What follows belongs to an exercise in optimizing a design on an open flow for a short achievable clock period and few clock cycles; a production flow would make more cautious choices.
Where RTL was checked, it was by simulation tests only, not by an equivalence proof against the original.
The series may have gaps, and a smaller design here may also do less where the tests do not look.
Only the layout flow was run in runs 4 and 5; the RTL was not checked for function there.
Power figures rest on the tool's default switching activity, not on a simulated workload.

## design/flow/run.sh

```bash
#!/bin/bash
# synth_recipe.tcl (not shown) runs the flow's synth.tcl, then flattens the netlist and writes it again
# the make line also repeats each setting of config.mk as NAME=value (left out here)
make -C /OpenROAD-flow-scripts/flow DESIGN_CONFIG=/design/flow/config.mk WORK_HOME=/design/flow/orfs CLKGATE_MAP_FILE= SYNTH_SCRIPT=/design/flow/synth_recipe.tcl finish
```

## design/flow/config.mk

```make
export PLATFORM = sky130hd
export DESIGN_NAME = top_proc
export DESIGN_NICKNAME = top_proc
export VERILOG_FILES = /design/flow/design.v
export SDC_FILE = /design/flow/constraint.sdc
export NUM_CORES = 4
export LEC_CHECK = 0
export CAP_MARGIN = 20
export CORE_MARGIN = 2
export CORE_UTILIZATION = 40
export PLACE_DENSITY = 0.6
export SLEW_MARGIN = 20
```

## design/flow/design.v

```verilog
`timescale 1ns/1ps
module alu (output reg [31:0] result,
            output reg zero,
    		input wire [31:0] op1,
    		input wire [31:0] op2,
    		input wire [3:0] alu_op);
  parameter [3:0] ALU_AND = 4'b0000,
                  ALU_OR = 4'b0001,
                  ALU_ADD = 4'b0010,
                  ALU_SUB = 4'b0110,
                  ALU_LESS = 4'b0100,
                  ALU_SHIFTR = 4'b1000,
                  ALU_SHIFTL = 4'b1001,
                  ALU_ARITHMR = 4'b1100,
                  ALU_XOR = 4'b0101;
  always @(*) 
    begin
      case (alu_op)  
        ALU_AND: result = op1 & op2;
        ALU_OR:  result = op1 | op2;
		ALU_ADD: result = op1 + op2;
		ALU_SUB: result = op1 - op2;
		ALU_LESS:  result = ($signed(op1) < $signed(op2)) ? 32'b1 : 32'b0;
		ALU_SHIFTR: result = op1 >> op2[4:0];
		ALU_SHIFTL: result = op1 << op2[4:0];
		ALU_ARITHMR: result = $signed(op1) >>> op2[4:0];
		ALU_XOR: result = op1 ^ op2;
        default: result = 32'b0;
      endcase
    end
  always @(*) 
    begin  
      zero = (result == 32'b0) ? 1'b1 : 1'b0;
    end
endmodule
`timescale 1ns/1ps
module regfile #(parameter DATAWIDTH = 32,  
                 parameter COUNT = 32)  
  (output wire [DATAWIDTH-1:0] readData1,  
   output wire [DATAWIDTH-1:0] readData2,  
   input wire clk,  
   input wire [4:0] readReg1,  
   input wire [4:0] readReg2,  
   input wire [4:0] writeReg,  
   input wire [DATAWIDTH-1:0] writeData,  
   input wire write);  
  reg[DATAWIDTH-1:0] registers [0:COUNT-1];  
  always @(posedge clk)
    begin
      if(write)  
        begin
          registers[writeReg] <= writeData;
        end
    end
  assign readData1 = (readReg1 == 5'd0) ? {DATAWIDTH{1'b0}} : registers[readReg1];
  assign readData2 = (readReg2 == 5'd0) ? {DATAWIDTH{1'b0}} : registers[readReg2];
endmodule
`timescale 1ns/1ps
module datapath #(parameter [31:0] INITIAL_PC = 32'h00400000)
(
  	output reg [31:0] PC,  
    output wire Zero,  
  	output wire [31:0] dAddress,  
  	output wire [31:0] dWriteData,  
  	output wire [31:0] WriteBackData,  
    input wire clk,  
    input wire rst,  
  	input wire [31:0] instr,  
    input wire PCSrc,  
    input wire ALUSrc,  
    input wire RegWrite,  
 	input wire MemToReg,  
  	input wire [3:0] ALUCtrl,  
  	input wire loadPC,  
  	input wire [31:0] dReadData);  
    wire [6:0] opcode = instr[6:0];
    wire [4:0] rd = instr[11:7];
    wire [2:0] funct3 = instr[14:12];
    wire [4:0] rs1 = instr[19:15];
    wire [4:0] rs2 = instr[24:20];
    wire [6:0] funct7 = instr[31:25];
    reg [31:0] imm;
    always @(*) begin
        case (opcode)
            7'b0010011, 7'b0000011, 7'b1100111:  
                imm = {{20{instr[31]}}, instr[31:20]};
            7'b0100011:  
                imm = {{20{instr[31]}}, instr[31:25], instr[11:7]};
            7'b1100011:  
                imm = {{19{instr[31]}}, instr[31], instr[7], instr[30:25], instr[11:8], 1'b0};
            7'b0110111, 7'b0010111:  
                imm = {instr[31:12], 12'b0};
            7'b1101111:  
                imm = {{11{instr[31]}}, instr[31], instr[19:12], instr[20], instr[30:21], 1'b0};
            default:
                imm = 32'b0;
        endcase
    end
    wire [31:0] readData1, readData2;
    regfile #(32, 32) regfile_inst (
      .readData1(readData1),
      .readData2(readData2),
      .clk(clk),
      .readReg1(rs1),
      .readReg2(rs2),
      .writeReg(rd),
      .writeData(WriteBackData),
      .write(RegWrite)
    );
  wire [31:0] alu_op2 = ALUSrc ? imm : readData2;
  wire [31:0] aluResult;
  alu alu_inst (
    .result(aluResult),
    .zero(Zero),
    .op1(readData1),
    .op2(alu_op2),
    .alu_op(ALUCtrl)
  );
  assign dAddress = aluResult;
  assign dWriteData = readData2;
  assign WriteBackData = MemToReg ? dReadData : aluResult;
  always @(posedge clk)
    begin
      if(rst)  
        PC <= INITIAL_PC;
      else if(loadPC)  
        PC <= PCSrc ? (PC + imm) : PC + 4;  
    end
endmodule
`timescale 1ns/1ps
module top_proc #(parameter [31:0] INITIAL_PC = 32'h00400000)
  (
    output wire [31:0] PC,             
    output wire [31:0] dAddress,       
    output wire [31:0] dWriteData,     
    output wire MemRead,               
    output wire MemWrite,              
    input wire clk,                    
    input wire rst,                    
    input wire [31:0] instr,           
    input wire [31:0] dReadData);      
  localparam [6:0] OP_R    = 7'b0110011,
                   OP_I    = 7'b0010011,
                   OP_LW   = 7'b0000011,
                   OP_SW   = 7'b0100011,
                   OP_BEQ  = 7'b1100011;
  localparam [2:0] S_IF  = 3'd0,
                   S_ID  = 3'd1,
                   S_EX  = 3'd2,
                   S_MEM = 3'd3,
                   S_WB  = 3'd4;
  wire [6:0] opcode = instr[6:0];
  wire [2:0] funct3 = instr[14:12];
  wire [6:0] funct7 = instr[31:25];
  wire is_r   = (opcode == OP_R);
  wire is_i   = (opcode == OP_I);
  wire is_lw  = (opcode == OP_LW);
  wire is_sw  = (opcode == OP_SW);
  wire is_beq = (opcode == OP_BEQ);
  reg [2:0] state;
  always @(posedge clk)
    begin
      if (rst)
        state <= S_IF;
      else
        case (state)
          S_IF:    state <= S_ID;
          S_ID:    state <= S_EX;
          S_EX:    state <= S_MEM;
          S_MEM:   state <= S_WB;
          default: state <= S_IF;
        endcase
    end
  reg [3:0] ALUCtrl;
  always @(*)
    begin
      if (is_lw || is_sw)
        ALUCtrl = 4'b0010;                  
      else if (is_beq)
        ALUCtrl = 4'b0110;                  
      else
        case (funct3)
          3'b000:  ALUCtrl = (is_r && funct7[5]) ? 4'b0110 : 4'b0010;  
          3'b001:  ALUCtrl = 4'b1001;       
          3'b010:  ALUCtrl = 4'b0100;       
          3'b100:  ALUCtrl = 4'b0101;       
          3'b101:  ALUCtrl = funct7[5] ? 4'b1100 : 4'b1000;  
          3'b110:  ALUCtrl = 4'b0001;       
          default: ALUCtrl = 4'b0000;       
        endcase
    end
  wire Zero;
  wire [31:0] WriteBackData;
  wire in_mem = (state == S_MEM);
  wire in_wb  = (state == S_WB);
  assign MemRead  = (in_mem | in_wb) & is_lw;
  assign MemWrite = in_mem & is_sw;
  wire RegWrite = in_wb & (is_r | is_i | is_lw);
  wire loadPC   = in_wb;
  wire PCSrc    = is_beq & Zero;
  wire ALUSrc   = is_i | is_lw | is_sw;
  wire MemToReg = is_lw;
  datapath #(
    .INITIAL_PC(INITIAL_PC)
  ) datapath_inst (
    .PC(PC),
    .Zero(Zero),
    .dAddress(dAddress),
    .dWriteData(dWriteData),
    .WriteBackData(WriteBackData),
    .clk(clk),
    .rst(rst),
    .instr(instr),
    .PCSrc(PCSrc),
    .ALUSrc(ALUSrc),
    .RegWrite(RegWrite),
    .MemToReg(MemToReg),
    .ALUCtrl(ALUCtrl),
    .loadPC(loadPC),
    .dReadData(dReadData)
  );
endmodule
```

## design/flow/constraint.sdc

```tcl
create_clock -name core_clock -period 13.0 [get_ports {clk}]
set_input_delay 2.6000 -clock core_clock [delete_from_list [all_inputs] [get_ports {clk}]]
set_output_delay 2.6000 -clock core_clock [all_outputs]
set_load 0.01 [all_outputs]
```

**Run 1: track usage over the die**

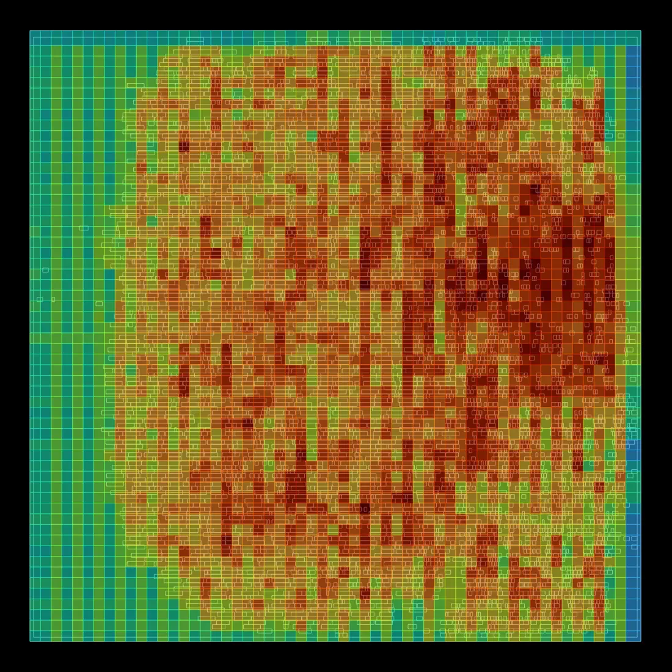
GRT met2 Usage: 49.9%
met3 usage: 5.33%

**Run 1: signal wires on met2**

(1 px per um)
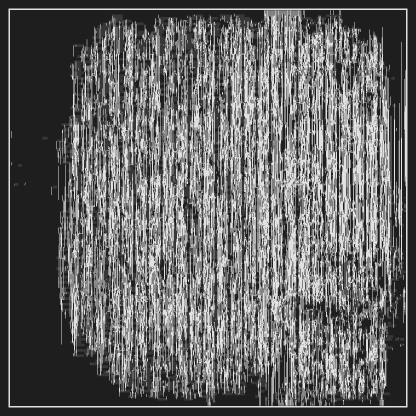
longest straight run: 218 um
wire length on this layer: 116 mm
share of all routed wire: 46%
nets with wire on the layer: 4433
final wirelength: 251 mm
vias: 47.1k

==> results.txt, run 1 <==
Post-DRT Antenna Nets=0; Fill cells=~13k; Worst Path Arrival=~10 ns; H-tree Lvls=3; post-synthesis mux area share=between 20% and 30%; Psw=slightly below 3 mW; most instantiated cells after synthesis=1024 x edfxtp_1, 413 x mux2i_1, 390 x mux4_2; Finish-stage setup viols=0; Pre-antenna DRT Iters=7; crit path capture type=output pin; post-route minimum period=roughly 13 ns; worst path cell trace=clkdlybuf4s50_1 > or4bb_1 > nor2_1 > o21a_1 > a21o_1 > nand2_1 > nand2_1 > inv_1 > ha_1 > or3_1 > o31ai_1 > o21ai_0 > a211oi_1 > o211a_1 > o21ai_0 > buf_4 > a21oi_1 > o21bai_1 > a221o_1 > a21oi_2 > buf_4 > inv_1 > clkdlybuf4s50_1; Power Sequential=just over 4 mW; Worst setup SP type=input pin; fin nets=5098; largest net degree at the start of global routing=approximately 110; most frequent cell after synthesis=edfxtp_1; Avg WL per Cell=around 36 um; Cell Pwr Density=around 140 mW/mm^2; Setup CP Type=input pin to output pin; Setup Fix Bufs, Post-CTS=0; Vias/cell=~6.7; syn avg cell area=approximately 13 um^2; worst reg2reg setup slack=between 4 and 5 ns; YS warnings=4; fin util=around 46%; cts bufs inserted=105; clock group total power=3.14 mW; register bit total from synthesis=1059; status=complete, no violations; area delta synth->final=14.1%; switching fraction of total power=just over 30%; fin cells=7021; CTS tree=built; Max rail drop VDD=between 0.1 and 0.15 mV; Yosys top cell area share=about half; # clock sinks=roughly 1.1k; core area=between 0.15 and 0.2 mm^2; Compound-Gate Fraction of Synth Area=a little under an eighth; initial DRC count=about 6.5k; initial antenna violation count=5; Fin. Hold Viols=0; Slew HR=approximately 22%; hold depth=2; clk buf depth=3; slowest cell on the critical path=o21a_1; CTS Root Cell=clkbuf_16; Post-synth top flop=edfxtp_1; Critical Path Fanout Max=14; hold endpoint=datapath_inst.PC[0]$_SDFFE_PP0P_; ranking of synthesized cells by area=edfxtp_1 50%, mux4_2 14%, mux2i_1 6.7%, ha_1 2.7%, a22oi_1 2.1%; IO buf count=roughly 160; Synth Area in XOR/XNOR=less than 1%; Least-Margin Pin Slew=about 1.1 ns; Place WS=0.0632 ns; commonest non-fill, non-tap cell in the layout=edfxtp_1; Bufs and invs on worst path=6; number of synthesized flops with an enable pin=1024; Max Fclk=0.0781 GHz; HPWL Detailed=approximately 170 mm; Hold Path Origin=datapath_inst.PC[0]$_SDFFE_PP0P_; family with the most delay on the worst path=compound AO/OA/AOI/OAI gates; largest family of logic cells by synthesized area=multiplexers; Worst-path clk slew=0.06 ns; unrepaired setup endpoints after global routing=false; Synth Instances=between 4k and 5k; die width=between 300 and 400 um; Critical R2R Launch=datapath_inst.regfile_inst.registers[3][5]$_DFFE_PP_
Testbench counts for the RTL of run 1, summed over its fixed seeds: cycles 81,386.
**Run 1: where the registers sit**

(1 px per um)
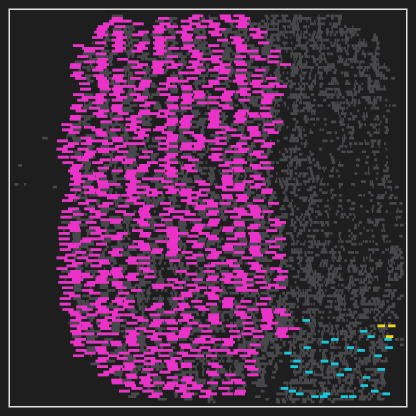
| color | signal | placed flops |
|---|---|---|
| magenta | `datapath_inst.regfile_inst.registers` | 1024 |
| cyan | `datapath_inst.PC` | 32 |
| yellow | `state` | 3 |

-- run 1: stage by stage --
stage	cell area, um^2	power, mW	hold slack [ns]
CTS	70100	9.50	0.498
detailed placement	66600	6.40	0.490
global route	70200	9.80	0.526
global placement	66500	6.40	0.478
finish	70200	9.54	0.492
floorplan	61500	5.36	0.463
-- run 1: registers in the layout (all words and copies together) (netlist names) --
register / cells
datapath_inst.regfile_inst.registers: 1024
datapath_inst.PC: 32
state: 3
-- run 1: what timing repair did --
action | in CTS | in global routing
hold buffers | 0 | 0
gates resized for setup | 0 | 2
endpoints found under the setup margin | 0 | 2
-- run 1: routing by layer --
metal / share of wire (%) / routed length, um / GRT usage, % / vias to the layer above
li1: - / - / - / 19400
met1: 38 / 94700 / 40.7 / 24100
met2: 46 / 116000 / 49.9 / 2973
met3: 9.5 / 23800 / 5.33 / 630
met4: 6.6 / 16500 / 17.4 / 0
met5: 0 / 0 / 0 / -
-- run 1: final cells by class --
type,instances,area (um^2),area share [%]
flip-flops and latches,1059,31500,44.8
multi-input cells,3196,28500,40.6
repair buffers,420,3700,5.27
clock buffers,134,2760,3.93
well taps,2030,2540,3.62
clock inverters,62,757,1.08
inverters,115,432,0.615
diodes,5,12.5,0.0178
--- run 2 (changed files replaced; the others as in run 1) ---
==> design/flow/design.v <==
`timescale 1ns/1ps
module alu (output wire [31:0] result,
            input wire [31:0] op1,
            input wire [31:0] op2,
            input wire        sub,
            input wire        arith,
            input wire [6:0]  sel);
  wire [31:0] sum = op1 + op2 + {31'b0, sub};
  wire lt = (op1[31] == op2[31]) ? op1[31] : sum[31];
  wire [31:0] sll = op1 << op2[4:0];
  wire [32:0] sr_in = {arith & op1[31], op1};
  wire [32:0] sr_out = $signed(sr_in) >>> op2[4:0];
  assign result = ({32{sel[0]}} & sum)
                | ({32{sel[1]}} & {31'b0, lt})
                | ({32{sel[2]}} & (op1 ^ op2))
                | ({32{sel[3]}} & (op1 | op2))
                | ({32{sel[4]}} & (op1 & op2))
                | ({32{sel[5]}} & sll)
                | ({32{sel[6]}} & sr_out[31:0]);
endmodule
`timescale 1ns/1ps
module regfile (output wire [31:0] readData1,
                output wire [31:0] readData2,
                input wire clk,
                input wire [4:0] readReg1,
                input wire [4:0] readReg2,
                input wire [4:0] writeReg,
                input wire [31:0] writeData,
                input wire write);
  reg [31:0] registers [1:31];
  always @(posedge clk)
    if (write && writeReg != 5'd0)
      registers[writeReg] <= writeData;
  assign readData1 = (readReg1 == 5'd0) ? 32'b0 : registers[readReg1];
  assign readData2 = (readReg2 == 5'd0) ? 32'b0 : registers[readReg2];
endmodule
`timescale 1ns/1ps
module datapath #(parameter [31:0] INITIAL_PC = 32'h00400000)
  (output wire [31:0] PC,
   output wire [31:0] dAddress,
   output wire [31:0] dWriteData,
   output wire MemRead,
   output wire MemWrite,
   input wire clk,
   input wire rst,
   input wire [31:0] instr,
   input wire [31:0] dReadData);
  localparam [6:0] OP_R   = 7'b0110011,
                   OP_I   = 7'b0010011,
                   OP_LW  = 7'b0000011,
                   OP_SW  = 7'b0100011,
                   OP_BEQ = 7'b1100011;
  reg [31:2] pc_f;
  assign PC = {pc_f, 2'b00};
  reg        valid_d;
  reg [31:0] ir_d;
  reg [31:2] pc_d;
  reg        valid_e;
  reg [31:0] op1_e, op2_e, sd_e;
  reg        sub_e, arith_e;
  reg [6:0]  sel_e;
  reg [4:0]  rd_e;
  reg        we_e;       
  reg        lw_e;       
  reg        ld_e;       
  reg        st_e;       
  reg        br_e;       
  reg        pred_e;     
  reg [31:2] alt_e;      
  reg [31:0] res_m, sd_m;
  reg [4:0]  rd_m;
  reg        we_m, ld_m, st_m;
  wire [6:0] opc = ir_d[6:0];
  wire [2:0] f3  = ir_d[14:12];
  wire       f7b5 = ir_d[30];
  wire [4:0] rs1 = ir_d[19:15];
  wire [4:0] rs2 = ir_d[24:20];
  wire [4:0] rd  = ir_d[11:7];
  wire is_r   = (opc == OP_R);
  wire is_i   = (opc == OP_I);
  wire is_lw  = (opc == OP_LW);
  wire is_sw  = (opc == OP_SW);
  wire is_beq = (opc == OP_BEQ);
  wire is_alu = is_r | is_i;
  wire [31:0] imm_i = {{20{ir_d[31]}}, ir_d[31:20]};
  wire [31:0] imm_s = {{20{ir_d[31]}}, ir_d[31:25], ir_d[11:7]};
  wire [31:2] imm_b = {{19{ir_d[31]}}, ir_d[31], ir_d[7], ir_d[30:25], ir_d[11:9]};
  wire        imm_b1 = ir_d[8];  
  wire use1 = is_alu | is_lw | is_sw | is_beq;
  wire use2 = is_r | is_sw | is_beq;
  wire op_add = (is_alu & f3 == 3'b000 & ~(is_r & f7b5)) | is_lw | is_sw;
  wire op_sub = is_r & f3 == 3'b000 & f7b5;
  wire op_slt = is_alu & f3 == 3'b010;
  wire op_xor = is_alu & f3 == 3'b100;
  wire op_or  = is_alu & f3 == 3'b110;
  wire op_and = is_alu & f3 == 3'b111;
  wire op_sll = is_alu & f3 == 3'b001;
  wire op_sr  = is_alu & f3 == 3'b101;
  wire inv2   = op_sub | op_slt;
  wire [31:0] wb_m = ld_m ? dReadData : res_m;
  wire [31:0] rf1, rf2;
  regfile regfile_inst (
    .readData1(rf1), .readData2(rf2), .clk(clk),
    .readReg1(rs1), .readReg2(rs2),
    .writeReg(rd_m), .writeData(wb_m), .write(we_m));
  wire [31:0] alu_e;
  alu alu_inst (.result(alu_e), .op1(op1_e), .op2(op2_e),
                .sub(sub_e), .arith(arith_e), .sel(sel_e));
  wire hitE1 = we_e & (rd_e == rs1);
  wire hitE2 = we_e & (rd_e == rs2);
  wire hitM1 = we_m & (rd_m == rs1);
  wire hitM2 = we_m & (rd_m == rs2);
  wire [31:0] fwd1 = hitE1 ? alu_e : hitM1 ? wb_m : rf1;
  wire [31:0] fwd2 = hitE2 ? alu_e : hitM2 ? wb_m : rf2;
  wire stall = valid_d & lw_e & (((rd_e == rs1) & use1) | ((rd_e == rs2) & use2));
  wire [31:2] tgt_d  = pc_d + imm_b;
  wire [31:2] next_d = pc_d + 30'd1;
  wire        pred_d = (rs1 == rs2) | ir_d[31];
  wire        cond_d = (rs1 != rs2);
  wire eq_e = (op1_e == op2_e);
  wire mispred = br_e & (eq_e ^ pred_e);
  wire redirect_d = valid_d & is_beq & pred_d & ~stall;
  wire [31:0] b_sel = (is_i | is_lw) ? imm_i : is_sw ? imm_s : fwd2;
  always @(posedge clk) begin
    if (rst) begin
      pc_f    <= INITIAL_PC[31:2];
      valid_d <= 1'b0;
    end else if (mispred) begin
      pc_f    <= alt_e;
      valid_d <= 1'b0;
    end else if (stall) begin
    end else if (redirect_d) begin
      pc_f    <= tgt_d;
      valid_d <= 1'b0;
    end else begin
      pc_f    <= pc_f + 30'd1;
      valid_d <= 1'b1;
    end
    if (!stall) begin
      ir_d <= instr;
      pc_d <= pc_f;
    end
  end
  wire go_e = valid_d & ~stall & ~mispred;
  always @(posedge clk) begin
    if (rst) begin
      valid_e <= 1'b0; we_e <= 1'b0; lw_e <= 1'b0; ld_e <= 1'b0;
      st_e <= 1'b0; br_e <= 1'b0;
    end else begin
      valid_e <= go_e;
      we_e    <= go_e & (is_alu | is_lw) & (rd != 5'd0) & ~is_lw;
      lw_e    <= go_e & is_lw & (rd != 5'd0);
      ld_e    <= go_e & is_lw;
      st_e    <= go_e & is_sw;
      br_e    <= go_e & is_beq & cond_d;
    end
    op1_e   <= fwd1;
    op2_e   <= inv2 ? ~b_sel : b_sel;
    sd_e    <= fwd2;
    sub_e   <= inv2;
    arith_e <= f7b5;
    sel_e   <= {op_sr, op_sll, op_and, op_or, op_xor, op_slt, op_add | op_sub};
    rd_e    <= rd;
    pred_e  <= pred_d;
    alt_e   <= pred_d ? next_d : tgt_d;
  end
  always @(posedge clk) begin
    if (rst) begin
      we_m <= 1'b0; ld_m <= 1'b0; st_m <= 1'b0;
    end else begin
      we_m <= we_e | lw_e;
      ld_m <= ld_e;
      st_m <= st_e;
    end
    res_m <= alu_e;
    sd_m  <= sd_e;
    rd_m  <= rd_e;
  end
  assign dAddress   = res_m;
  assign dWriteData = sd_m;
  assign MemRead    = ld_m;
  assign MemWrite   = st_m;
endmodule
`timescale 1ns/1ps
module top_proc #(parameter [31:0] INITIAL_PC = 32'h00400000)
  (
    output wire [31:0] PC,             
    output wire [31:0] dAddress,       
    output wire [31:0] dWriteData,     
    output wire MemRead,               
    output wire MemWrite,              
    input wire clk,                    
    input wire rst,                    
    input wire [31:0] instr,           
    input wire [31:0] dReadData);      
  datapath #(.INITIAL_PC(INITIAL_PC)) datapath_inst (
    .PC(PC), .dAddress(dAddress), .dWriteData(dWriteData),
    .MemRead(MemRead), .MemWrite(MemWrite),
    .clk(clk), .rst(rst), .instr(instr), .dReadData(dReadData));
endmodule
==> design/flow/config.mk <==
export PLATFORM = sky130hd
export DESIGN_NAME = top_proc
export DESIGN_NICKNAME = top_proc
export VERILOG_FILES = /design/flow/design.v
export SDC_FILE = /design/flow/constraint.sdc
export NUM_CORES = 4
export LEC_CHECK = 0
export ABC_CLOCK_PERIOD_IN_PS = 3000
export CAP_MARGIN = 20
export CORE_MARGIN = 2
export CORE_UTILIZATION = 40
export PLACE_DENSITY = 0.6
export SETUP_SLACK_MARGIN = 5
export SLEW_MARGIN = 20
**Run 2: signal wires on met2**

(1 px per um)
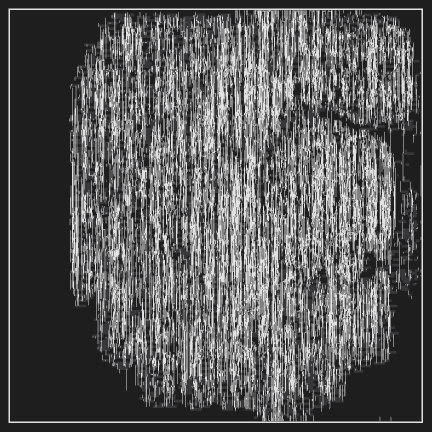
wire length on this layer: 101 mm
main direction: vertical
longest straight run: 124 um
nets with wire on the layer: 4067

**Run 2: drive-strength map**

(1.5 px per um)
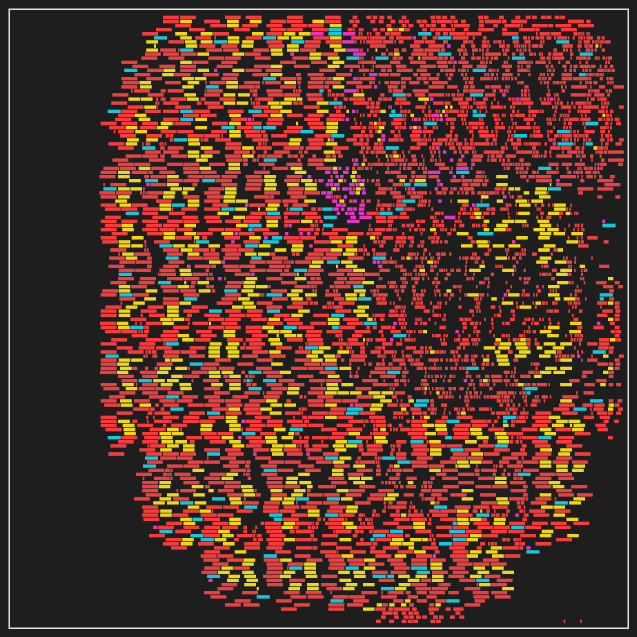
| color | size | cells |
|---|---|---|
| yellow | _2 cells | 743 |
| red | _0 and _1 cells | 3607 |
| cyan | _6 and larger | 181 |
| magenta | _3 and _4 cells | 136 |
final worst setup slack: 8.09 ns
area delta synth->final: 12.8%
design area: 0.0750 mm^2
Buffers, non-clock: 260

==> results.txt, run 2 <==
hold_buf cts=0 (unchanged); Fill cells=14.2k (was 13.4k); Vias/cell=6.36 (was 6.71); Critical Path Fanout Max=33 (was 14); crit path capture type=output pin (unchanged); H-tree Lvls=4 (was 3); unrepaired setup endpoints after global routing=false (unchanged); Finish-stage setup viols=0 (unchanged); Worst-path clk slew=0.06 ns (about the same); HPWL Detailed=134 mm (was 166 mm); Power Sequential=4.70 mW (was 4.04 mW); Avg WL per Cell=32.0 um (was 35.7 um); post-route minimum period=4.91 ns (was 12.81 ns); clock group total power=3.96 mW (was 3.14 mW); Bufs and invs on worst path=2 (was 6); Cell Pwr Density=131 mW/mm^2 (was 136 mW/mm^2); Hold Path Origin=datapath_inst.sd_e[8]$_DFF_P_ (was datapath_inst.PC[0]$_SDFFE_PP0P_); Fin. Hold Viols=0 (unchanged); Post-synth top flop=edfxtp_1 (unchanged); IO buf count=161 (was 163); largest net degree at the start of global routing=126 (was 107); fin cells=6857 (was 7021); vias=43.6k (was 47.1k); register bit total from synthesis=1313 (was 1059); Max rail drop VDD=0.134 mV (was 0.113 mV); Pre-antenna DRT Iters=6 (was 7); status=complete, no violations (unchanged); largest family of logic cells by synthesized area=multiplexers (unchanged); Setup CP Type=flip-flop to output pin (was input pin to output pin); fin nets=4717 (was 5098); Worst setup SP type=flip-flop (was input pin); Least-Margin Pin Slew=1.27 ns (was 1.15 ns); Post-CTS Resized=0 (unchanged); Synth Area in XOR/XNOR=1.74% (was 0.541%); syn avg cell area=14.8 um^2 (was 13.0 um^2); hold depth=0 (was 2); switching fraction of total power=25.4% (was 31.1%); cts bufs inserted=141 (was 105); Setup Fix Bufs, Post-CTS=0 (unchanged); YS warnings=2 (was 4); final wirelength=219 mm (was 251 mm); ranking of synthesized cells by area=edfxtp_1 48%, mux4_2 21%, dfxtp_1 7.8%, mux2i_1 2.6%, a21oi_1 2.2% (was edfxtp_1 50%, mux4_2 14%, mux2i_1 6.7%, ha_1 2.7%, a22oi_1 2.1%); CTS Root Cell=clkbuf_16 (unchanged); Synth Instances=4490 (was 4722); Place WS=8.20 ns (was 0.0632 ns); die width=412 um (was 396 um); slowest cell on the critical path=clkdlybuf4s50_1 (was o21a_1); Yosys top cell area share=47.6% (was 50.0%); number of synthesized flops with an enable pin=1054 (was 1024); Slew HR=15.3% (was 21.7%); Psw=2.49 mW (was 2.97 mW); Compound-Gate Fraction of Synth Area=8.23% (was 11.9%); Critical R2R Launch=datapath_inst.op1_e[19]$_DFF_P_ (was datapath_inst.regfile_inst.registers[3][5]$_DFFE_PP_); worst reg2reg setup slack=8.14 ns (was 4.41 ns); commonest non-fill, non-tap cell in the layout=edfxtp_1 (unchanged); post-synthesis mux area share=24.5% (was 21.2%); most frequent cell after synthesis=edfxtp_1 (unchanged); initial DRC count=5415 (was 6532); CTS tree=built (unchanged); worst path cell trace=buf_4 > clkdlybuf4s50_1 (was clkdlybuf4s50_1 > or4bb_1 > nor2_1 > o21a_1 > a21o_1 > nand2_1 > nand2_1 > inv_1 > ha_1 > or3_1 > o31ai_1 > o21ai_0 > a211oi_1 > o211a_1 > o21ai_0 > buf_4 > a21oi_1 > o21bai_1 > a221o_1 > a21oi_2 > buf_4 > inv_1 > clkdlybuf4s50_1); initial antenna violation count=9 (was 5)
Testbench counts for the RTL of run 2, summed over its fixed seeds: cycles 18,394.
**Run 2: cell classes on the final placement**

(1 px per um)
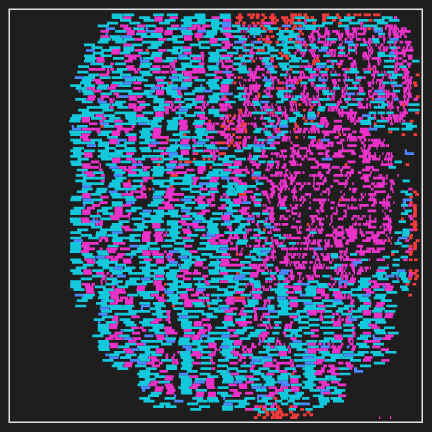
| color | class | cells |
|---|---|---|
| magenta | combinational and other logic | 2836 |
| blue | clock drivers and dummy loads | 258 |
| cyan | flops | 1313 |
| red | other buffers and delay cells | 260 |
Cell Rows: 149
sequential share of cell area: 49.2%

## run 2: per-stage QoR
| stage | util [%] | instance area (um^2) | hold WS (ns) |
|---|---|---|---|
| after floorplan | - | 66500 | 0.310 |
| after global placement | 42.7 | 70400 | 0.316 |
| after detailed placement | 42.7 | 70400 | 0.317 |
| after CTS | 45.4 | 74900 | 0.332 |
| after global routing | 45.4 | 75000 | 0.332 |
| final | 45.4 | 75000 | 0.331 |
## run 2: metal layers
layer	up-vias	global-route usage (%)	wire length [um]
li1	18100	-	-
met1	22600	35.5	87500
met2	2382	39.5	101000
met3	455	5.32	21500
met4	12	10.6	8950
met5	-	0	68
## run 2: logic make-up after synthesis
logic type,after synthesis
AND/OR/NAND/NOR,791
flip-flops,1313
buffers and inverters,464
other,1
adder cells (fa/ha/maj),99
XOR/XNOR,132
AO/OA/AOI/OAI,843
multiplexers,847
## run 2: layout make-up
type	count	area [um^2]	share of cell area, %
clock buffer	189	3910	5.21
inverter	122	459	0.612
antenna	1	2.50	0.00334
clock inverter	69	604	0.806
sequential	1313	36900	49.2
tap	2189	2740	3.65
multi-input combinational	2714	28000	37.3
timing repair buffer	260	2440	3.25
## Run 3: files that changed since run 2, shown whole
removed: design/flow/run.sh
==> design/flow/design.v <==
`timescale 1ns/1ps
module alu (output wire [31:0] result,
            input wire [31:0] op1,
            input wire [31:0] op2,
            input wire        sub,
            input wire        arith,
            input wire [6:0]  sel);
  wire [31:0] sum = op1 + op2 + {31'b0, sub};
  wire lt = (op1[31] == op2[31]) ? op1[31] : sum[31];
  wire [31:0] sll = op1 << op2[4:0];
  wire [32:0] sr_in = {arith & op1[31], op1};
  wire [32:0] sr_out = $signed(sr_in) >>> op2[4:0];
  assign result = ({32{sel[0]}} & sum)
                | ({32{sel[1]}} & {31'b0, lt})
                | ({32{sel[2]}} & (op1 ^ op2))
                | ({32{sel[3]}} & (op1 | op2))
                | ({32{sel[4]}} & (op1 & op2))
                | ({32{sel[5]}} & sll)
                | ({32{sel[6]}} & sr_out[31:0]);
endmodule
`timescale 1ns/1ps
module regfile (output wire [31:0] readData1,
                output wire [31:0] readData2,
                input wire clk,
                input wire [4:0] readReg1,
                input wire [4:0] readReg2,
                input wire [4:0] writeReg,
                input wire [31:0] writeData,
                input wire write);
  reg [31:0] registers [1:31];
  always @(posedge clk)
    if (write && writeReg != 5'd0)
      registers[writeReg] <= writeData;
  assign readData1 = (readReg1 == 5'd0) ? 32'b0 : registers[readReg1];
  assign readData2 = (readReg2 == 5'd0) ? 32'b0 : registers[readReg2];
endmodule
`timescale 1ns/1ps
module datapath #(parameter [31:0] INITIAL_PC = 32'h00400000)
  (output wire [31:0] PC,
   output wire [31:0] dAddress,
   output wire [31:0] dWriteData,
   output wire MemRead,
   output wire MemWrite,
   input wire clk,
   input wire rst,
   input wire [31:0] instr,
   input wire [31:0] dReadData);
  localparam [6:0] OP_R   = 7'b0110011,
                   OP_I   = 7'b0010011,
                   OP_LW  = 7'b0000011,
                   OP_SW  = 7'b0100011,
                   OP_BEQ = 7'b1100011;
  reg [31:2] pc_f;
  assign PC = {pc_f, 2'b00};
  reg [31:0] op1_e, op2_e, sd_e;
  reg        sub_e, arith_e;
  reg [6:0]  sel_e;
  reg [4:0]  rd_e;
  reg        we_e;       
  reg        lw_e;       
  reg        ld_e;       
  reg        st_e;       
  reg        br_e;       
  reg        pred_e;     
  reg [31:2] alt_e;      
  reg [31:0] res_m, sd_m;
  reg [4:0]  rd_m;
  reg        we_m;       
  reg        lw_m;       
  reg        ld_m, st_m;
  wire [6:0] opc  = instr[6:0];
  wire [2:0] f3   = instr[14:12];
  wire       f7b5 = instr[30];
  wire [4:0] rs1  = instr[19:15];
  wire [4:0] rs2  = instr[24:20];
  wire [4:0] rd   = instr[11:7];
  wire is_r   = (opc == OP_R);
  wire is_i   = (opc == OP_I);
  wire is_lw  = (opc == OP_LW);
  wire is_sw  = (opc == OP_SW);
  wire is_beq = (opc == OP_BEQ);
  wire is_alu = is_r | is_i;
  wire [31:0] imm_i = {{20{instr[31]}}, instr[31:20]};
  wire [31:0] imm_s = {{20{instr[31]}}, instr[31:25], instr[11:7]};
  wire [31:2] imm_b = {{19{instr[31]}}, instr[31], instr[7], instr[30:25], instr[11:9]};
  wire use1 = is_alu | is_lw | is_sw | is_beq;
  wire use2 = is_r | is_sw | is_beq;
  wire op_add = (is_alu & f3 == 3'b000 & ~(is_r & f7b5)) | is_lw | is_sw;
  wire op_sub = is_r & f3 == 3'b000 & f7b5;
  wire op_slt = is_alu & f3 == 3'b010;
  wire op_xor = is_alu & f3 == 3'b100;
  wire op_or  = is_alu & f3 == 3'b110;
  wire op_and = is_alu & f3 == 3'b111;
  wire op_sll = is_alu & f3 == 3'b001;
  wire op_sr  = is_alu & f3 == 3'b101;
  wire inv2   = op_sub | op_slt;
  wire [31:0] wb_m = lw_m ? dReadData : res_m;
  wire [31:0] rf1, rf2;
  regfile regfile_inst (
    .readData1(rf1), .readData2(rf2), .clk(clk),
    .readReg1(rs1), .readReg2(rs2),
    .writeReg(rd_m), .writeData(wb_m), .write(we_m));
  wire [31:0] alu_e;
  alu alu_inst (.result(alu_e), .op1(op1_e), .op2(op2_e),
                .sub(sub_e), .arith(arith_e), .sel(sel_e));
  wire hitE1 = we_e & (rd_e == rs1);
  wire hitE2 = we_e & (rd_e == rs2);
  wire hitM1 = we_m & (rd_m == rs1);
  wire hitM2 = we_m & (rd_m == rs2);
  wire [31:0] fwd1 = hitE1 ? alu_e : hitM1 ? wb_m : rf1;
  wire [31:0] fwd2 = hitE2 ? alu_e : hitM2 ? wb_m : rf2;
  wire eq_e    = (op1_e == op2_e);
  wire mispred = br_e & (eq_e ^ pred_e);
  wire stall = lw_e & (((rd_e == rs1) & use1) | ((rd_e == rs2) & use2));
  wire        pred   = (rs1 == rs2) | instr[31];
  wire        taken  = is_beq & pred;
  wire [31:2] tgt    = pc_f + imm_b;
  wire [31:2] next   = pc_f + 30'd1;
  wire [31:0] b_sel = (is_i | is_lw) ? imm_i : is_sw ? imm_s : fwd2;
  always @(posedge clk) begin
    if (rst)
      pc_f <= INITIAL_PC[31:2];
    else if (mispred)
      pc_f <= alt_e;
    else if (stall)
      pc_f <= pc_f;
    else if (taken)
      pc_f <= tgt;
    else
      pc_f <= next;
  end
  wire go = ~mispred & ~stall;
  always @(posedge clk) begin
    if (rst) begin
      we_e <= 1'b0; lw_e <= 1'b0; ld_e <= 1'b0; st_e <= 1'b0; br_e <= 1'b0;
    end else begin
      we_e <= go & is_alu & (rd != 5'd0);
      lw_e <= go & is_lw & (rd != 5'd0);
      ld_e <= go & is_lw;
      st_e <= go & is_sw;
      br_e <= go & is_beq & (rs1 != rs2);
    end
    op1_e   <= fwd1;
    op2_e   <= inv2 ? ~b_sel : b_sel;
    sd_e    <= fwd2;
    sub_e   <= inv2;
    arith_e <= f7b5;
    sel_e   <= {op_sr, op_sll, op_and, op_or, op_xor, op_slt, op_add | op_sub};
    rd_e    <= rd;
    pred_e  <= pred;
    alt_e   <= pred ? next : tgt;
  end
  always @(posedge clk) begin
    if (rst) begin
      we_m <= 1'b0; lw_m <= 1'b0; ld_m <= 1'b0; st_m <= 1'b0;
    end else begin
      we_m <= we_e | lw_e;
      lw_m <= lw_e;
      ld_m <= ld_e;
      st_m <= st_e;
    end
    res_m <= alu_e;
    sd_m  <= sd_e;
    rd_m  <= rd_e;
  end
  assign dAddress   = res_m;
  assign dWriteData = sd_m;
  assign MemRead    = ld_m;
  assign MemWrite   = st_m;
endmodule
`timescale 1ns/1ps
module top_proc #(parameter [31:0] INITIAL_PC = 32'h00400000)
  (
    output wire [31:0] PC,             
    output wire [31:0] dAddress,       
    output wire [31:0] dWriteData,     
    output wire MemRead,               
    output wire MemWrite,              
    input wire clk,                    
    input wire rst,                    
    input wire [31:0] instr,           
    input wire [31:0] dReadData);      
  datapath #(.INITIAL_PC(INITIAL_PC)) datapath_inst (
    .PC(PC), .dAddress(dAddress), .dWriteData(dWriteData),
    .MemRead(MemRead), .MemWrite(MemWrite),
    .clk(clk), .rst(rst), .instr(instr), .dReadData(dReadData));
endmodule
==> design/flow/flow/run.sh <==
#!/bin/bash
# The standard layout, with timing repair aiming well past the design's
# clock period (setup margin), so that the achieved period is as short as
# the design allows. The constraints are the design's own.
set -euo pipefail
MARGIN=$(cat flow/margin.txt)
bash standard.sh SETUP_SLACK_MARGIN=$MARGIN finish > standard_flow.log 2>&1
==> design/flow/flow/margin.txt <==
9.3
==> design/flow/standard.sh <==
#!/bin/bash
# synth_recipe.tcl (not shown) runs the flow's synth.tcl, then flattens the netlist and writes it again
# the make line also repeats each setting of config.mk as NAME=value (left out here)
make -C /OpenROAD-flow-scripts/flow DESIGN_CONFIG=/design/flow/config.mk WORK_HOME=/design/flow/orfs CLKGATE_MAP_FILE= SYNTH_SCRIPT=/design/flow/synth_recipe.tcl "${@:-finish}"
==> design/flow/config.mk <==
export PLATFORM = sky130hd
export DESIGN_NAME = top_proc
export DESIGN_NICKNAME = top_proc
export VERILOG_FILES = /design/flow/design.v
export SDC_FILE = /design/flow/constraint.sdc
export NUM_CORES = 4
export LEC_CHECK = 0
export ABC_CLOCK_PERIOD_IN_PS = 3000
export CAP_MARGIN = 20
export CORE_MARGIN = 2
export CORE_UTILIZATION = 40
export PLACE_DENSITY = 0.6
export SLEW_MARGIN = 20
**Run 3: track usage over the die**

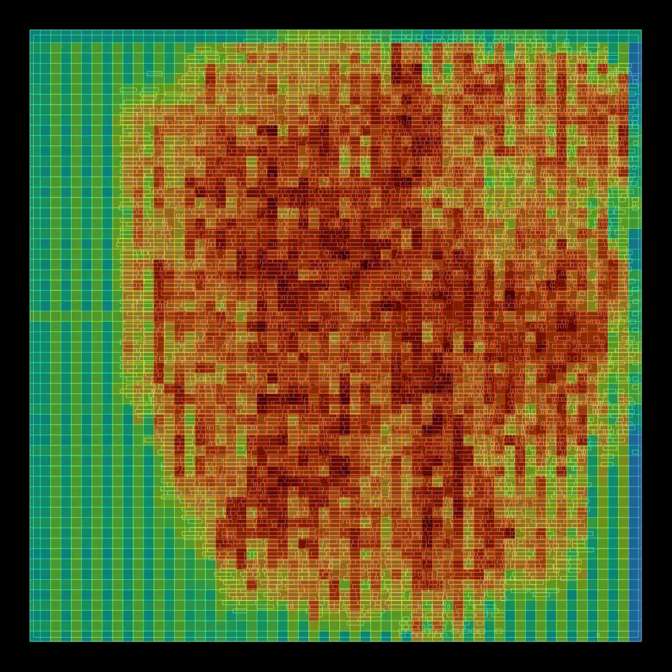
GR Util All Layers: 31.8%
busiest layer in global routing: met2
Avg WL per Cell: 36.0 um
GRT met2 Usage: 49.4%

**Run 3: where the registers sit**

(1 px per um)
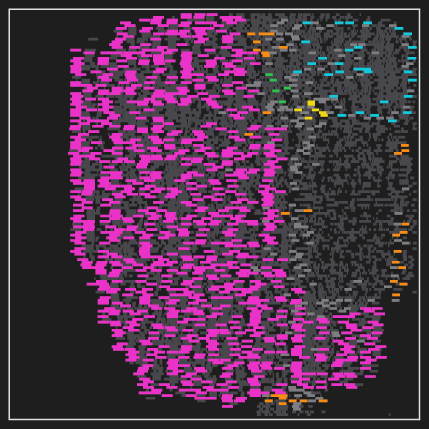
| color | signal | placed flops |
|---|---|---|
| orange | `datapath_inst.res_m` | 32 |
| yellow | `datapath_inst.sel_e` | 7 |
| cyan | `datapath_inst.pc_f` | 30 |
| green | `datapath_inst.rd_e` | 5 |
| magenta | `datapath_inst.regfile_inst.registers` | 992 |
fin util: 52.8%
Power Sequential: 4.43 mW
sequential share of cell area: 40.8%

==> results.txt, run 3 <==
Setup Fix Bufs, Post-CTS=280 (was 0); Cell Pwr Density=121 mW/mm^2 (was 131 mW/mm^2); Yosys top cell area share=45.5% (was 47.6%); design area=0.0859 mm^2 (was 0.0750 mm^2); CTS tree=built (unchanged); initial DRC count=7054 (was 5415); unrepaired setup endpoints after global routing=true (was false); Post-synth top flop=edfxtp_1 (unchanged); Hold Slack=0.327 ns (was 0.331 ns); Pre-antenna DRT Iters=6 (unchanged); fin cells=7667 (was 6857); Synth Instances=4846 (was 4490); vias=51.2k (was 43.6k); family with the most delay on the worst path=multiplexers (was buffers and inverters); H-tree Lvls=4 (unchanged); Worst setup SP type=input pin (was flip-flop); die width=409 um (was 412 um); Least-Margin Pin Slew=1.27 ns (about the same); Place WS=5.97 ns (was 8.20 ns); largest net degree at the start of global routing=63 (was 126); Setup CP Type=input pin to flip-flop (was flip-flop to output pin); number of synthesized flops with an enable pin=992 (was 1054); area delta synth->final=31.1% (was 12.8%); Tot Pwr=10.4 mW (was 9.81 mW); max reg flops=992 (unchanged); register bit total from synthesis=1241 (was 1313); post-route minimum period=4.44 ns (was 4.91 ns); Psw=2.84 mW (was 2.49 mW); switching fraction of total power=27.4% (was 25.4%); Cell Rows=148 (was 149); Critical R2R Launch=datapath_inst.op2_e[3]$_DFF_P_ (was datapath_inst.op1_e[19]$_DFF_P_); Max rail drop VDD=0.167 mV (was 0.134 mV); fin nets=5543 (was 4717); Cell Area, Placed=0.0696 mm^2 (was 0.0704 mm^2); Finish-stage setup viols=0 (unchanged); initial antenna violation count=10 (was 9); hold endpoint=datapath_inst.sd_m[7]$_DFF_P_ (was datapath_inst.sd_m[8]$_DFF_P_); status=complete, no violations (unchanged); Bufs and invs on worst path=3 (was 2); cts bufs inserted=135 (was 141); Fin. Hold Viols=0 (unchanged); HPWL Detailed=145 mm (was 134 mm); Hold Path Origin=datapath_inst.sd_e[7]$_DFF_P_ (was datapath_inst.sd_e[8]$_DFF_P_); hold depth=0 (unchanged); Slew HR=15.4% (was 15.3%); most instantiated cells after synthesis=992 x edfxtp_1, 464 x mux4_2, 345 x nor2_1 (was 1054 x edfxtp_1, 618 x mux4_2, 293 x a21oi_1); worst reg2reg setup slack=8.95 ns (was 8.14 ns); CTS Root Cell=clkbuf_16 (unchanged); Post-CTS Resized=1414 (was 0); final worst setup slack=8.56 ns (was 8.09 ns); Post-DRT Antenna Nets=0 (unchanged); hold_buf cts=0 (unchanged); clk buf depth=3 (unchanged); IO buf count=161 (unchanged); most frequent cell after synthesis=edfxtp_1 (unchanged)
Testbench counts for the RTL of run 3, summed over its fixed seeds: cycles 16,751.
**Run 3: drive-strength map**

(1.5 px per um)
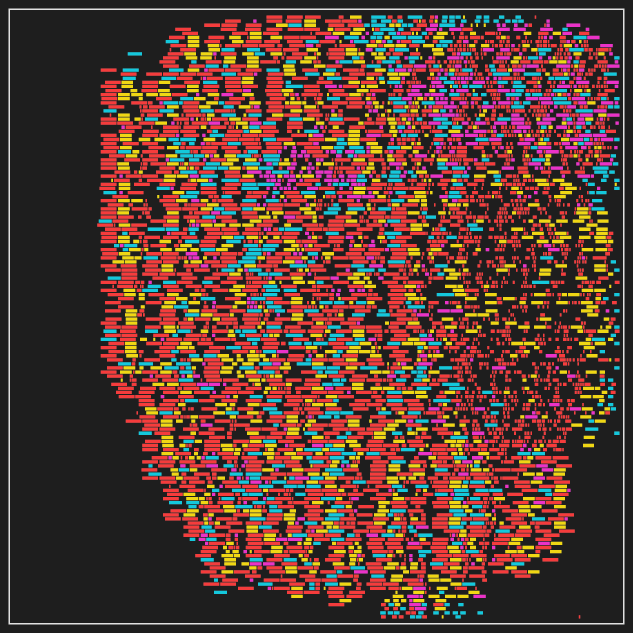
| color | size | cells |
|---|---|---|
| red | _0 and _1 cells | 3315 |
| yellow | _2 cells | 1017 |
| cyan | _6 and larger | 610 |
| magenta | _3 and _4 cells | 544 |

-- run 3: power by group through the flow --
stage	Combinational (mW)	Sequential, mW	Clock (mW)
3_3_place_gp	1.39	4.51	0
6_report	1.92	4.43	4.03
4_1_cts	1.75	4.42	4.05
2_1_floorplan	1.01	4.44	0
5_1_grt	1.98	4.43	4.21
3_5_place_dp	1.39	4.51	0
-- run 3: kinds of logic after synthesis --
family	after synthesis	synth area share, %
flops	1241	53.1
compound gates	1113	11.3
simple gates	901	6.34
mux	857	22.2
buf+inv	515	3.58
xor+xnor	120	1.60
fa+ha+maj	98	1.91
other cells	1	0.00573
-- run 3: cell type report --
class / count / area (um^2)
Sequential cell: 1241 / 35000
Clock inverter: 72 / 875
Tap cell: 2175 / 2720
Clock buffer: 172 / 3720
Fill cell: 13000 / 76900
Timing Repair Buffer: 778 / 10800
Multi-Input combinational cell: 3093 / 32100
Timing Repair inverter: 8 / 93.8
Inverter: 122 / 528
Antenna cell: 6 / 15.0
-- run 3: metal layers --
metal	global-route usage [%]	share of wire, %
met1	38.9	35
met2	49.4	46
met3	7.74	11
met4	22.7	8.6
met5	0.517	0.070
## Run 4: files that changed since run 3, shown whole
==> design/flow/design.v <==
`timescale 1ns/1ps
module alu (output wire [31:0] result,
            output wire        eq,       
            input wire [31:0] op1,
            input wire [31:0] op2,
            input wire        sub,
            input wire        arith,
            input wire [6:0]  sel);
  wire [31:0] b = op2 ^ {32{sub}};
  wire [32:0] sum1 = {op1, 1'b1} + {b, sub};
  wire [31:0] sum = sum1[32:1];
  wire lt = (op1[31] == b[31]) ? op1[31] : sum[31];
  assign eq = (op1 == op2);
  wire [31:0] sll = op1 << op2[4:0];
  wire [32:0] sr_in = {arith & op1[31], op1};
  wire [32:0] sr_out = $signed(sr_in) >>> op2[4:0];
  assign result = ({32{sel[0]}} & sum)
                | ({32{sel[1]}} & {31'b0, lt})
                | ({32{sel[2]}} & (op1 ^ op2))
                | ({32{sel[3]}} & (op1 | op2))
                | ({32{sel[4]}} & (op1 & op2))
                | ({32{sel[5]}} & sll)
                | ({32{sel[6]}} & sr_out[31:0]);
endmodule
`timescale 1ns/1ps
module regfile (output wire [31:0] readData1,
                output wire [31:0] readData2,
                input wire clk,
                input wire [4:0] readReg1,
                input wire [4:0] readReg2,
                input wire [4:0] writeReg,
                input wire [31:0] writeData,
                input wire write);
  reg [31:0] registers [1:31];
  always @(posedge clk)
    if (write && writeReg != 5'd0)
      registers[writeReg] <= writeData;
  assign readData1 = (readReg1 == 5'd0) ? 32'b0 : registers[readReg1];
  assign readData2 = (readReg2 == 5'd0) ? 32'b0 : registers[readReg2];
endmodule
`timescale 1ns/1ps
module datapath #(parameter [31:0] INITIAL_PC = 32'h00400000)
  (output wire [31:0] PC,
   output wire [31:0] dAddress,
   output wire [31:0] dWriteData,
   output wire MemRead,
   output wire MemWrite,
   input wire clk,
   input wire rst,
   input wire [31:0] instr,
   input wire [31:0] dReadData);
  localparam [6:0] OP_R   = 7'b0110011,
                   OP_I   = 7'b0010011,
                   OP_LW  = 7'b0000011,
                   OP_SW  = 7'b0100011,
                   OP_BEQ = 7'b1100011;
  reg [31:2] pc_out;     
  reg [31:2] pcn_f;      
  wire [31:2] pc_f = ~pcn_f;
  assign PC = {pc_out, 2'b00};
  reg [31:0] rf1_e, rf2_e, imm_e;
  reg        s1m_e, s1w_e, s1r_e;           
  reg        s2m_e, s2w_e, s2r_e, s2i_e;    
  reg        t2m_e, t2w_e;                  
  reg        sub_e, arith_e;
  reg [6:0]  sel_e;
  reg [4:0]  rd_e;
  reg        we_e;       
  reg        lw_e;       
  reg        ld_e;       
  reg        st_e;       
  reg        br_e;       
  reg        pred_e;     
  reg [31:2] alt_e;      
  reg [31:0] res_m;      
  reg [31:0] addr_m;     
  reg [31:0] rwd_m;      
  reg [31:0] sd_m;
  reg [4:0]  rd_m;
  reg        we_m;       
  reg        lw_m;       
  reg        ld_m, st_m;
  reg [31:0] wb_w;       
  wire [6:0] opc  = instr[6:0];
  wire [2:0] f3   = instr[14:12];
  wire       f7b5 = instr[30];
  wire [4:0] rs1  = instr[19:15];
  wire [4:0] rs2  = instr[24:20];
  wire [4:0] rd   = instr[11:7];
  wire is_r   = (opc == OP_R);
  wire is_i   = (opc == OP_I);
  wire is_lw  = (opc == OP_LW);
  wire is_sw  = (opc == OP_SW);
  wire is_beq = (opc == OP_BEQ);
  wire is_alu = is_r | is_i;
  wire [31:0] imm_i = {{20{instr[31]}}, instr[31:20]};
  wire [31:0] imm_s = {{20{instr[31]}}, instr[31:25], instr[11:7]};
  wire use1 = is_alu | is_lw | is_sw | is_beq;
  wire use2 = is_r | is_sw | is_beq;
  wire op_add = (is_alu & f3 == 3'b000 & ~(is_r & f7b5)) | is_lw | is_sw;
  wire op_sub = is_r & f3 == 3'b000 & f7b5;
  wire op_slt = is_alu & f3 == 3'b010;
  wire op_xor = is_alu & f3 == 3'b100;
  wire op_or  = is_alu & f3 == 3'b110;
  wire op_and = is_alu & f3 == 3'b111;
  wire op_sll = is_alu & f3 == 3'b001;
  wire op_sr  = is_alu & f3 == 3'b101;
  wire [31:0] wb_m = lw_m ? dReadData : rwd_m;
  wire [31:0] rf1, rf2;
  regfile regfile_inst (
    .readData1(rf1), .readData2(rf2), .clk(clk),
    .readReg1(rs1), .readReg2(rs2),
    .writeReg(rd_m), .writeData(wb_m), .write(we_m));
  wire hitE1 = we_e & (rd_e == rs1);    
  wire hitE2 = we_e & (rd_e == rs2);
  wire hitM1 = we_m & (rd_m == rs1);    
  wire hitM2 = we_m & (rd_m == rs2);
  wire [31:0] op1 = ({32{s1m_e}} & res_m) | ({32{s1w_e}} & wb_w) | ({32{s1r_e}} & rf1_e);
  wire [31:0] op2 = ({32{s2m_e}} & res_m) | ({32{s2w_e}} & wb_w) | ({32{s2r_e}} & rf2_e)
                  | ({32{s2i_e}} & imm_e);
  wire [31:0] sd  = t2m_e ? res_m : t2w_e ? wb_w : rf2_e;
  wire [31:0] alu_e;
  wire        eq_e;
  alu alu_inst (.result(alu_e), .eq(eq_e), .op1(op1), .op2(op2),
                .sub(sub_e), .arith(arith_e), .sel(sel_e));
  wire mispred = br_e & (eq_e ^ pred_e);
  wire stall = lw_e & (((rd_e == rs1) & use1) | ((rd_e == rs2) & use2));
  wire        pred  = (rs1 == rs2) | instr[31];
  wire        taken = is_beq & pred;
  wire [12:2] off   = {instr[31], instr[7], instr[30:25], instr[11:9]};
  wire [13:2] lo    = {1'b0, pc_f[12:2]} + {1'b0, off};
  wire [31:13] hi_p = pc_f[31:13] + 19'd1;
  wire [31:13] hi_m = ~(pcn_f[31:13] + 19'd1);    
  wire [31:13] hi_c0 = instr[31] ? hi_m : pc_f[31:13];
  wire [31:13] hi_c1 = instr[31] ? pc_f[31:13] : hi_p;
  wire [31:2] next  = pc_f + 30'd1;
  reg [31:2] npc_o;
  always @(*) begin
    if (rst)          npc_o = INITIAL_PC[31:2];
    else if (mispred) npc_o = alt_e;
    else if (stall)   npc_o = pc_f;
    else              npc_o = next;
  end
  wire to_tgt = taken & ~stall & ~mispred & ~rst;
  wire [31:2] tgt = {lo[13] ? hi_c1 : hi_c0, lo[12:2]};
  wire [31:2] npc = to_tgt ? tgt : npc_o;
  always @(posedge clk) begin
    pc_out <= npc;
    pcn_f  <= ~npc;
  end
  wire go = ~mispred & ~stall;
  wire use_imm = is_i | is_lw | is_sw;
  always @(posedge clk) begin
    if (rst) begin
      we_e <= 1'b0; lw_e <= 1'b0; ld_e <= 1'b0; st_e <= 1'b0; br_e <= 1'b0;
    end else begin
      we_e <= go & is_alu & (rd != 5'd0);
      lw_e <= go & is_lw & (rd != 5'd0);
      ld_e <= go & is_lw;
      st_e <= go & is_sw;
      br_e <= go & is_beq & (rs1 != rs2);
    end
    rf1_e   <= rf1;
    rf2_e   <= rf2;
    imm_e   <= is_sw ? imm_s : imm_i;
    s1m_e   <= hitE1;
    s1w_e   <= ~hitE1 & hitM1;
    s1r_e   <= ~hitE1 & ~hitM1;
    s2i_e   <= use_imm;
    s2m_e   <= ~use_imm & hitE2;
    s2w_e   <= ~use_imm & ~hitE2 & hitM2;
    s2r_e   <= ~use_imm & ~hitE2 & ~hitM2;
    t2m_e   <= hitE2;
    t2w_e   <= ~hitE2 & hitM2;
    sub_e   <= op_sub | op_slt;
    arith_e <= f7b5;
    sel_e   <= {op_sr, op_sll, op_and, op_or, op_xor, op_slt, op_add | op_sub};
    rd_e    <= rd;
    pred_e  <= pred;
    alt_e   <= pred ? next : tgt;
  end
  always @(posedge clk) begin
    if (rst) begin
      we_m <= 1'b0; lw_m <= 1'b0; ld_m <= 1'b0; st_m <= 1'b0;
    end else begin
      we_m <= we_e | lw_e;
      lw_m <= lw_e;
      ld_m <= ld_e;
      st_m <= st_e;
    end
    res_m  <= alu_e;
    if (ld_e | st_e) addr_m <= alu_e;
    if (we_e) rwd_m <= alu_e;
    sd_m   <= sd;
    rd_m   <= rd_e;
    wb_w   <= wb_m;
  end
  assign dAddress   = addr_m;
  assign dWriteData = sd_m;
  assign MemRead    = ld_m;
  assign MemWrite   = st_m;
endmodule
`timescale 1ns/1ps
module top_proc #(parameter [31:0] INITIAL_PC = 32'h00400000)
  (
    output wire [31:0] PC,             
    output wire [31:0] dAddress,       
    output wire [31:0] dWriteData,     
    output wire MemRead,               
    output wire MemWrite,              
    input wire clk,                    
    input wire rst,                    
    input wire [31:0] instr,           
    input wire [31:0] dReadData);      
  datapath #(.INITIAL_PC(INITIAL_PC)) datapath_inst (
    .PC(PC), .dAddress(dAddress), .dWriteData(dWriteData),
    .MemRead(MemRead), .MemWrite(MemWrite),
    .clk(clk), .rst(rst), .instr(instr), .dReadData(dReadData));
endmodule
**Run 4: signal wires on met2**

(1 px per um)
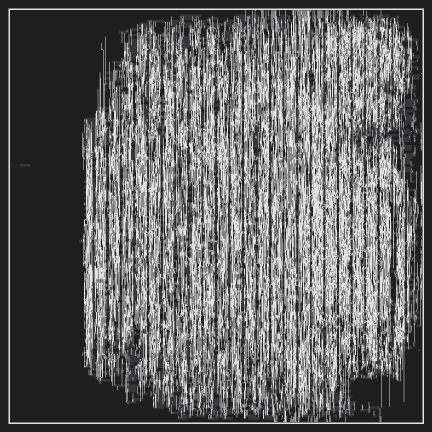
main direction: vertical
share of all routed wire: 47%
nets with wire on the layer: 4739
longest straight run: 113 um
GRT met2 Usage: 48.5%
final wirelength: 265 mm
vias: 49.4k

**Run 4: cell classes on the final placement**

(1 px per um)
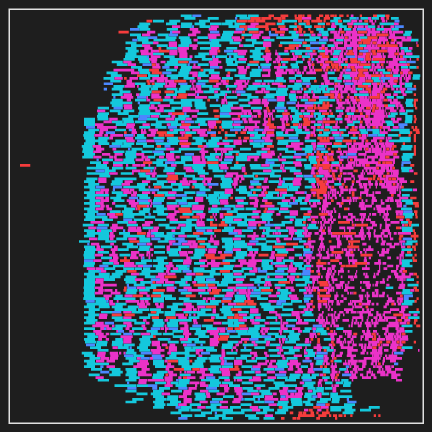
| color | class | cells |
|---|---|---|
| blue | clock drivers and dummy loads | 265 |
| magenta | combinational and other logic | 2983 |
| cyan | flops | 1355 |
| red | other buffers and delay cells | 661 |
fin util: 51.8%
design area: 0.0856 mm^2

==> results.txt, run 4 <==
Max Fclk=0.234 GHz (was 0.225 GHz); fraction of area in multi-input gates=36.5% (was 37.3%); Residual DRC=0 (unchanged); number of synthesized flops with an enable pin=1056 (was 992); # clock sinks=1355 (was 1241); unrepaired setup endpoints after global routing=true (unchanged); status=complete, no violations (unchanged); busiest layer in global routing=met2 (unchanged); family with the most delay on the worst path=compound AO/OA/AOI/OAI gates (was multiplexers); met3 WL=27.4 mm (was 30.7 mm); post-synthesis mux area share=20.8% (was 22.2%); Synth Instances=4701 (was 4846); highest routed layer=met5 (unchanged); # clk buffers=192 (was 172); max reg flops=992 (unchanged); Post-Synth Simple-Gate Area=5.88% (was 6.34%); M1 WL=93.5 mm (was 95.4 mm); Top class by area=registers (unchanged); most frequent cell after synthesis=edfxtp_1 (unchanged); IO buf count=161 (unchanged); GR Layer Usage met1=36.8% (was 38.9%); HPWL Detailed=141 mm (was 145 mm); crit path capture type=flip-flop (unchanged); Bufs and invs on worst path=5 (was 3); Fin. Hold Viols=0 (unchanged); ranking of synthesized cells by area=edfxtp_1 48%, mux4_2 15%, dfxtp_1 9.0%, mux2i_1 3.3%, mux2_2 2.8% (was edfxtp_1 45%, mux4_2 16%, dfxtp_1 7.6%, mux2i_1 4.9%, a21oi_1 2.2%); cts bufs inserted=143 (was 135); most instantiated cells after synthesis=1056 x edfxtp_1, 436 x mux4_2, 299 x dfxtp_1 (was 992 x edfxtp_1, 464 x mux4_2, 345 x nor2_1); Clock-cell share=5.58% (was 5.34%); initial antenna violation count=16 (was 10); largest family of logic cells by synthesized area=multiplexers (unchanged); Place WS=6.75 ns (was 5.97 ns); register bit total from synthesis=1355 (was 1241); NonClk Buf Share=9.95% (was 12.6%); Worst Path Arrival=4.95 ns (was 5.14 ns); Post-synth top flop=edfxtp_1 (unchanged); sequential share of cell area=44.1% (was 40.8%); clk buf depth=3 (unchanged); Setup Fix Bufs, Post-CTS=165 (was 280); Setup CP Type=input pin to flip-flop (unchanged); final worst setup slack=8.72 ns (was 8.56 ns); initial DRC count=6461 (was 7054); fin nets=5321 (was 5543); die width=412 um (was 409 um); CTS tree=built (unchanged); area delta synth->final=28.3% (was 31.1%); H-tree Lvls=4 (unchanged); Critical Path Fanout Max=6 (was 7); Hold Slack=0.409 ns (was 0.327 ns); Max rail drop VDD=0.126 mV (was 0.167 mV); diode count=5 (was 6); post-route minimum period=4.28 ns (was 4.44 ns); Compound-Gate Fraction of Synth Area=9.91% (was 11.3%); Finish-stage setup viols=0 (unchanged); # Taps=2189 (was 2175); syn avg cell area=14.2 um^2 (was 13.5 um^2); largest net degree at the start of global routing=65 (was 63); slowest cell on the critical path=mux2_4 (was mux4_2); Least-Margin Pin Slew=1.16 ns (was 1.27 ns); Non-clk invs=104 (was 130); Top reg by flops=datapath_inst.regfile_inst.registers (unchanged); Synth Area in XOR/XNOR=2.01% (was 1.60%); fin cells=7458 (was 7667); gr ovfl total=0 (unchanged); Fill cells=13.3k (was 13.0k); hold_buf cts=0 (unchanged); area share of fa/ha/maj cells after synthesis=2.09% (was 1.91%); core area=0.165 mm^2 (was 0.163 mm^2); Worst-path clk slew=0.06 ns (about the same); Pre-antenna DRT Iters=8 (was 6); WL met2=124 mm (was 126 mm); Cell Area, Placed=0.0719 mm^2 (was 0.0696 mm^2); Tot Pwr=10.9 mW (was 10.4 mW); Cell Pwr Density=127 mW/mm^2 (was 121 mW/mm^2); sequential cell count=1355 (was 1241); CTS Root Cell=clkbuf_16 (unchanged); YS warnings=2 (unchanged); Post-DRT Antenna Nets=0 (unchanged); multi-input gate count=2879 (was 3093)
**Run 4: track usage over the die**

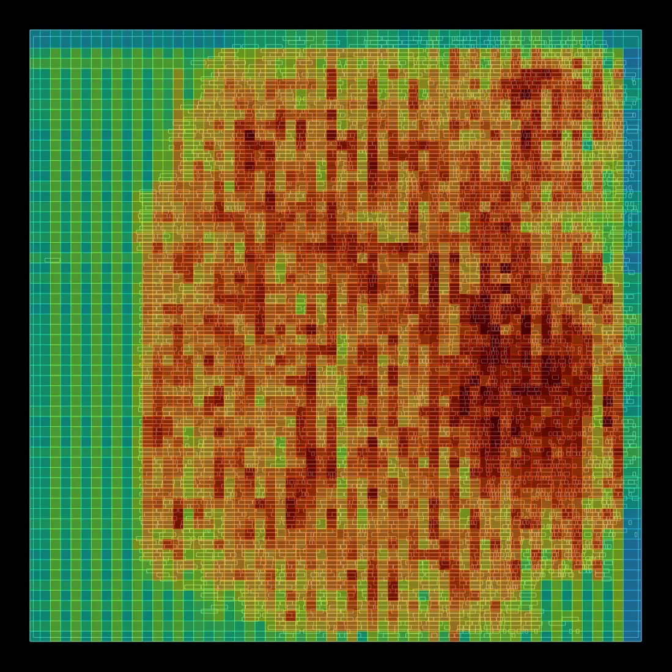
GR Util All Layers: 29.6%
met3 usage: 5.76%
Avg WL per Cell: 35.5 um

[run 4: cell count changes after synthesis, moves of 29 or more]
cell | before | now
mux2i_1 | 319 | 223
dfxtp_1 | 249 | 299
nor3_1 | 65 | 142
buf_1 | 31 | 72
o221ai_1 | 13 | 43
nor2_1 | 345 | 162
a221oi_1 | 77 | 106
o21ai_0 | 218 | 261
xor2_1 | 46 | 76
a211oi_1 | 129 | 19
a222oi_1 | 2 | 31
a21oi_1 | 287 | 191
mux2_2 | 70 | 163
edfxtp_1 | 992 | 1056
[run 4: worst paths after layout]
check | startpoint | to | slack, ns | depth (start not counted)
max | instr[10] | datapath_inst.pc_out[24]$_DFF_P_ | 8.72 | 14
min | datapath_inst.rd_e[0]$_DFF_P_ | datapath_inst.rd_m[0]$_DFF_P_ | 0.41 | 0
max reg2reg | datapath_inst.s1m_e$_DFF_P_ | datapath_inst.pcn_f[15]$_DFF_P_ | 8.80 | 18
min reg2reg | datapath_inst.rd_e[0]$_DFF_P_ | datapath_inst.rd_m[0]$_DFF_P_ | 0.41 | 0
[run 4: power breakdown]
part	switching, mW	leakage, nW	internal (mW)
Sequential	0.0600	11.7	4.66
Clock	1.78	2.34	2.43
Combinational	1.09	15.6	0.853
## Run 5: files that changed since run 4, shown whole
==> design/flow/design.v <==
`timescale 1ns/1ps
module alu (output wire [31:0] result,
            output wire [31:0] aresult,
            output wire [31:0] wresult,
            input wire [31:0] op1,
            input wire [31:0] op2,
            input wire        cin,
            input wire [31:0] sop1,
            input wire [4:0]  shamt,
            input wire        arith,
            input wire [6:0]  sel,
            input wire [6:0]  asel,      
            input wire [6:0]  wsel);     
  wire [32:0] sum1 = {op1, 1'b1} + {op2, cin};
  wire [31:0] sum = sum1[32:1];
  wire lt = (op1[31] == op2[31]) ? op1[31] : sum[31];
  wire [31:0] sll = sop1 << shamt;
  wire [32:0] sr_in = {arith & sop1[31], sop1};
  wire [32:0] sr_out = $signed(sr_in) >>> shamt;
  wire [31:0] t_xor = op1 ^ op2;
  wire [31:0] t_or  = op1 | op2;
  wire [31:0] t_and = op1 & op2;
  wire [31:0] t_srx = sr_out[31:0];
  assign result = ({32{sel[0]}} & sum)
                | ({32{sel[1]}} & {31'b0, lt})
                | ({32{sel[2]}} & t_xor)
                | ({32{sel[3]}} & t_or)
                | ({32{sel[4]}} & t_and)
                | ({32{sel[5]}} & sll)
                | ({32{sel[6]}} & t_srx);
  assign aresult = ({32{asel[0]}} & sum)
                 | ({32{asel[1]}} & {31'b0, lt})
                 | ({32{asel[2]}} & t_xor)
                 | ({32{asel[3]}} & t_or)
                 | ({32{asel[4]}} & t_and)
                 | ({32{asel[5]}} & sll)
                 | ({32{asel[6]}} & t_srx);
  assign wresult = ({32{wsel[0]}} & sum)
                 | ({32{wsel[1]}} & {31'b0, lt})
                 | ({32{wsel[2]}} & t_xor)
                 | ({32{wsel[3]}} & t_or)
                 | ({32{wsel[4]}} & t_and)
                 | ({32{wsel[5]}} & sll)
                 | ({32{wsel[6]}} & t_srx);
endmodule
`timescale 1ns/1ps
module regfile (output wire [31:0] readData1,
                output wire [31:0] readData2,
                input wire clk,
                input wire [4:0] readReg1,
                input wire [4:0] readReg2,
                input wire [4:0] writeReg,
                input wire [31:0] writeData,
                input wire write);
  reg [31:0] registers [1:31];
  always @(posedge clk)
    if (write && writeReg != 5'd0)
      registers[writeReg] <= writeData;
  assign readData1 = (readReg1 == 5'd0) ? 32'b0 : registers[readReg1];
  assign readData2 = (readReg2 == 5'd0) ? 32'b0 : registers[readReg2];
endmodule
`timescale 1ns/1ps
module datapath #(parameter [31:0] INITIAL_PC = 32'h00400000)
  (output wire [31:0] PC,
   output wire [31:0] dAddress,
   output wire [31:0] dWriteData,
   output wire MemRead,
   output wire MemWrite,
   input wire clk,
   input wire rst,
   input wire [31:0] instr,
   input wire [31:0] dReadData);
  localparam [6:0] OP_R   = 7'b0110011,
                   OP_I   = 7'b0010011,
                   OP_LW  = 7'b0000011,
                   OP_SW  = 7'b0100011,
                   OP_BEQ = 7'b1100011;
  reg [31:2] pc_out;     
  reg [31:2] pcn_f;      
  wire [31:2] pc_f = ~pcn_f;
  assign PC = {pc_out, 2'b00};
  reg [31:0] rf1_e, rf2_e, imm_e;
  reg        s1m_e, s1w_e, s1r_e;           
  reg        s2m_e, s2w_e, s2r_e, s2i_e;    
  reg        s2mp_e, s2mn_e, s2wp_e, s2wn_e, s2rp_e, s2rn_e;   
  reg        h1m_e, h1w_e, h1r_e, h2m_e, h2w_e, h2r_e, h2i_e;
  reg        c1m_e, c1w_e, c1r_e, c2m_e, c2w_e, c2r_e;
  reg        d2m_e, d2w_e, d2r_e;
  reg        sub_e, arith_e;
  reg [6:0]  sel_e, asel_e, wsel_e;
  reg [4:0]  rd_e;
  reg        we_e;       
  reg        lw_e;       
  reg        ld_e;       
  reg        st_e;       
  reg        br_e;       
  reg        pred_e;     
  reg        rp_e;       
  reg [31:2] pc_e;       
  reg [31:0] res_m;      
  reg [31:0] addr_m;     
  reg [31:0] rwd_m;      
  reg [31:0] sd_m;
  reg [4:0]  rd_m;
  reg        we_m;       
  reg        lw_m;       
  reg        ld_m, st_m;
  reg [31:0] wb_w;       
  wire [6:0] opc  = instr[6:0];
  wire [2:0] f3   = instr[14:12];
  wire       f7b5 = instr[30];
  wire [4:0] rs1  = instr[19:15];
  wire [4:0] rs2  = instr[24:20];
  wire [4:0] rd   = instr[11:7];
  wire is_r   = (opc == OP_R);
  wire is_i   = (opc == OP_I);
  wire is_lw  = (opc == OP_LW);
  wire is_sw  = (opc == OP_SW);
  wire is_beq = (opc == OP_BEQ);
  wire is_alu = is_r | is_i;
  wire [31:0] imm_i = {{20{instr[31]}}, instr[31:20]};
  wire [31:0] imm_s = {{20{instr[31]}}, instr[31:25], instr[11:7]};
  wire [31:0] imm_b = {{20{instr[31]}}, instr[7], instr[30:25], instr[11:8], 1'b0};
  wire use1 = is_alu | is_lw | is_sw | is_beq;
  wire use2 = is_r | is_sw | is_beq;
  wire op_add = (is_alu & f3 == 3'b000 & ~(is_r & f7b5)) | is_lw | is_sw;
  wire op_sub = is_r & f3 == 3'b000 & f7b5;
  wire op_slt = is_alu & f3 == 3'b010;
  wire op_xor = is_alu & f3 == 3'b100;
  wire op_or  = is_alu & f3 == 3'b110;
  wire op_and = is_alu & f3 == 3'b111;
  wire op_sll = is_alu & f3 == 3'b001;
  wire op_sr  = is_alu & f3 == 3'b101;
  wire inv2   = op_sub | op_slt;    
  wire is_sh  = op_sll | op_sr;
  wire [31:0] wb_m = lw_m ? dReadData : rwd_m;
  wire [31:0] rf1, rf2;
  regfile regfile_inst (
    .readData1(rf1), .readData2(rf2), .clk(clk),
    .readReg1(rs1), .readReg2(rs2),
    .writeReg(rd_m), .writeData(wb_m), .write(we_m));
  wire hitE1 = we_e & (rd_e == rs1);    
  wire hitE2 = we_e & (rd_e == rs2);
  wire hitM1 = we_m & (rd_m == rs1);    
  wire hitM2 = we_m & (rd_m == rs2);
  wire [31:0] op1, op2, sop1, cmp1, cmp2, sd;
  wire [4:0]  shamt;
  opmux #(32) op1_mux (.y(op1), .a(res_m), .b(wb_w), .c(rf1_e), .d(32'b0),
                       .sa(s1m_e), .sb(s1w_e), .sc(s1r_e), .sd(1'b0));
  opmux_pn op2_mux (.y(op2), .a(res_m), .b(wb_w), .c(rf2_e), .d(imm_e),
                    .sap(s2mp_e), .san(s2mn_e), .sbp(s2wp_e), .sbn(s2wn_e),
                    .scp(s2rp_e), .scn(s2rn_e), .sd(s2i_e));
  opmux #(32) sop1_mux (.y(sop1), .a(res_m), .b(wb_w), .c(rf1_e), .d(32'b0),
                        .sa(h1m_e), .sb(h1w_e), .sc(h1r_e), .sd(1'b0));
  opmux #(5) shamt_mux (.y(shamt), .a(res_m[4:0]), .b(wb_w[4:0]), .c(rf2_e[4:0]), .d(imm_e[4:0]),
                        .sa(h2m_e), .sb(h2w_e), .sc(h2r_e), .sd(h2i_e));
  opmux #(32) cmp1_mux (.y(cmp1), .a(res_m), .b(wb_w), .c(rf1_e), .d(32'b0),
                        .sa(c1m_e), .sb(c1w_e), .sc(c1r_e), .sd(1'b0));
  opmux #(32) cmp2_mux (.y(cmp2), .a(res_m), .b(wb_w), .c(rf2_e), .d(32'b0),
                        .sa(c2m_e), .sb(c2w_e), .sc(c2r_e), .sd(1'b0));
  opmux #(32) sd_mux (.y(sd), .a(res_m), .b(wb_w), .c(rf2_e), .d(32'b0),
                      .sa(d2m_e), .sb(d2w_e), .sc(d2r_e), .sd(1'b0));
  wire [31:0] alu_e, alu_a, alu_w;
  alu alu_inst (.result(alu_e), .aresult(alu_a), .wresult(alu_w),
                .op1(op1), .op2(op2), .cin(sub_e),
                .sop1(sop1), .shamt(shamt), .arith(arith_e), .sel(sel_e),
                .asel(asel_e), .wsel(wsel_e));
  wire eq_e = (cmp1 == cmp2);
  wire mispred = br_e & (eq_e ^ pred_e);
  wire dep = lw_e & (((rd_e == rs1) & use1) | ((rd_e == rs2) & use2));
  wire redo = rp_e;
  wire        near  = (instr[30:26] == {5{instr[31]}}) & (instr[7] == instr[31]);
  wire        pred  = ((rs1 == rs2) | instr[31]) & near;
  wire [31:2] alt_e = pred_e ? pc_e + 30'd1 : pc_e + imm_e[31:2];
  wire [31:7] hi_p, hi_m;
  wire [31:2] npc_run;
  pc_early #(.INITIAL_PC(INITIAL_PC)) pc_early_inst (
    .pc(pc_f), .pcn(pcn_f), .alt(redo ? pc_e : alt_e), .redirect(mispred | redo), .rst(rst),
    .hi_p(hi_p), .hi_m(hi_m), .npc_run(npc_run));
  wire [31:2] npc;
  pc_late pc_late_inst (
    .instr(instr), .pc(pc_f), .hi_p(hi_p), .hi_m(hi_m),
    .npc_run(npc_run), .kill(mispred | redo | rst), .npc(npc));
  always @(posedge clk) begin
    pc_out <= npc;
    pcn_f  <= ~npc;
  end
  wire go = ~mispred & ~redo;
  wire ex = go & ~dep;    
  wire use_imm = is_i | is_lw | is_sw;
  always @(posedge clk) begin
    if (rst) begin
      we_e <= 1'b0; lw_e <= 1'b0; ld_e <= 1'b0; st_e <= 1'b0; br_e <= 1'b0;
      rp_e <= 1'b0;
    end else begin
      we_e <= ex & is_alu & (rd != 5'd0);
      lw_e <= ex & is_lw & (rd != 5'd0);
      ld_e <= ex & is_lw;
      st_e <= ex & is_sw;
      br_e <= ex & is_beq & ((rs1 != rs2) | ~near);
      rp_e <= go & dep;
    end
    rf1_e   <= rf1;
    rf2_e   <= rf2;
    imm_e   <= is_beq ? imm_b : is_sw ? imm_s : op_slt ? ~imm_i : imm_i;
    s1m_e   <= hitE1;
    s1w_e   <= ~hitE1 & hitM1;
    s1r_e   <= ~hitE1 & ~hitM1;
    s2i_e   <= use_imm;
    s2m_e   <= ~use_imm & hitE2;
    s2w_e   <= ~use_imm & ~hitE2 & hitM2;
    s2r_e   <= ~use_imm & ~hitE2 & ~hitM2;
    s2mp_e  <= ~use_imm & hitE2 & ~inv2;
    s2mn_e  <= ~use_imm & hitE2 & inv2;
    s2wp_e  <= ~use_imm & ~hitE2 & hitM2 & ~inv2;
    s2wn_e  <= ~use_imm & ~hitE2 & hitM2 & inv2;
    s2rp_e  <= ~use_imm & ~hitE2 & ~hitM2 & ~inv2;
    s2rn_e  <= ~use_imm & ~hitE2 & ~hitM2 & inv2;
    h1m_e   <= is_sh & hitE1;
    h1w_e   <= is_sh & ~hitE1 & hitM1;
    h1r_e   <= is_sh & ~hitE1 & ~hitM1;
    h2i_e   <= is_sh & use_imm;
    h2m_e   <= is_sh & ~use_imm & hitE2;
    h2w_e   <= is_sh & ~use_imm & ~hitE2 & hitM2;
    h2r_e   <= is_sh & ~use_imm & ~hitE2 & ~hitM2;
    c1m_e   <= is_beq & hitE1;
    c1w_e   <= is_beq & ~hitE1 & hitM1;
    c1r_e   <= is_beq & ~hitE1 & ~hitM1;
    c2m_e   <= is_beq & hitE2;
    c2w_e   <= is_beq & ~hitE2 & hitM2;
    c2r_e   <= is_beq & ~hitE2 & ~hitM2;
    d2m_e   <= is_sw & hitE2;
    d2w_e   <= is_sw & ~hitE2 & hitM2;
    d2r_e   <= is_sw & ~hitE2 & ~hitM2;
    sub_e   <= inv2;
    arith_e <= f7b5;
    sel_e   <= {op_sr, op_sll, op_and, op_or, op_xor, op_slt, op_add | op_sub};
    asel_e  <= {6'b0, is_lw | is_sw};
    wsel_e  <= {op_sr, op_sll, op_and, op_or, op_xor, op_slt, op_add | op_sub} & {7{is_alu}};
    rd_e    <= rd;
    pred_e  <= pred;
    pc_e    <= pc_f;
  end
  always @(posedge clk) begin
    if (rst) begin
      we_m <= 1'b0; lw_m <= 1'b0; ld_m <= 1'b0; st_m <= 1'b0;
    end else begin
      we_m <= we_e | lw_e;
      lw_m <= lw_e;
      ld_m <= ld_e;
      st_m <= st_e;
    end
    res_m  <= alu_e;
    addr_m <= alu_a;
    rwd_m  <= alu_w;
    sd_m   <= sd;
    rd_m   <= rd_e;
    wb_w   <= wb_m;
  end
  assign dAddress   = addr_m;
  assign dWriteData = sd_m;
  assign MemRead    = ld_m;
  assign MemWrite   = st_m;
endmodule
module pc_early #(parameter [31:0] INITIAL_PC = 32'h00400000)
  (input wire [31:2] pc,
   input wire [31:2] pcn,       
   input wire [31:2] alt,
   input wire redirect,         
   input wire rst,
   output wire [31:7] hi_p,
   output wire [31:7] hi_m,
   output wire [31:2] npc_run);
  assign hi_p = pc[31:7] + 25'd1;
  assign hi_m = ~(pcn[31:7] + 25'd1);    
  wire [31:2] next = pc + 30'd1;
  assign npc_run = rst ? INITIAL_PC[31:2] : redirect ? alt : next;
endmodule
module pc_late
  (input wire [31:0] instr,
   input wire [31:2] pc,
   input wire [31:7] hi_p,
   input wire [31:7] hi_m,
   input wire [31:2] npc_run,
   input wire kill,             
   output wire [31:2] npc);
  wire near  = (instr[30:26] == {5{instr[31]}}) & (instr[7] == instr[31]);
  wire taken = (instr[6:0] == 7'b1100011) & ((instr[19:15] == instr[24:20]) | instr[31]) & near;
  wire [6:2] off = {instr[26:25], instr[11:9]};
  wire [7:2] lo  = {1'b0, pc[6:2]} + {1'b0, off};
  wire [31:7] hi_c0 = instr[31] ? hi_m : pc[31:7];
  wire [31:7] hi_c1 = instr[31] ? pc[31:7] : hi_p;
  wire [31:2] tgt = {lo[7] ? hi_c1 : hi_c0, lo[6:2]};
  wire to_tgt = taken & ~kill;
  assign npc = to_tgt ? tgt : npc_run;
endmodule
module opmux #(parameter W = 32)
  (output wire [W-1:0] y,
   input wire [W-1:0] a, b, c, d,
   input wire sa, sb, sc, sd);
  assign y = ({W{sa}} & a) | ({W{sb}} & b) | ({W{sc}} & c) | ({W{sd}} & d);
endmodule
module opmux_pn
  (output wire [31:0] y,
   input wire [31:0] a, b, c, d,
   input wire sap, san, sbp, sbn, scp, scn, sd);
  assign y = ({32{sap}} & a) | ({32{san}} & ~a) | ({32{sbp}} & b) | ({32{sbn}} & ~b)
           | ({32{scp}} & c) | ({32{scn}} & ~c) | ({32{sd}} & d);
endmodule
`timescale 1ns/1ps
module top_proc #(parameter [31:0] INITIAL_PC = 32'h00400000)
  (
    output wire [31:0] PC,             
    output wire [31:0] dAddress,       
    output wire [31:0] dWriteData,     
    output wire MemRead,               
    output wire MemWrite,              
    input wire clk,                    
    input wire rst,                    
    input wire [31:0] instr,           
    input wire [31:0] dReadData);      
  datapath #(.INITIAL_PC(INITIAL_PC)) datapath_inst (
    .PC(PC), .dAddress(dAddress), .dWriteData(dWriteData),
    .MemRead(MemRead), .MemWrite(MemWrite),
    .clk(clk), .rst(rst), .instr(instr), .dReadData(dReadData));
endmodule
==> design/flow/config.mk <==
export PLATFORM = sky130hd
export DESIGN_NAME = top_proc
export DESIGN_NICKNAME = top_proc
export VERILOG_FILES = /design/flow/design.v
export SDC_FILE = /design/flow/constraint.sdc
export NUM_CORES = 4
export LEC_CHECK = 0
export ABC_CLOCK_PERIOD_IN_PS = 3000
export CAP_MARGIN = 20
export CORE_MARGIN = 2
export CORE_UTILIZATION = 60
export CTS_CLUSTER_DIAMETER = 200
export CTS_CLUSTER_SIZE = 20
export PLACE_DENSITY = 0.72
export SLEW_MARGIN = 20
export SYNTH_HIERARCHICAL = 1
**Run 5: cell classes on the final placement**

(1 px per um)
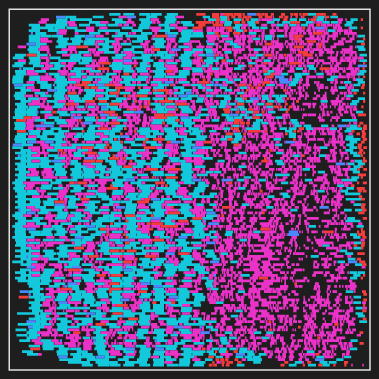
| color | class | cells |
|---|---|---|
| cyan | flops | 1378 |
| magenta | combinational and other logic | 4484 |
| red | other buffers and delay cells | 417 |
| blue | clock drivers and dummy loads | 135 |
design area: 0.0854 mm^2
fin util: 68.1%
Cell Rows: 130

**Run 5: drive-strength map**

(1.5 px per um)
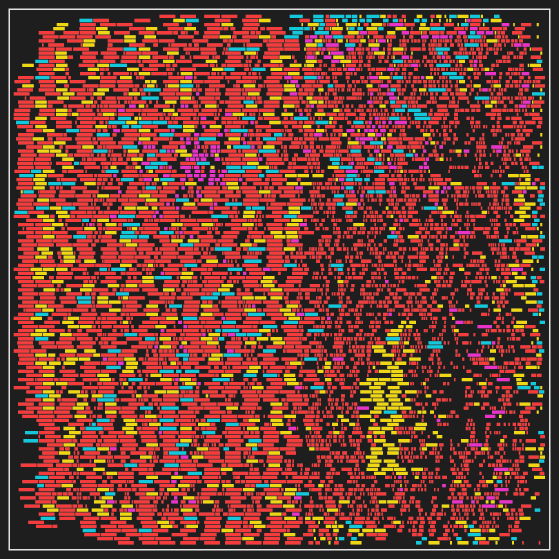
| color | size | cells |
|---|---|---|
| magenta | _3 and _4 cells | 258 |
| red | _0 and _1 cells | 5120 |
| yellow | _2 cells | 743 |
| cyan | _6 and larger | 293 |
area delta synth->final: 12.8%
Buffers, non-clock: 417
final worst setup slack: 9.10 ns

==> results.txt, run 5 <==
worst path cell trace=buf_8 > buf_12 > nor2_4 > nand2_4 > nor4bb_2 > nand4_1 > nor3_4 > buf_6 > buf_12 > buf_16 > mux2_4 (was buf_12 > ha_4 > a211oi_4 > o21a_1 > o31ai_4 > o41ai_4 > buf_4 > buf_6 > buf_12 > buf_6 > mux2_4 > nand2_2 > a21oi_2 > a211o_1); status=complete, no violations (unchanged); IO buf count=161 (unchanged); Yosys top cell area share=39.3% (was 47.5%); vias=60.1k (was 49.4k); family with the most delay on the worst path=simple AND/OR/NAND/NOR gates (was compound AO/OA/AOI/OAI gates); Worst Path Arrival=4.52 ns (was 4.95 ns); Worst setup SP type=input pin (unchanged); max reg flops=992 (unchanged); Setup Fix Bufs, Post-CTS=55 (was 165); hold depth=0 (unchanged); H-tree Lvls=3 (was 4); Cell Pwr Density=104 mW/mm^2 (was 127 mW/mm^2); Top reg by flops=datapath_inst.regfile_inst.registers (unchanged); Setup crit start=rst (was instr[10]); unrepaired setup endpoints after global routing=true (unchanged); Hold Slack=0.402 ns (was 0.409 ns); post-synthesis mux area share=20.2% (was 20.8%); Comb pwr share=16.1% (was 17.8%); Max Fclk=0.256 GHz (was 0.234 GHz); Clock power frac=29.9% (was 38.7%); most instantiated cells after synthesis=992 x edfxtp_1, 548 x nand2_1, 456 x mux2i_1 (was 1056 x edfxtp_1, 436 x mux4_2, 299 x dfxtp_1); Setup CP Type=input pin to flip-flop (unchanged); # clock sinks=1378 (was 1355); reg-to-reg endpoint=datapath_inst.pc_out[11]$_DFF_P_ (was datapath_inst.pcn_f[15]$_DFF_P_); register bit total from synthesis=1378 (was 1355); CTS tree=built (unchanged); GR Util All Layers=43.6% (was 29.6%); syn avg cell area=12.3 um^2 (was 14.2 um^2); cts bufs inserted=78 (was 143); Pre-antenna DRT Iters=10 (was 8); largest net degree at the start of global routing=107 (was 65); WP depth=11 (was 14); number of synthesized flops with an enable pin=992 (was 1056); Cell Area, Placed=0.0791 mm^2 (was 0.0719 mm^2); most frequent cell after synthesis=edfxtp_1 (unchanged); Finish-stage setup viols=0 (unchanged); Vias/cell=7.45 (was 6.62); Tot Pwr=8.91 mW (was 10.9 mW); Synth Area in XOR/XNOR=2.11% (was 2.01%); Critical Path End=datapath_inst.pc_out[11]$_DFF_P_ (was datapath_inst.pc_out[24]$_DFF_P_); commonest non-fill, non-tap cell in the layout=edfxtp_1 (unchanged); clk buf depth=3 (unchanged); Bufs and invs on worst path=5 (unchanged); combinational power=1.44 mW (was 1.94 mW); core area=0.125 mm^2 (was 0.165 mm^2); fin nets=6510 (was 5321); Post-DRT Antenna Nets=0 (unchanged); Slew HR=14.5% (was 22.1%); Residual DRC=0 (unchanged); Post-Synth Simple-Gate Area=9.56% (was 5.88%); Synth Instances=6146 (was 4701); YS warnings=8 (was 2); Cell Int Power=6.44 mW (was 7.95 mW); Post-CTS Resized=761 (was 1011); Critical Path Fanout Max=7 (was 6); Place WS=6.88 ns (was 6.75 ns); hold endpoint=datapath_inst.rd_m[2]$_DFF_P_ (was datapath_inst.rd_m[0]$_DFF_P_); Power Sequential=4.81 mW (was 4.72 mW); top power group=sequential cells (unchanged); Least-Margin Pin Slew=1.28 ns (was 1.16 ns); Compound-Gate Fraction of Synth Area=12.7% (was 9.91%); largest family of logic cells by synthesized area=multiplexers (unchanged); fin cells=8070 (was 7458); Avg WL per Cell=35.9 um (was 35.5 um); Fin. Hold Viols=0 (unchanged); area share of fa/ha/maj cells after synthesis=1.43% (was 2.09%); CTS Root Cell=clkbuf_16 (unchanged); Critical R2R Launch=datapath_inst.c2m_e$_DFF_P_ (was datapath_inst.s1m_e$_DFF_P_); Psw=2.46 mW (was 2.93 mW); switching fraction of total power=27.6% (was 26.9%); clock group total power=2.66 mW (was 4.21 mW); initial DRC count=10.6k (was 6461); Flop pwr share=54.0% (was 43.4%); hold_buf cts=0 (unchanged); Worst-path clk slew=0.09 ns (was 0.06 ns); crit path capture type=flip-flop (unchanged)
**Run 5: track usage over the die**

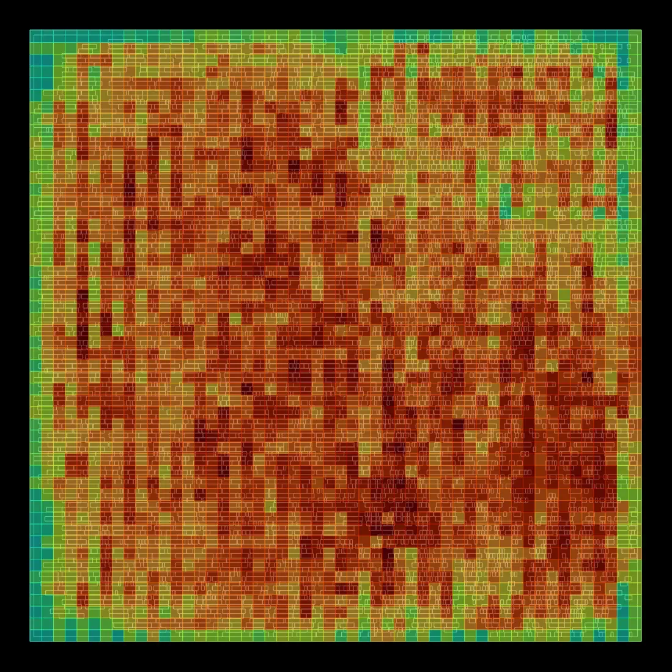
GRT met2 Usage: 66.4%
met3 usage: 11.7%

run 5: Yosys stat by module (local to each module, per instance), a selection:
module	area, um^2	flip-flops and latches
alu	9210	0
opmux_pn	1440	0
regfile	46500	992
pc_late	1820	0
run 5: layer usage:
| metal | global-route usage [%] | vias up | wire length [um] |
|---|---|---|---|
| li1 | - | 24300 | - |
| met1 | 55.8 | 29300 | 97000 |
| met2 | 66.4 | 5272 | 128000 |
| met3 | 11.7 | 1250 | 41500 |
| met4 | 26.9 | 12 | 22800 |
| met5 | 0 | - | 76 |
run 5: logic make-up (layout without fill, tap and decap cells):
group,count (synthesis),in the layout
multiplexers,986,986
AO/OA/AOI/OAI,1316,1316
flip-flops,1378,1378
adder cells (fa/ha/maj),85,85
other,1,217
XOR/XNOR,182,182
buffers and inverters,690,746
AND/OR/NAND/NOR,1508,1510
run 5: final cells by class:
| class | instances | area, um^2 |
|---|---|---|
| fill | 8887 | 40000 |
| timing repair buffer | 417 | 5750 |
| antenna | 6 | 15.0 |
| clock inverter | 6 | 131 |
| inverter | 194 | 733 |
| sequential | 1378 | 37600 |
| multi-input combinational | 4290 | 36900 |
| clock buffer | 129 | 2170 |
| tap | 1650 | 2060 |
==> run 6, diff against run 5 <==
--- a/design/flow/design.v
+++ b/design/flow/design.v
@@ -98,2 +98,3 @@
   reg        rp_e;       
+  reg        add_e;      
   reg [31:2] pc_e;       
@@ -168,2 +169,4 @@
   wire eq_e = (cmp1 == cmp2);
+  wire zero_e;           
+  sum_zero sum_zero_inst (.z(zero_e), .a(op1), .b(op2));
   wire mispred = br_e & (eq_e ^ pred_e);
@@ -172,9 +175,9 @@
   wire        near  = (instr[30:26] == {5{instr[31]}}) & (instr[7] == instr[31]);
-  wire        pred  = ((rs1 == rs2) | instr[31]) & near;
+  wire        pred;      
   wire [31:2] alt_e = pred_e ? pc_e + 30'd1 : pc_e + imm_e[31:2];
   wire [31:7] hi_p, hi_m;
-  wire [31:2] npc_run;
+  wire [31:2] next, altr;
   pc_early #(.INITIAL_PC(INITIAL_PC)) pc_early_inst (
-    .pc(pc_f), .pcn(pcn_f), .alt(redo ? pc_e : alt_e), .redirect(mispred | redo), .rst(rst),
-    .hi_p(hi_p), .hi_m(hi_m), .npc_run(npc_run));
+    .pc(pc_f), .pcn(pcn_f), .alt(redo ? pc_e : alt_e), .rst(rst),
+    .hi_p(hi_p), .hi_m(hi_m), .next(next), .altr(altr));
   wire [31:2] npc;
@@ -182,3 +185,4 @@
     .instr(instr), .pc(pc_f), .hi_p(hi_p), .hi_m(hi_m),
-    .npc_run(npc_run), .kill(mispred | redo | rst), .npc(npc));
+    .next(next), .altr(altr), .red(mispred | redo | rst),
+    .rd_e(rd_e), .add_e(add_e), .zero_e(zero_e), .pred(pred), .npc(npc));
   always @(posedge clk) begin
@@ -193,3 +197,3 @@
       we_e <= 1'b0; lw_e <= 1'b0; ld_e <= 1'b0; st_e <= 1'b0; br_e <= 1'b0;
-      rp_e <= 1'b0;
+      rp_e <= 1'b0; add_e <= 1'b0;
     end else begin
@@ -201,2 +205,3 @@
       rp_e <= go & dep;
+      add_e <= ex & is_alu & (f3 == 3'b000) & ~(is_r & f7b5) & (rd != 5'd0);
     end
@@ -268,3 +273,2 @@
    input wire [31:2] alt,
-   input wire redirect,         
    input wire rst,
@@ -272,7 +276,8 @@
    output wire [31:7] hi_m,
-   output wire [31:2] npc_run);
+   output wire [31:2] next,
+   output wire [31:2] altr);
   assign hi_p = pc[31:7] + 25'd1;
   assign hi_m = ~(pcn[31:7] + 25'd1);    
-  wire [31:2] next = pc + 30'd1;
-  assign npc_run = rst ? INITIAL_PC[31:2] : redirect ? alt : next;
+  assign next = pc + 30'd1;
+  assign altr = rst ? INITIAL_PC[31:2] : alt;
 endmodule
@@ -283,7 +288,16 @@
    input wire [31:7] hi_m,
-   input wire [31:2] npc_run,
-   input wire kill,             
+   input wire [31:2] next,
+   input wire [31:2] altr,
+   input wire red,              
+   input wire [4:0] rd_e,       
+   input wire add_e,            
+   input wire zero_e,           
+   output wire pred,            
    output wire [31:2] npc);
   wire near  = (instr[30:26] == {5{instr[31]}}) & (instr[7] == instr[31]);
-  wire taken = (instr[6:0] == 7'b1100011) & ((instr[19:15] == instr[24:20]) | instr[31]) & near;
+  wire [4:0] rs1 = instr[19:15];
+  wire [4:0] rs2 = instr[24:20];
+  wire fused = add_e & (((rs1 == rd_e) & (rs2 == 5'd0)) | ((rs2 == rd_e) & (rs1 == 5'd0)));
+  assign pred = near & (fused ? zero_e : ((rs1 == rs2) | instr[31]));
+  wire taken = (instr[6:0] == 7'b1100011) & pred;
   wire [6:2] off = {instr[26:25], instr[11:9]};
@@ -293,4 +307,3 @@
   wire [31:2] tgt = {lo[7] ? hi_c1 : hi_c0, lo[6:2]};
-  wire to_tgt = taken & ~kill;
-  assign npc = to_tgt ? tgt : npc_run;
+  assign npc = red ? altr : taken ? tgt : next;
 endmodule
@@ -309,2 +322,5 @@
 endmodule
+module sum_zero (output wire z, input wire [31:0] a, input wire [31:0] b);
+  assign z = &((a ^ b) ~^ {a[30:0] | b[30:0], 1'b0});
+endmodule
 `timescale 1ns/1ps
==> design/flow/flow/margin.txt (replaced) <==
9.6
--- a/design/flow/config.mk
+++ b/design/flow/config.mk
@@ -10,6 +10,4 @@
 export CORE_MARGIN = 2
-export CORE_UTILIZATION = 60
-export CTS_CLUSTER_DIAMETER = 200
-export CTS_CLUSTER_SIZE = 20
-export PLACE_DENSITY = 0.72
+export CORE_UTILIZATION = 40
+export PLACE_DENSITY = 0.6
 export SLEW_MARGIN = 20
**Run 6: track usage over the die**

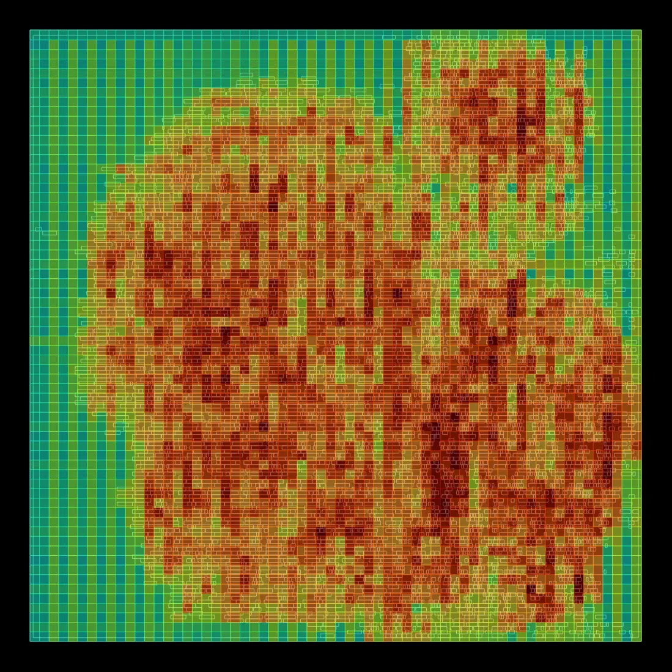
Avg WL per Cell: 33.4 um
fin util: 50.2%
met3 usage: 6.08%
GRT met2 Usage: 47.8%
GR Util All Layers: 30.7%

**Run 6: cell classes on the final placement**

(1 px per um)
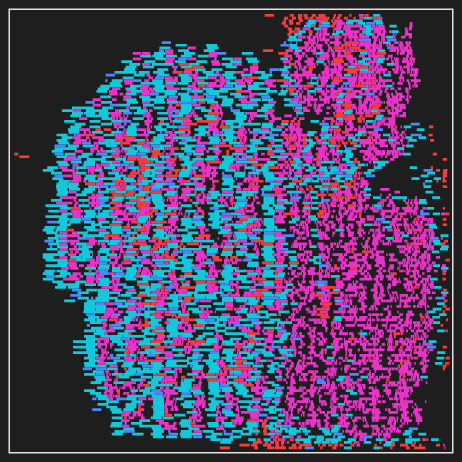
| color | class | cells |
|---|---|---|
| cyan | flops | 1378 |
| blue | clock drivers and dummy loads | 284 |
| red | other buffers and delay cells | 640 |
| magenta | combinational and other logic | 4606 |

==> results.txt, run 6 <==
status=complete, no violations (unchanged); Residual DRC=0 (unchanged); Finish-stage setup viols=0 (unchanged); CTS tree=built (unchanged); largest net degree at the start of global routing=74 (was 107); Top reg by flops=datapath_inst.regfile_inst.registers (unchanged); area delta synth->final=24.6% (was 12.8%); met3 WL=34.8 mm (was 41.5 mm); Tot Pwr=12.7 mW (was 8.91 mW); die width=442 um (was 359 um); number of synthesized flops with an enable pin=992 (unchanged); crit path capture type=flip-flop (unchanged); area share of fa/ha/maj cells after synthesis=2.23% (was 1.43%); Least-Margin Pin Slew=1.12 ns (was 1.28 ns); IO buf count=161 (unchanged); Vias/cell=6.50 (was 7.45); GR Layer Usage met1=39.4% (was 55.8%); Worst Path Arrival=4.67 ns (was 4.52 ns); Synth Area in XOR/XNOR=2.67% (was 2.11%); highest routed layer=met5 (unchanged); Cell Area, Placed=0.0815 mm^2 (was 0.0791 mm^2); clock group total power=4.43 mW (was 2.66 mW); vias=61.3k (was 60.1k); Cell Pwr Density=133 mW/mm^2 (was 104 mW/mm^2); Post-Synth Simple-Gate Area=8.35% (was 9.56%); Critical Path Fanout Max=7 (unchanged); WL met2=141 mm (was 128 mm); top power group=sequential cells (unchanged); ranking of synthesized cells by area=edfxtp_1 39%, mux4_2 11%, dfxtp_1 10%, mux2i_1 7.0%, a22oi_1 4.5% (was edfxtp_1 39%, mux4_2 12%, dfxtp_1 10%, mux2i_1 6.0%, a22oi_1 4.4%); reg-to-reg endpoint=datapath_inst.pc_out[11]$_DFF_P_ (unchanged); Fin. Hold Viols=0 (unchanged); worst path cell trace=buf_16 > buf_16 > xor2_4 > nor4_4 > o21ai_2 > or3b_4 > buf_12 > and2_4 > buf_12 > o31ai_4 > inv_1 (was buf_8 > buf_12 > nor2_4 > nand2_4 > nor4bb_2 > nand4_1 > nor3_4 > buf_6 > buf_12 > buf_16 > mux2_4); worst reg-to-reg path cell count=16 (was 17); family with the most delay on the worst path=simple AND/OR/NAND/NOR gates (unchanged); design area=0.0956 mm^2 (was 0.0854 mm^2); # clock sinks=1378 (unchanged); Yosys top cell area share=38.8% (was 39.3%); CTS Root Cell=clkbuf_16 (unchanged); hold endpoint=datapath_inst.st_m$_SDFF_PP0_ (was datapath_inst.rd_m[2]$_DFF_P_); Cell Int Power=8.80 mW (was 6.44 mW); final wirelength=315 mm (was 289 mm); initial DRC count=9091 (was 10.6k); busiest layer in global routing=met2 (unchanged); register bit total from synthesis=1378 (unchanged); fin nets=6979 (was 6510); Critical R2R Launch=datapath_inst.res_m[23]$_DFF_P_ (was datapath_inst.c2m_e$_DFF_P_); worst reg2reg setup slack=9.07 ns (was 9.13 ns); Comb pwr share=25.2% (was 16.1%); Worst setup SP type=input pin (unchanged); Clock power frac=34.9% (was 29.9%); Compound-Gate Fraction of Synth Area=13.2% (was 12.7%); Place WS=6.61 ns (was 6.88 ns); Power Sequential=5.05 mW (was 4.81 mW); Max rail drop VDD=0.123 mV (was 0.143 mV); Max Fclk=0.252 GHz (was 0.256 GHz); Synth Instances=6253 (was 6146); switching fraction of total power=30.6% (was 27.6%); Hold Path Origin=datapath_inst.st_e$_SDFF_PP0_ (was datapath_inst.rd_e[2]$_DFF_P_); Setup CP Type=input pin to flip-flop (unchanged); Flop pwr share=39.8% (was 54.0%); Worst-path clk slew=0.06 ns (was 0.09 ns); fin cells=9436 (was 8070); M1 WL=115 mm (was 97.0 mm); Post-DRT Antenna Nets=0 (unchanged); hold depth=1 (was 0); most frequent cell after synthesis=edfxtp_1 (unchanged); HPWL Detailed=185 mm (was 175 mm); syn avg cell area=12.3 um^2 (about the same); Hold Slack=0.461 ns (was 0.402 ns); final worst setup slack=9.04 ns (was 9.10 ns); Pre-antenna DRT Iters=11 (was 10); Bufs and invs on worst path=5 (unchanged); combinational power=3.20 mW (was 1.44 mW); clk buf depth=3 (unchanged); cts bufs inserted=152 (was 78)
Testbench counts for the RTL of run 6, summed over its fixed seeds: cycles 16,470.
**Run 6: signal wires on met2**

(1 px per um)
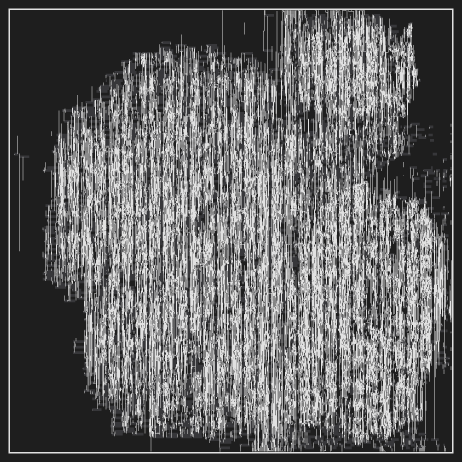
wire length on this layer: 141 mm
main direction: vertical

-- run 6: cell types whose count changed after synthesis, sizes merged, moves of 24 or more --
cell / previous run / this run
xor2: 116 / 75
nor2: 345 / 259
nand4b: 31 / 0
nor2b: 58 / 109
xnor2: 66 / 159
inv: 190 / 263
mux2i: 456 / 536
mux4: 415 / 384
a22o: 70 / 46
ha: 82 / 132
-- run 6: worst max path at each step --
stage	startpoint	to	slack, ns	cells after the start
2_1_floorplan	instr[10]	datapath_inst.pcn_f[9]$_DFF_P_	8.58	10
3_5_place_dp	instr[16]	datapath_inst.rf1_e[28]$_DFF_P_	6.61	8
5_1_grt	instr[18]	datapath_inst.pcn_f[7]$_DFF_P_	9.01	11
6_report	instr[18]	datapath_inst.pcn_f[7]$_DFF_P_	9.04	11
3_3_place_gp	instr[16]	datapath_inst.rf1_e[28]$_DFF_P_	6.60	8
4_1_cts	datapath_inst.pc_out[15]$_DFF_P_	PC[15]	9.04	1
-- run 6: final cells by class --
cell class	count	area, um^2
flip-flops and latches	1378	37800
well taps	2511	3140
repair buffers	640	9080
fillers	16100	94800
clock buffers	192	4120
clock inverters	92	951
diodes	17	42.5
multi-input cells	4338	39400
inverters	268	1010
==> run 7, diff against run 6 <==
==> design/flow/flow/margin.txt (replaced) <==
9.3
**Run 7: signal wires on met2**

(1 px per um)
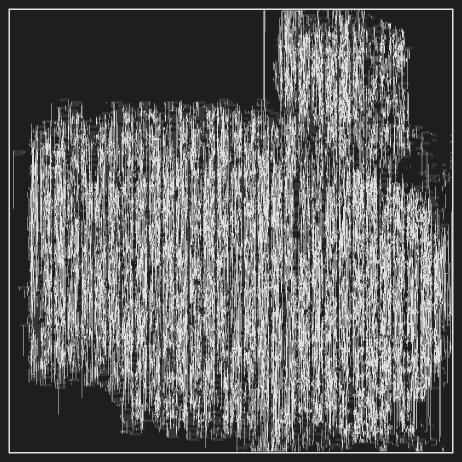
share of all routed wire: 45%
main direction: vertical
wire length on this layer: 136 mm

**Run 7: track usage over the die**

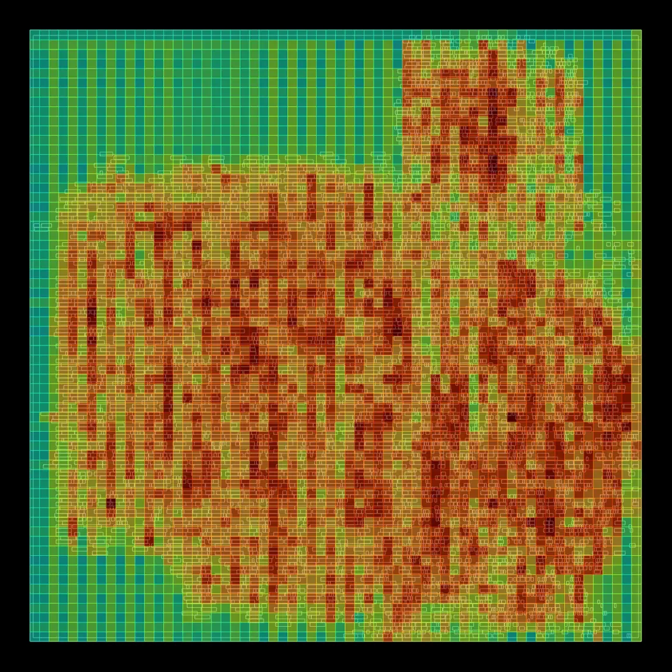
Avg WL per Cell: 32.7 um
GR Util All Layers: 30.0%
fin util: 48.3%
GR Layer Usage met1: 40.0%
met3 usage: 5.73%

==> results.txt, run 7 <==
fin cells=9278 (was 9436); met3 WL=32.9 mm (was 34.8 mm); DIE AREA=0.195 mm^2 (unchanged); Buffers, non-clock=492 (was 640); Worst setup SP type=input pin (unchanged); number of synthesized flops with an enable pin=992 (unchanged); worst path cell trace=buf_6 > buf_12 > xor2_2 > nor4_4 > o21ai_2 > or2_4 > buf_12 > and2_4 > buf_12 > o31ai_4 > inv_1 (was buf_16 > buf_16 > xor2_4 > nor4_4 > o21ai_2 > or3b_4 > buf_12 > and2_4 > buf_12 > o31ai_4 > inv_1); Vias/cell=6.47 (was 6.50); Worst-path clk slew=0.06 ns (about the same); Max-Cap Viols=0 (unchanged); unrepaired setup endpoints after global routing=true (unchanged); initial antenna violation count=24 (was 35); Setup Fix Bufs, Post-CTS=99 (was 184); Hold Path Origin=datapath_inst.st_e$_SDFF_PP0_ (unchanged); # Taps=2511 (unchanged); core area=0.190 mm^2 (unchanged); highest routed layer=met5 (unchanged); family with the most delay on the worst path=simple AND/OR/NAND/NOR gates (unchanged); Fill cells=16.4k (was 16.1k); sequential cell count=1378 (unchanged); crit path capture type=flip-flop (unchanged); register bit total from synthesis=1378 (unchanged); worst reg2reg setup slack=9.15 ns (was 9.07 ns); Top reg by flops=datapath_inst.regfile_inst.registers (unchanged); Cell Pwr Density=136 mW/mm^2 (was 133 mW/mm^2); Slew HR=21.7% (was 25.4%); NonClk Buf Share=7.01% (was 9.50%); most instantiated cells after synthesis=992 x edfxtp_1, 541 x nand2_1, 535 x mux2i_1 (unchanged); GRT met2 Usage=46.4% (was 47.8%); Fin. Hold Viols=0 (unchanged); Non-clk invs=268 (unchanged); slowest cell on the critical path=nor4_4 (was or3b_4); Cell Area, Synth=0.0767 mm^2 (unchanged); Critical R2R Launch=datapath_inst.rf2_e[26]$_DFF_P_ (was datapath_inst.res_m[23]$_DFF_P_); share of layout cells above drive strength 1=23.5% (was 27.2%); IO buf count=161 (unchanged); fin nets=6832 (was 6979); Post-CTS Resized=912 (was 1146); H-tree Lvls=4 (unchanged); YS warnings=8 (unchanged); Top class by area=multi-input gates (unchanged); Setup CP Type=input pin to flip-flop (unchanged); Post-Synth Simple-Gate Area=8.35% (unchanged); post-route minimum period=3.93 ns (was 3.96 ns); Place WS=6.67 ns (was 6.61 ns); Post-DRT Antenna Nets=0 (unchanged); hold depth=1 (unchanged); Synth Instances=6253 (unchanged); commonest non-fill, non-tap cell in the layout=edfxtp_1 (unchanged); fraction of area in multi-input gates=41.8% (was 41.3%); most frequent cell after synthesis=edfxtp_1 (unchanged); WL met2=136 mm (was 141 mm); syn avg cell area=12.3 um^2 (unchanged); Max rail drop VDD=0.137 mV (was 0.123 mV); Post-synth top flop=edfxtp_1 (unchanged); M1 WL=115 mm (about the same); hold endpoint=datapath_inst.st_m$_SDFF_PP0_ (unchanged); Synth Area in XOR/XNOR=2.67% (unchanged); multi-input gate count=4336 (was 4338); multi-input logic area=0.0384 mm^2 (was 0.0394 mm^2); clk buf depth=3 (unchanged); post-synthesis mux area share=20.1% (unchanged); cts bufs inserted=155 (was 152); WP depth=11 (unchanged); largest family of logic cells by synthesized area=multiplexers (unchanged); final worst setup slack=9.07 ns (was 9.04 ns); worst reg-to-reg path cell count=16 (unchanged); Worst Path Arrival=4.62 ns (was 4.67 ns); area delta synth->final=19.9% (was 24.6%); Compound-Gate Fraction of Synth Area=13.2% (unchanged); Cell Area, Placed=0.0815 mm^2 (about the same); reg-to-reg endpoint=datapath_inst.pcn_f[28]$_DFF_P_ (was datapath_inst.pc_out[11]$_DFF_P_); CTS tree=built (unchanged); Tot Pwr=12.5 mW (was 12.7 mW); num ports=164 (unchanged); largest net degree at the start of global routing=74 (unchanged); gr ovfl total=0 (unchanged); Bufs and invs on worst path=5 (unchanged); # clock sinks=1378 (unchanged); Pre-antenna DRT Iters=12 (was 11); max reg flops=992 (unchanged); CTS Root Cell=clkbuf_16 (unchanged); Least-Margin Pin Slew=1.17 ns (was 1.12 ns); Critical Path Fanout Max=14 (was 7); HPWL Detailed=184 mm (was 185 mm); Finish-stage setup viols=0 (unchanged); Hold Slack=0.438 ns (was 0.461 ns); Cell Count Post-Placement=8770 (was 8760); die width=442 um (unchanged); ranking of synthesized cells by area=edfxtp_1 39%, mux4_2 11%, dfxtp_1 10%, mux2i_1 7.0%, a22oi_1 4.5% (unchanged); area share of fa/ha/maj cells after synthesis=2.23% (unchanged); Clock-cell share=5.64% (was 5.31%); Cell Rows=160 (unchanged); vias=60.1k (was 61.3k); hold_buf cts=0 (unchanged); diode count=10 (was 17); Residual DRC=0 (unchanged); # clk buffers=200 (was 192); Yosys top cell area share=38.8% (unchanged); Sequential Area=0.0377 mm^2 (was 0.0378 mm^2); final wirelength=303 mm (was 315 mm); status=complete, no violations (unchanged)
**Run 7: cell classes on the final placement**

(1 px per um)
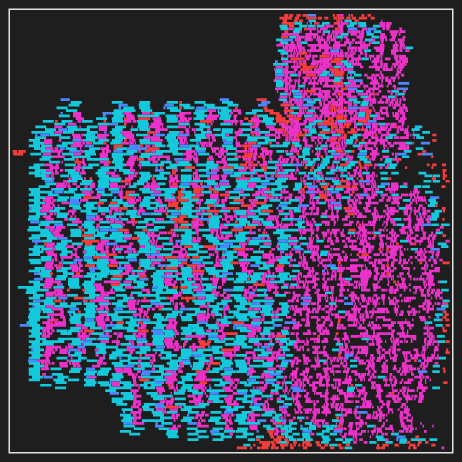
| color | class | cells |
|---|---|---|
| magenta | combinational and other logic | 4604 |
| blue | clock drivers and dummy loads | 283 |
| red | other buffers and delay cells | 492 |
| cyan | flops | 1378 |
design area: 0.0920 mm^2
sequential share of cell area: 41.0%

run 7: cell types whose count changed in the layout (fill, tap and decap cells not counted), moves of 18 or more:
cell,delta
buf_4,-37
buf_16,-32
buf_12,-28
a22oi_1,+22
a22oi_2,-22
ha_1,+20
buf_6,-18
run 7: worst max-delay path by stage:
stage / slack, ns / from / to
5_1_grt: 9.02 / instr[2] / datapath_inst.pcn_f[28]$_DFF_P_
3_3_place_gp: 6.72 / instr[16] / datapath_inst.rf1_e[18]$_DFF_P_
4_1_cts: 9.03 / datapath_inst.addr_m[8]$_DFF_P_ / dAddress[8]
3_5_place_dp: 6.67 / instr[16] / datapath_inst.rf1_e[23]$_DFF_P_
6_report: 9.07 / instr[24] / datapath_inst.pcn_f[28]$_DFF_P_
2_1_floorplan: 8.58 / instr[10] / datapath_inst.pcn_f[9]$_DFF_P_
run 7: power by group:
| part | switching, mW | total [mW] | internal (mW) | leakage (nW) |
|---|---|---|---|---|
| Combinational | 1.68 | 2.98 | 1.31 | 19.1 |
| Clock | 1.94 | 4.47 | 2.53 | 2.51 |
| Sequential | 0.211 | 5.05 | 4.84 | 12.9 |
| Total | 3.83 | 12.5 | 8.67 | 34.6 |
==> run 8, diff against run 7 <==
--- a/design/flow/config.mk
+++ b/design/flow/config.mk
@@ -11,2 +11,4 @@
 export CORE_UTILIZATION = 40
+export CTS_CLUSTER_DIAMETER = 100
+export CTS_CLUSTER_SIZE = 18
 export PLACE_DENSITY = 0.6
**Run 8: cell classes on the final placement**

(1 px per um)
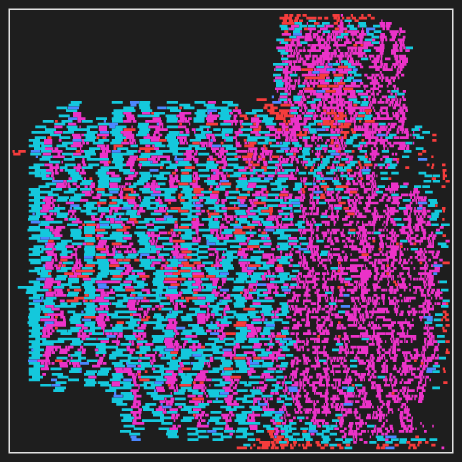
| color | class | cells |
|---|---|---|
| red | other buffers and delay cells | 497 |
| magenta | combinational and other logic | 4605 |
| cyan | flops | 1378 |
| blue | clock drivers and dummy loads | 164 |

**Run 8: where the registers sit**

(1 px per um)
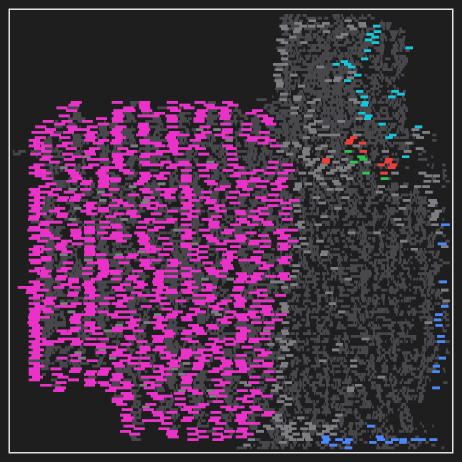
| color | signal | placed flops |
|---|---|---|
| magenta | `datapath_inst.regfile_inst.registers` | 992 |
| blue | `datapath_inst.addr_m` | 32 |
| red | `datapath_inst.imm_e` | 13 |
| green | `datapath_inst.wsel_e` | 6 |
| cyan | `datapath_inst.pc_e` | 30 |

==> results.txt, run 8 <==
Flop pwr share=45.8% (was 40.4%); largest net degree at the start of global routing=74 (unchanged); cts bufs inserted=92 (was 155); Fin. Hold Viols=0 (unchanged); switching fraction of total power=31.8% (was 30.6%); Least-Margin Pin Slew=1.21 ns (was 1.17 ns); max reg flops=992 (unchanged); gr ovfl total=0 (unchanged); ranking of synthesized cells by area=edfxtp_1 39%, mux4_2 11%, dfxtp_1 10%, mux2i_1 7.0%, a22oi_1 4.5% (unchanged); Max rail drop VDD=0.105 mV (was 0.137 mV); unrepaired setup endpoints after global routing=true (unchanged); busiest layer in global routing=met2 (unchanged); Post-synth top flop=edfxtp_1 (unchanged); Worst Path Arrival=4.67 ns (was 4.62 ns); Finish-stage setup viols=0 (unchanged); Post-DRT Antenna Nets=0 (unchanged); WL met2=138 mm (was 136 mm); fin nets=6775 (was 6832); Psw=3.49 mW (was 3.83 mW); post-synthesis mux area share=20.1% (unchanged); most frequent cell after synthesis=edfxtp_1 (unchanged); Yosys top cell area share=38.8% (unchanged); CTS Root Cell=clkbuf_16 (unchanged); number of synthesized flops with an enable pin=992 (unchanged); syn avg cell area=12.3 um^2 (unchanged); status=complete, no violations (unchanged); Setup crit start=instr[5] (was instr[24]); Max Fclk=0.247 GHz (was 0.255 GHz); Residual DRC=0 (unchanged); Cell Count Post-Placement=8770 (unchanged); Cell Area, Synth=0.0767 mm^2 (unchanged); fin util=47.1% (was 48.3%); met3 usage=5.05% (was 5.73%); initial DRC count=9249 (was 9131); Tot Pwr=11.0 mW (was 12.5 mW); largest family of logic cells by synthesized area=multiplexers (unchanged); Synth Area in XOR/XNOR=2.67% (unchanged); Clock power frac=27.6% (was 35.7%); Cell Area, Placed=0.0815 mm^2 (unchanged); # clock sinks=1378 (unchanged); DIE AREA=0.195 mm^2 (unchanged); final worst setup slack=8.94 ns (was 9.07 ns); Synth Instances=6253 (unchanged); design area=0.0898 mm^2 (was 0.0920 mm^2); core area=0.190 mm^2 (unchanged); Hold Slack=0.458 ns (was 0.438 ns); slowest cell on the critical path=or3b_4 (was nor4_4); met3 WL=34.1 mm (was 32.9 mm); CTS tree=built (unchanged); Hold Path Origin=datapath_inst.st_e$_SDFF_PP0_ (unchanged); Cell Pwr Density=123 mW/mm^2 (was 136 mW/mm^2); area delta synth->final=17.0% (was 19.9%); Avg WL per Cell=33.3 um (was 32.7 um); Critical R2R Launch=datapath_inst.rf1_e[28]$_DFF_P_ (was datapath_inst.rf2_e[26]$_DFF_P_); Max-Cap Viols=0 (unchanged); most instantiated cells after synthesis=992 x edfxtp_1, 541 x nand2_1, 535 x mux2i_1 (unchanged); IO buf count=161 (unchanged); Bufs and invs on worst path=3 (was 5); post-route minimum period=4.06 ns (was 3.93 ns); GR Util All Layers=29.9% (was 30.0%); num ports=164 (unchanged); area share of fa/ha/maj cells after synthesis=2.23% (unchanged); commonest non-fill, non-tap cell in the layout=edfxtp_1 (unchanged); YS warnings=8 (unchanged); Worst setup SP type=input pin (unchanged); worst path cell trace=clkdlybuf4s15_2 > nand2_2 > nor3_4 > nand2_2 > or3b_4 > buf_4 > buf_16 > a32oi_4 > o31ai_4 (was buf_6 > buf_12 > xor2_2 > nor4_4 > o21ai_2 > or2_4 > buf_12 > and2_4 > buf_12 > o31ai_4 > inv_1); M1 WL=114 mm (was 115 mm); Pre-antenna DRT Iters=12 (unchanged); Compound-Gate Fraction of Synth Area=13.2% (unchanged); Slew HR=19.0% (was 21.7%)
**Run 8: signal wires on met2**

(1 px per um)
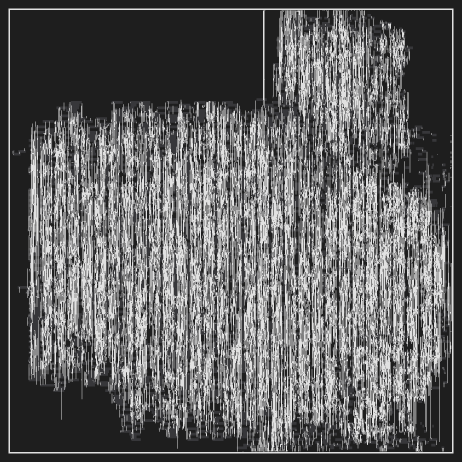
main direction: vertical
longest straight run: 139 um
nets with wire on the layer: 5680
wire length on this layer: 138 mm
share of all routed wire: 45%
final wirelength: 305 mm
GRT met2 Usage: 46.5%
vias: 60.0k

-- run 8: cell counts after synthesis --
No cell type changed its count.
-- run 8: final timing paths --
check / cells past startpoint / end / slack, ns
worst min-delay path: 1 / datapath_inst.st_m$_SDFF_PP0_ / 0.46
worst min register to register: 1 / datapath_inst.st_m$_SDFF_PP0_ / 0.46
worst max register to register: 15 / datapath_inst.pcn_f[15]$_DFF_P_ / 9.02
worst max-delay path: 9 / datapath_inst.pc_out[22]$_DFF_P_ / 8.94
-- run 8: final cells by class --
cell class	instances	area, um^2
sequential	1378	37700
clock inverter	15	250
tap	2511	3140
inverter	268	1010
fill	16600	101000
timing repair buffer	497	6660
multi-input combinational	4337	38400
clock buffer	149	2570
antenna	14	35.0
-- run 8: power groups by stage --
stage	logic [mW]	clock network, mW	registers (mW)
finish	2.93	3.03	5.04
global placement	2.43	0	5.11
CTS	2.74	3.06	5.03
detailed placement	2.45	0	5.11
global route	3.09	3.21	5.05
floorplan	1.76	0	5.03
-- run 8: repair_timing --
item	CTS	global route
pin swaps	77	70
buffers inserted	86	65
gates resized for setup	877	206
endpoints found under the setup margin	346	315
hold endpoints to repair	0	0
gates cloned	54	16
==> run 9, diff against run 8 <==
--- a/design/flow/design.v
+++ b/design/flow/design.v
@@ -172,2 +172,8 @@
   wire mispred = br_e & (eq_e ^ pred_e);
+  reg        mp_r;
+  reg [31:2] alt_r;
+  always @(posedge clk) begin
+    mp_r  <= ~rst & mispred;
+    alt_r <= alt_e;
+  end
   wire dep = lw_e & (((rd_e == rs1) & use1) | ((rd_e == rs2) & use2));
@@ -180,9 +186,10 @@
   pc_early #(.INITIAL_PC(INITIAL_PC)) pc_early_inst (
-    .pc(pc_f), .pcn(pcn_f), .alt(redo ? pc_e : alt_e), .rst(rst),
+    .pc(pc_f), .pcn(pcn_f), .alt(redo ? pc_e : alt_r), .rst(rst),
     .hi_p(hi_p), .hi_m(hi_m), .next(next), .altr(altr));
   wire [31:2] npc;
-  pc_late pc_late_inst (
+  pc_late #(.LO(2), .HI(31)) pc_late_inst (
     .instr(instr), .pc(pc_f), .hi_p(hi_p), .hi_m(hi_m),
-    .next(next), .altr(altr), .red(mispred | redo | rst),
-    .rd_e(rd_e), .add_e(add_e), .zero_e(zero_e), .pred(pred), .npc(npc));
+    .next(next), .altr(altr), .red(mp_r | redo | rst),
+    .rd_e(rd_e), .add_e(add_e), .zero_e(zero_e), .npc(npc));
+  pc_pred pc_pred_inst (.taken(pred), .instr(instr), .rd_e(rd_e), .add_e(add_e), .zero_e(zero_e));
   always @(posedge clk) begin
@@ -191,3 +198,3 @@
   end
-  wire go = ~mispred & ~redo;
+  wire go = ~mispred & ~mp_r & ~redo;
   wire ex = go & ~dep;    
@@ -283,3 +290,3 @@
 endmodule
-module pc_late
+module pc_late #(parameter LO = 2, parameter HI = 31)
   (input wire [31:0] instr,
@@ -294,10 +301,5 @@
    input wire zero_e,           
-   output wire pred,            
-   output wire [31:2] npc);
-  wire near  = (instr[30:26] == {5{instr[31]}}) & (instr[7] == instr[31]);
-  wire [4:0] rs1 = instr[19:15];
-  wire [4:0] rs2 = instr[24:20];
-  wire fused = add_e & (((rs1 == rd_e) & (rs2 == 5'd0)) | ((rs2 == rd_e) & (rs1 == 5'd0)));
-  assign pred = near & (fused ? zero_e : ((rs1 == rs2) | instr[31]));
-  wire taken = (instr[6:0] == 7'b1100011) & pred;
+   output wire [HI:LO] npc);
+  wire taken;
+  pc_pred pc_pred_inst (.taken(taken), .instr(instr), .rd_e(rd_e), .add_e(add_e), .zero_e(zero_e));
   wire [6:2] off = {instr[26:25], instr[11:9]};
@@ -307,3 +309,22 @@
   wire [31:2] tgt = {lo[7] ? hi_c1 : hi_c0, lo[6:2]};
-  assign npc = red ? altr : taken ? tgt : next;
+  pc_mux #(.W(HI - LO + 1)) pc_mux_inst (
+    .y(npc), .red(red), .taken(taken), .a(altr[HI:LO]), .b(tgt[HI:LO]), .c(next[HI:LO]));
+endmodule
+module pc_mux #(parameter W = 1)
+  (output wire [W-1:0] y, input wire red, input wire taken,
+   input wire [W-1:0] a, input wire [W-1:0] b, input wire [W-1:0] c);
+  assign y = red ? a : taken ? b : c;
+endmodule
+module pc_pred
+  (output wire taken,
+   input wire [31:0] instr,
+   input wire [4:0] rd_e,
+   input wire add_e,
+   input wire zero_e);
+  wire beq  = (instr[6:0] == 7'b1100011);
+  wire near = (instr[30:26] == {5{instr[31]}}) & (instr[7] == instr[31]);
+  wire [4:0] rs1 = instr[19:15];
+  wire [4:0] rs2 = instr[24:20];
+  wire fused = add_e & (((rs1 == rd_e) & (rs2 == 5'd0)) | ((rs2 == rd_e) & (rs1 == 5'd0)));
+  assign taken = beq & near & ((fused & zero_e) | (~fused & ((rs1 == rs2) | instr[31])));
 endmodule
--- a/design/flow/config.mk
+++ b/design/flow/config.mk
@@ -11,4 +11,2 @@
 export CORE_UTILIZATION = 40
-export CTS_CLUSTER_DIAMETER = 100
-export CTS_CLUSTER_SIZE = 18
 export PLACE_DENSITY = 0.6
**Run 9: signal wires on met2**

(1 px per um)
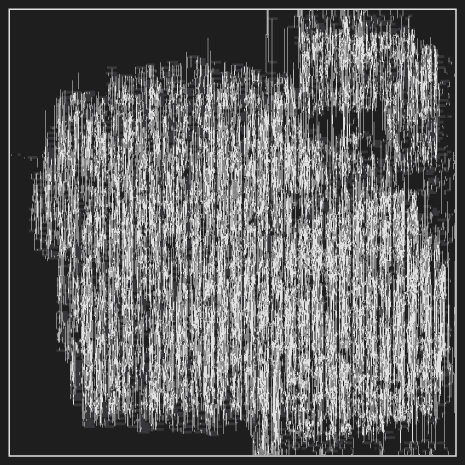
wire length on this layer: 141 mm
nets with wire on the layer: 5734
share of all routed wire: 45%
longest straight run: 144 um
main direction: vertical

**Run 9: where the registers sit**

(1 px per um)
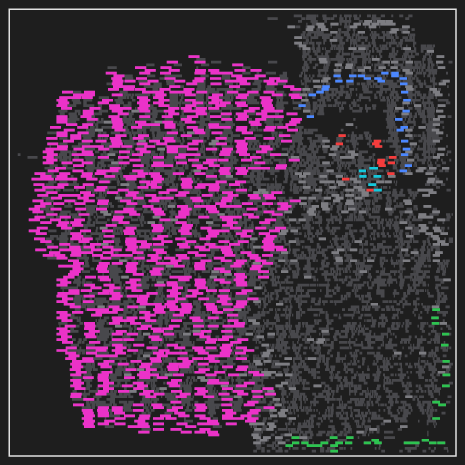
| color | signal | placed flops |
|---|---|---|
| red | `datapath_inst.imm_e` | 13 |
| green | `datapath_inst.addr_m` | 32 |
| blue | `datapath_inst.alt_r` | 30 |
| magenta | `datapath_inst.regfile_inst.registers` | 992 |
| cyan | `datapath_inst.wsel_e` | 6 |
Power Sequential: 5.12 mW
Sequential Area: 0.0383 mm^2
sequential share of cell area: 41.6%

==> results.txt, run 9 <==
status=complete, no violations (unchanged); Post-CTS Resized=722 (was 877); hold_buf cts=0 (unchanged); Hold Slack=0.476 ns (was 0.458 ns); # clock sinks=1409 (was 1378); Tot Pwr=12.0 mW (was 11.0 mW); commonest non-fill, non-tap cell in the layout=edfxtp_1 (unchanged); Setup crit start=instr[5] (unchanged); ranking of synthesized cells by area=edfxtp_1 38%, mux4_2 11%, dfxtp_1 11%, mux2i_1 6.6%, a22oi_1 4.4% (was edfxtp_1 39%, mux4_2 11%, dfxtp_1 10%, mux2i_1 7.0%, a22oi_1 4.5%); Finish-stage setup viols=0 (unchanged); GR Util All Layers=30.3% (was 29.9%); most instantiated cells after synthesis=992 x edfxtp_1, 570 x nand2_1, 511 x mux2i_1 (was 992 x edfxtp_1, 541 x nand2_1, 535 x mux2i_1); GR Layer Usage met1=38.7% (was 39.9%); register bit total from synthesis=1409 (was 1378); hold depth=1 (unchanged); highest routed layer=met5 (unchanged); Buffers, non-clock=479 (was 497); HPWL Detailed=186 mm (was 184 mm); Slew HR=19.9% (was 19.0%); post-route minimum period=3.93 ns (was 4.06 ns); Bufs and invs on worst path=3 (unchanged); Fill cells=16.9k (was 16.6k); NonClk Buf Share=6.89% (was 7.42%); Top class by area=registers (was multi-input gates); final wirelength=311 mm (was 305 mm); cts bufs inserted=157 (was 92); Psw=3.44 mW (was 3.49 mW); vias=60.6k (was 60.0k); Post-DRT Antenna Nets=0 (unchanged); Worst Path Arrival=4.60 ns (was 4.67 ns); WP depth=9 (unchanged); multi-input gate count=4402 (was 4337); switching fraction of total power=28.7% (was 31.8%); Critical R2R Launch=datapath_inst.rf2_e[30]$_DFF_P_ (was datapath_inst.rf1_e[28]$_DFF_P_); crit path capture type=flip-flop (unchanged); Non-clk invs=266 (was 268); number of synthesized flops with an enable pin=992 (unchanged); largest net degree at the start of global routing=97 (was 74); Synth Instances=6360 (was 6253); WL met2=141 mm (was 138 mm); fin cells=9383 (was 9169); clock group total power=4.60 mW (was 3.03 mW); Avg WL per Cell=33.1 um (was 33.3 um); worst path cell trace=clkdlybuf4s15_2 > nand3b_1 > nor4_4 > o21ai_2 > a221oi_4 > buf_12 > buf_16 > mux2i_2 > o21ai_2 (was clkdlybuf4s15_2 > nand2_2 > nor3_4 > nand2_2 > or3b_4 > buf_4 > buf_16 > a32oi_4 > o31ai_4); family with the most delay on the worst path=buffers and inverters (was simple AND/OR/NAND/NOR gates); Flop pwr share=42.7% (was 45.8%)
Testbench counts for the RTL of run 9, summed over its fixed seeds: cycles 16,524.
**Run 9: cell classes on the final placement**

(1 px per um)
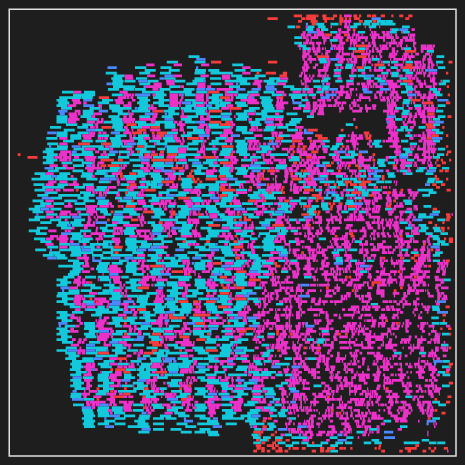
| color | class | cells |
|---|---|---|
| blue | clock drivers and dummy loads | 293 |
| cyan | flops | 1409 |
| red | other buffers and delay cells | 479 |
| magenta | combinational and other logic | 4668 |
Cell Rows: 161
core area: 0.193 mm^2

run 9: changes by cell type after synthesis, sizes merged, moves of 25 or more:
cell    delta
a32oi     -25
buf       +25
dfxtp     +31
nand2     +31
nand2b    +26
nand3     +27
nand4b    +28
o31ai     -27
xor2      +43
run 9: final timing paths:
check,end,slack [ns]
setup reg to reg,datapath_inst.pc_out[30]$_DFF_P_,9.15
hold / removal,datapath_inst.st_m$_SDFF_PP0_,0.48
setup / recovery,datapath_inst.pc_out[30]$_DFF_P_,9.07
hold reg to reg,datapath_inst.st_m$_SDFF_PP0_,0.48
run 9: cell families (layout without fill, tap and decap cells):
| logic type | after synthesis | in the layout | share of synthesized area (%) |
|---|---|---|---|
| AND/OR/NAND/NOR | 1456 | 1458 | 9.17 |
| buffers and inverters | 754 | 1038 | 4.67 |
| AO/OA/AOI/OAI | 1328 | 1328 | 12.6 |
| flip-flops | 1409 | 1409 | 49.0 |
| adder cells (fa/ha/maj) | 135 | 135 | 2.20 |
| multiplexers | 1018 | 1018 | 19.5 |
| other | 1 | 212 | 0.00482 |
| XOR/XNOR | 259 | 259 | 2.92 |

-- afterwards: timing with drivers on the ports --
The results above use ideal ports. As a check the final layouts listed here were re-extracted and re-timed, cells and wires unchanged.
Step 1 sets driving cells, clkbuf_16 on the clock port and buf_2 on the other inputs (assumed; they add their load-dependent delay and slew).
Step 2 times the ports against the registers' clock, not the clock port: input delays grow and output delays shrink by t, the midpoint of the rising clock arrivals with the driver on.
Slacks: ideal ports / drivers / drivers and shift; pairs: ideal ports / drivers.
run	t (ns)	setup WS [ns]	hold WS [ns]	clock arrival spread, ns	pins driven straight from the clock port
run 1	0.796	0.189 / 0.114 / 0.114	0.492 / 0.492 / 0.492	0.076 / 0.076	1
run 2	0.872	8.095 / 8.004 / 8.105	0.331 / 0.331 / 0.331	0.042 / 0.042	1
run 3	0.876	8.559 / 8.322 / 7.446	0.327 / 0.327 / 0.327	0.035 / 0.036	1
run 4	0.885	8.724 / 8.677 / 7.792	0.409 / 0.409 / 0.409	0.030 / 0.030	1
run 5	0.806	9.096 / 9.023 / 8.216	0.402 / 0.402 / 0.402	0.053 / 0.053	1
run 6	0.916	9.039 / 8.819 / 7.903	0.461 / 0.461 / 0.461	0.056 / 0.056	1
run 7	0.910	9.071 / 8.909 / 7.999	0.438 / 0.438 / 0.438	0.080 / 0.080	1
run 8	0.828	8.943 / 8.838 / 8.010	0.458 / 0.458 / 0.458	0.071 / 0.071	1
run 9	0.897	9.067 / 8.927 / 8.029	0.476 / 0.476 / 0.476	0.057 / 0.057	1
After both steps setup and hold are still met in every run listed. The setup slack of run 6, which loses most, moves by -0.220 ns with the drivers and by -1.136 ns with both steps.
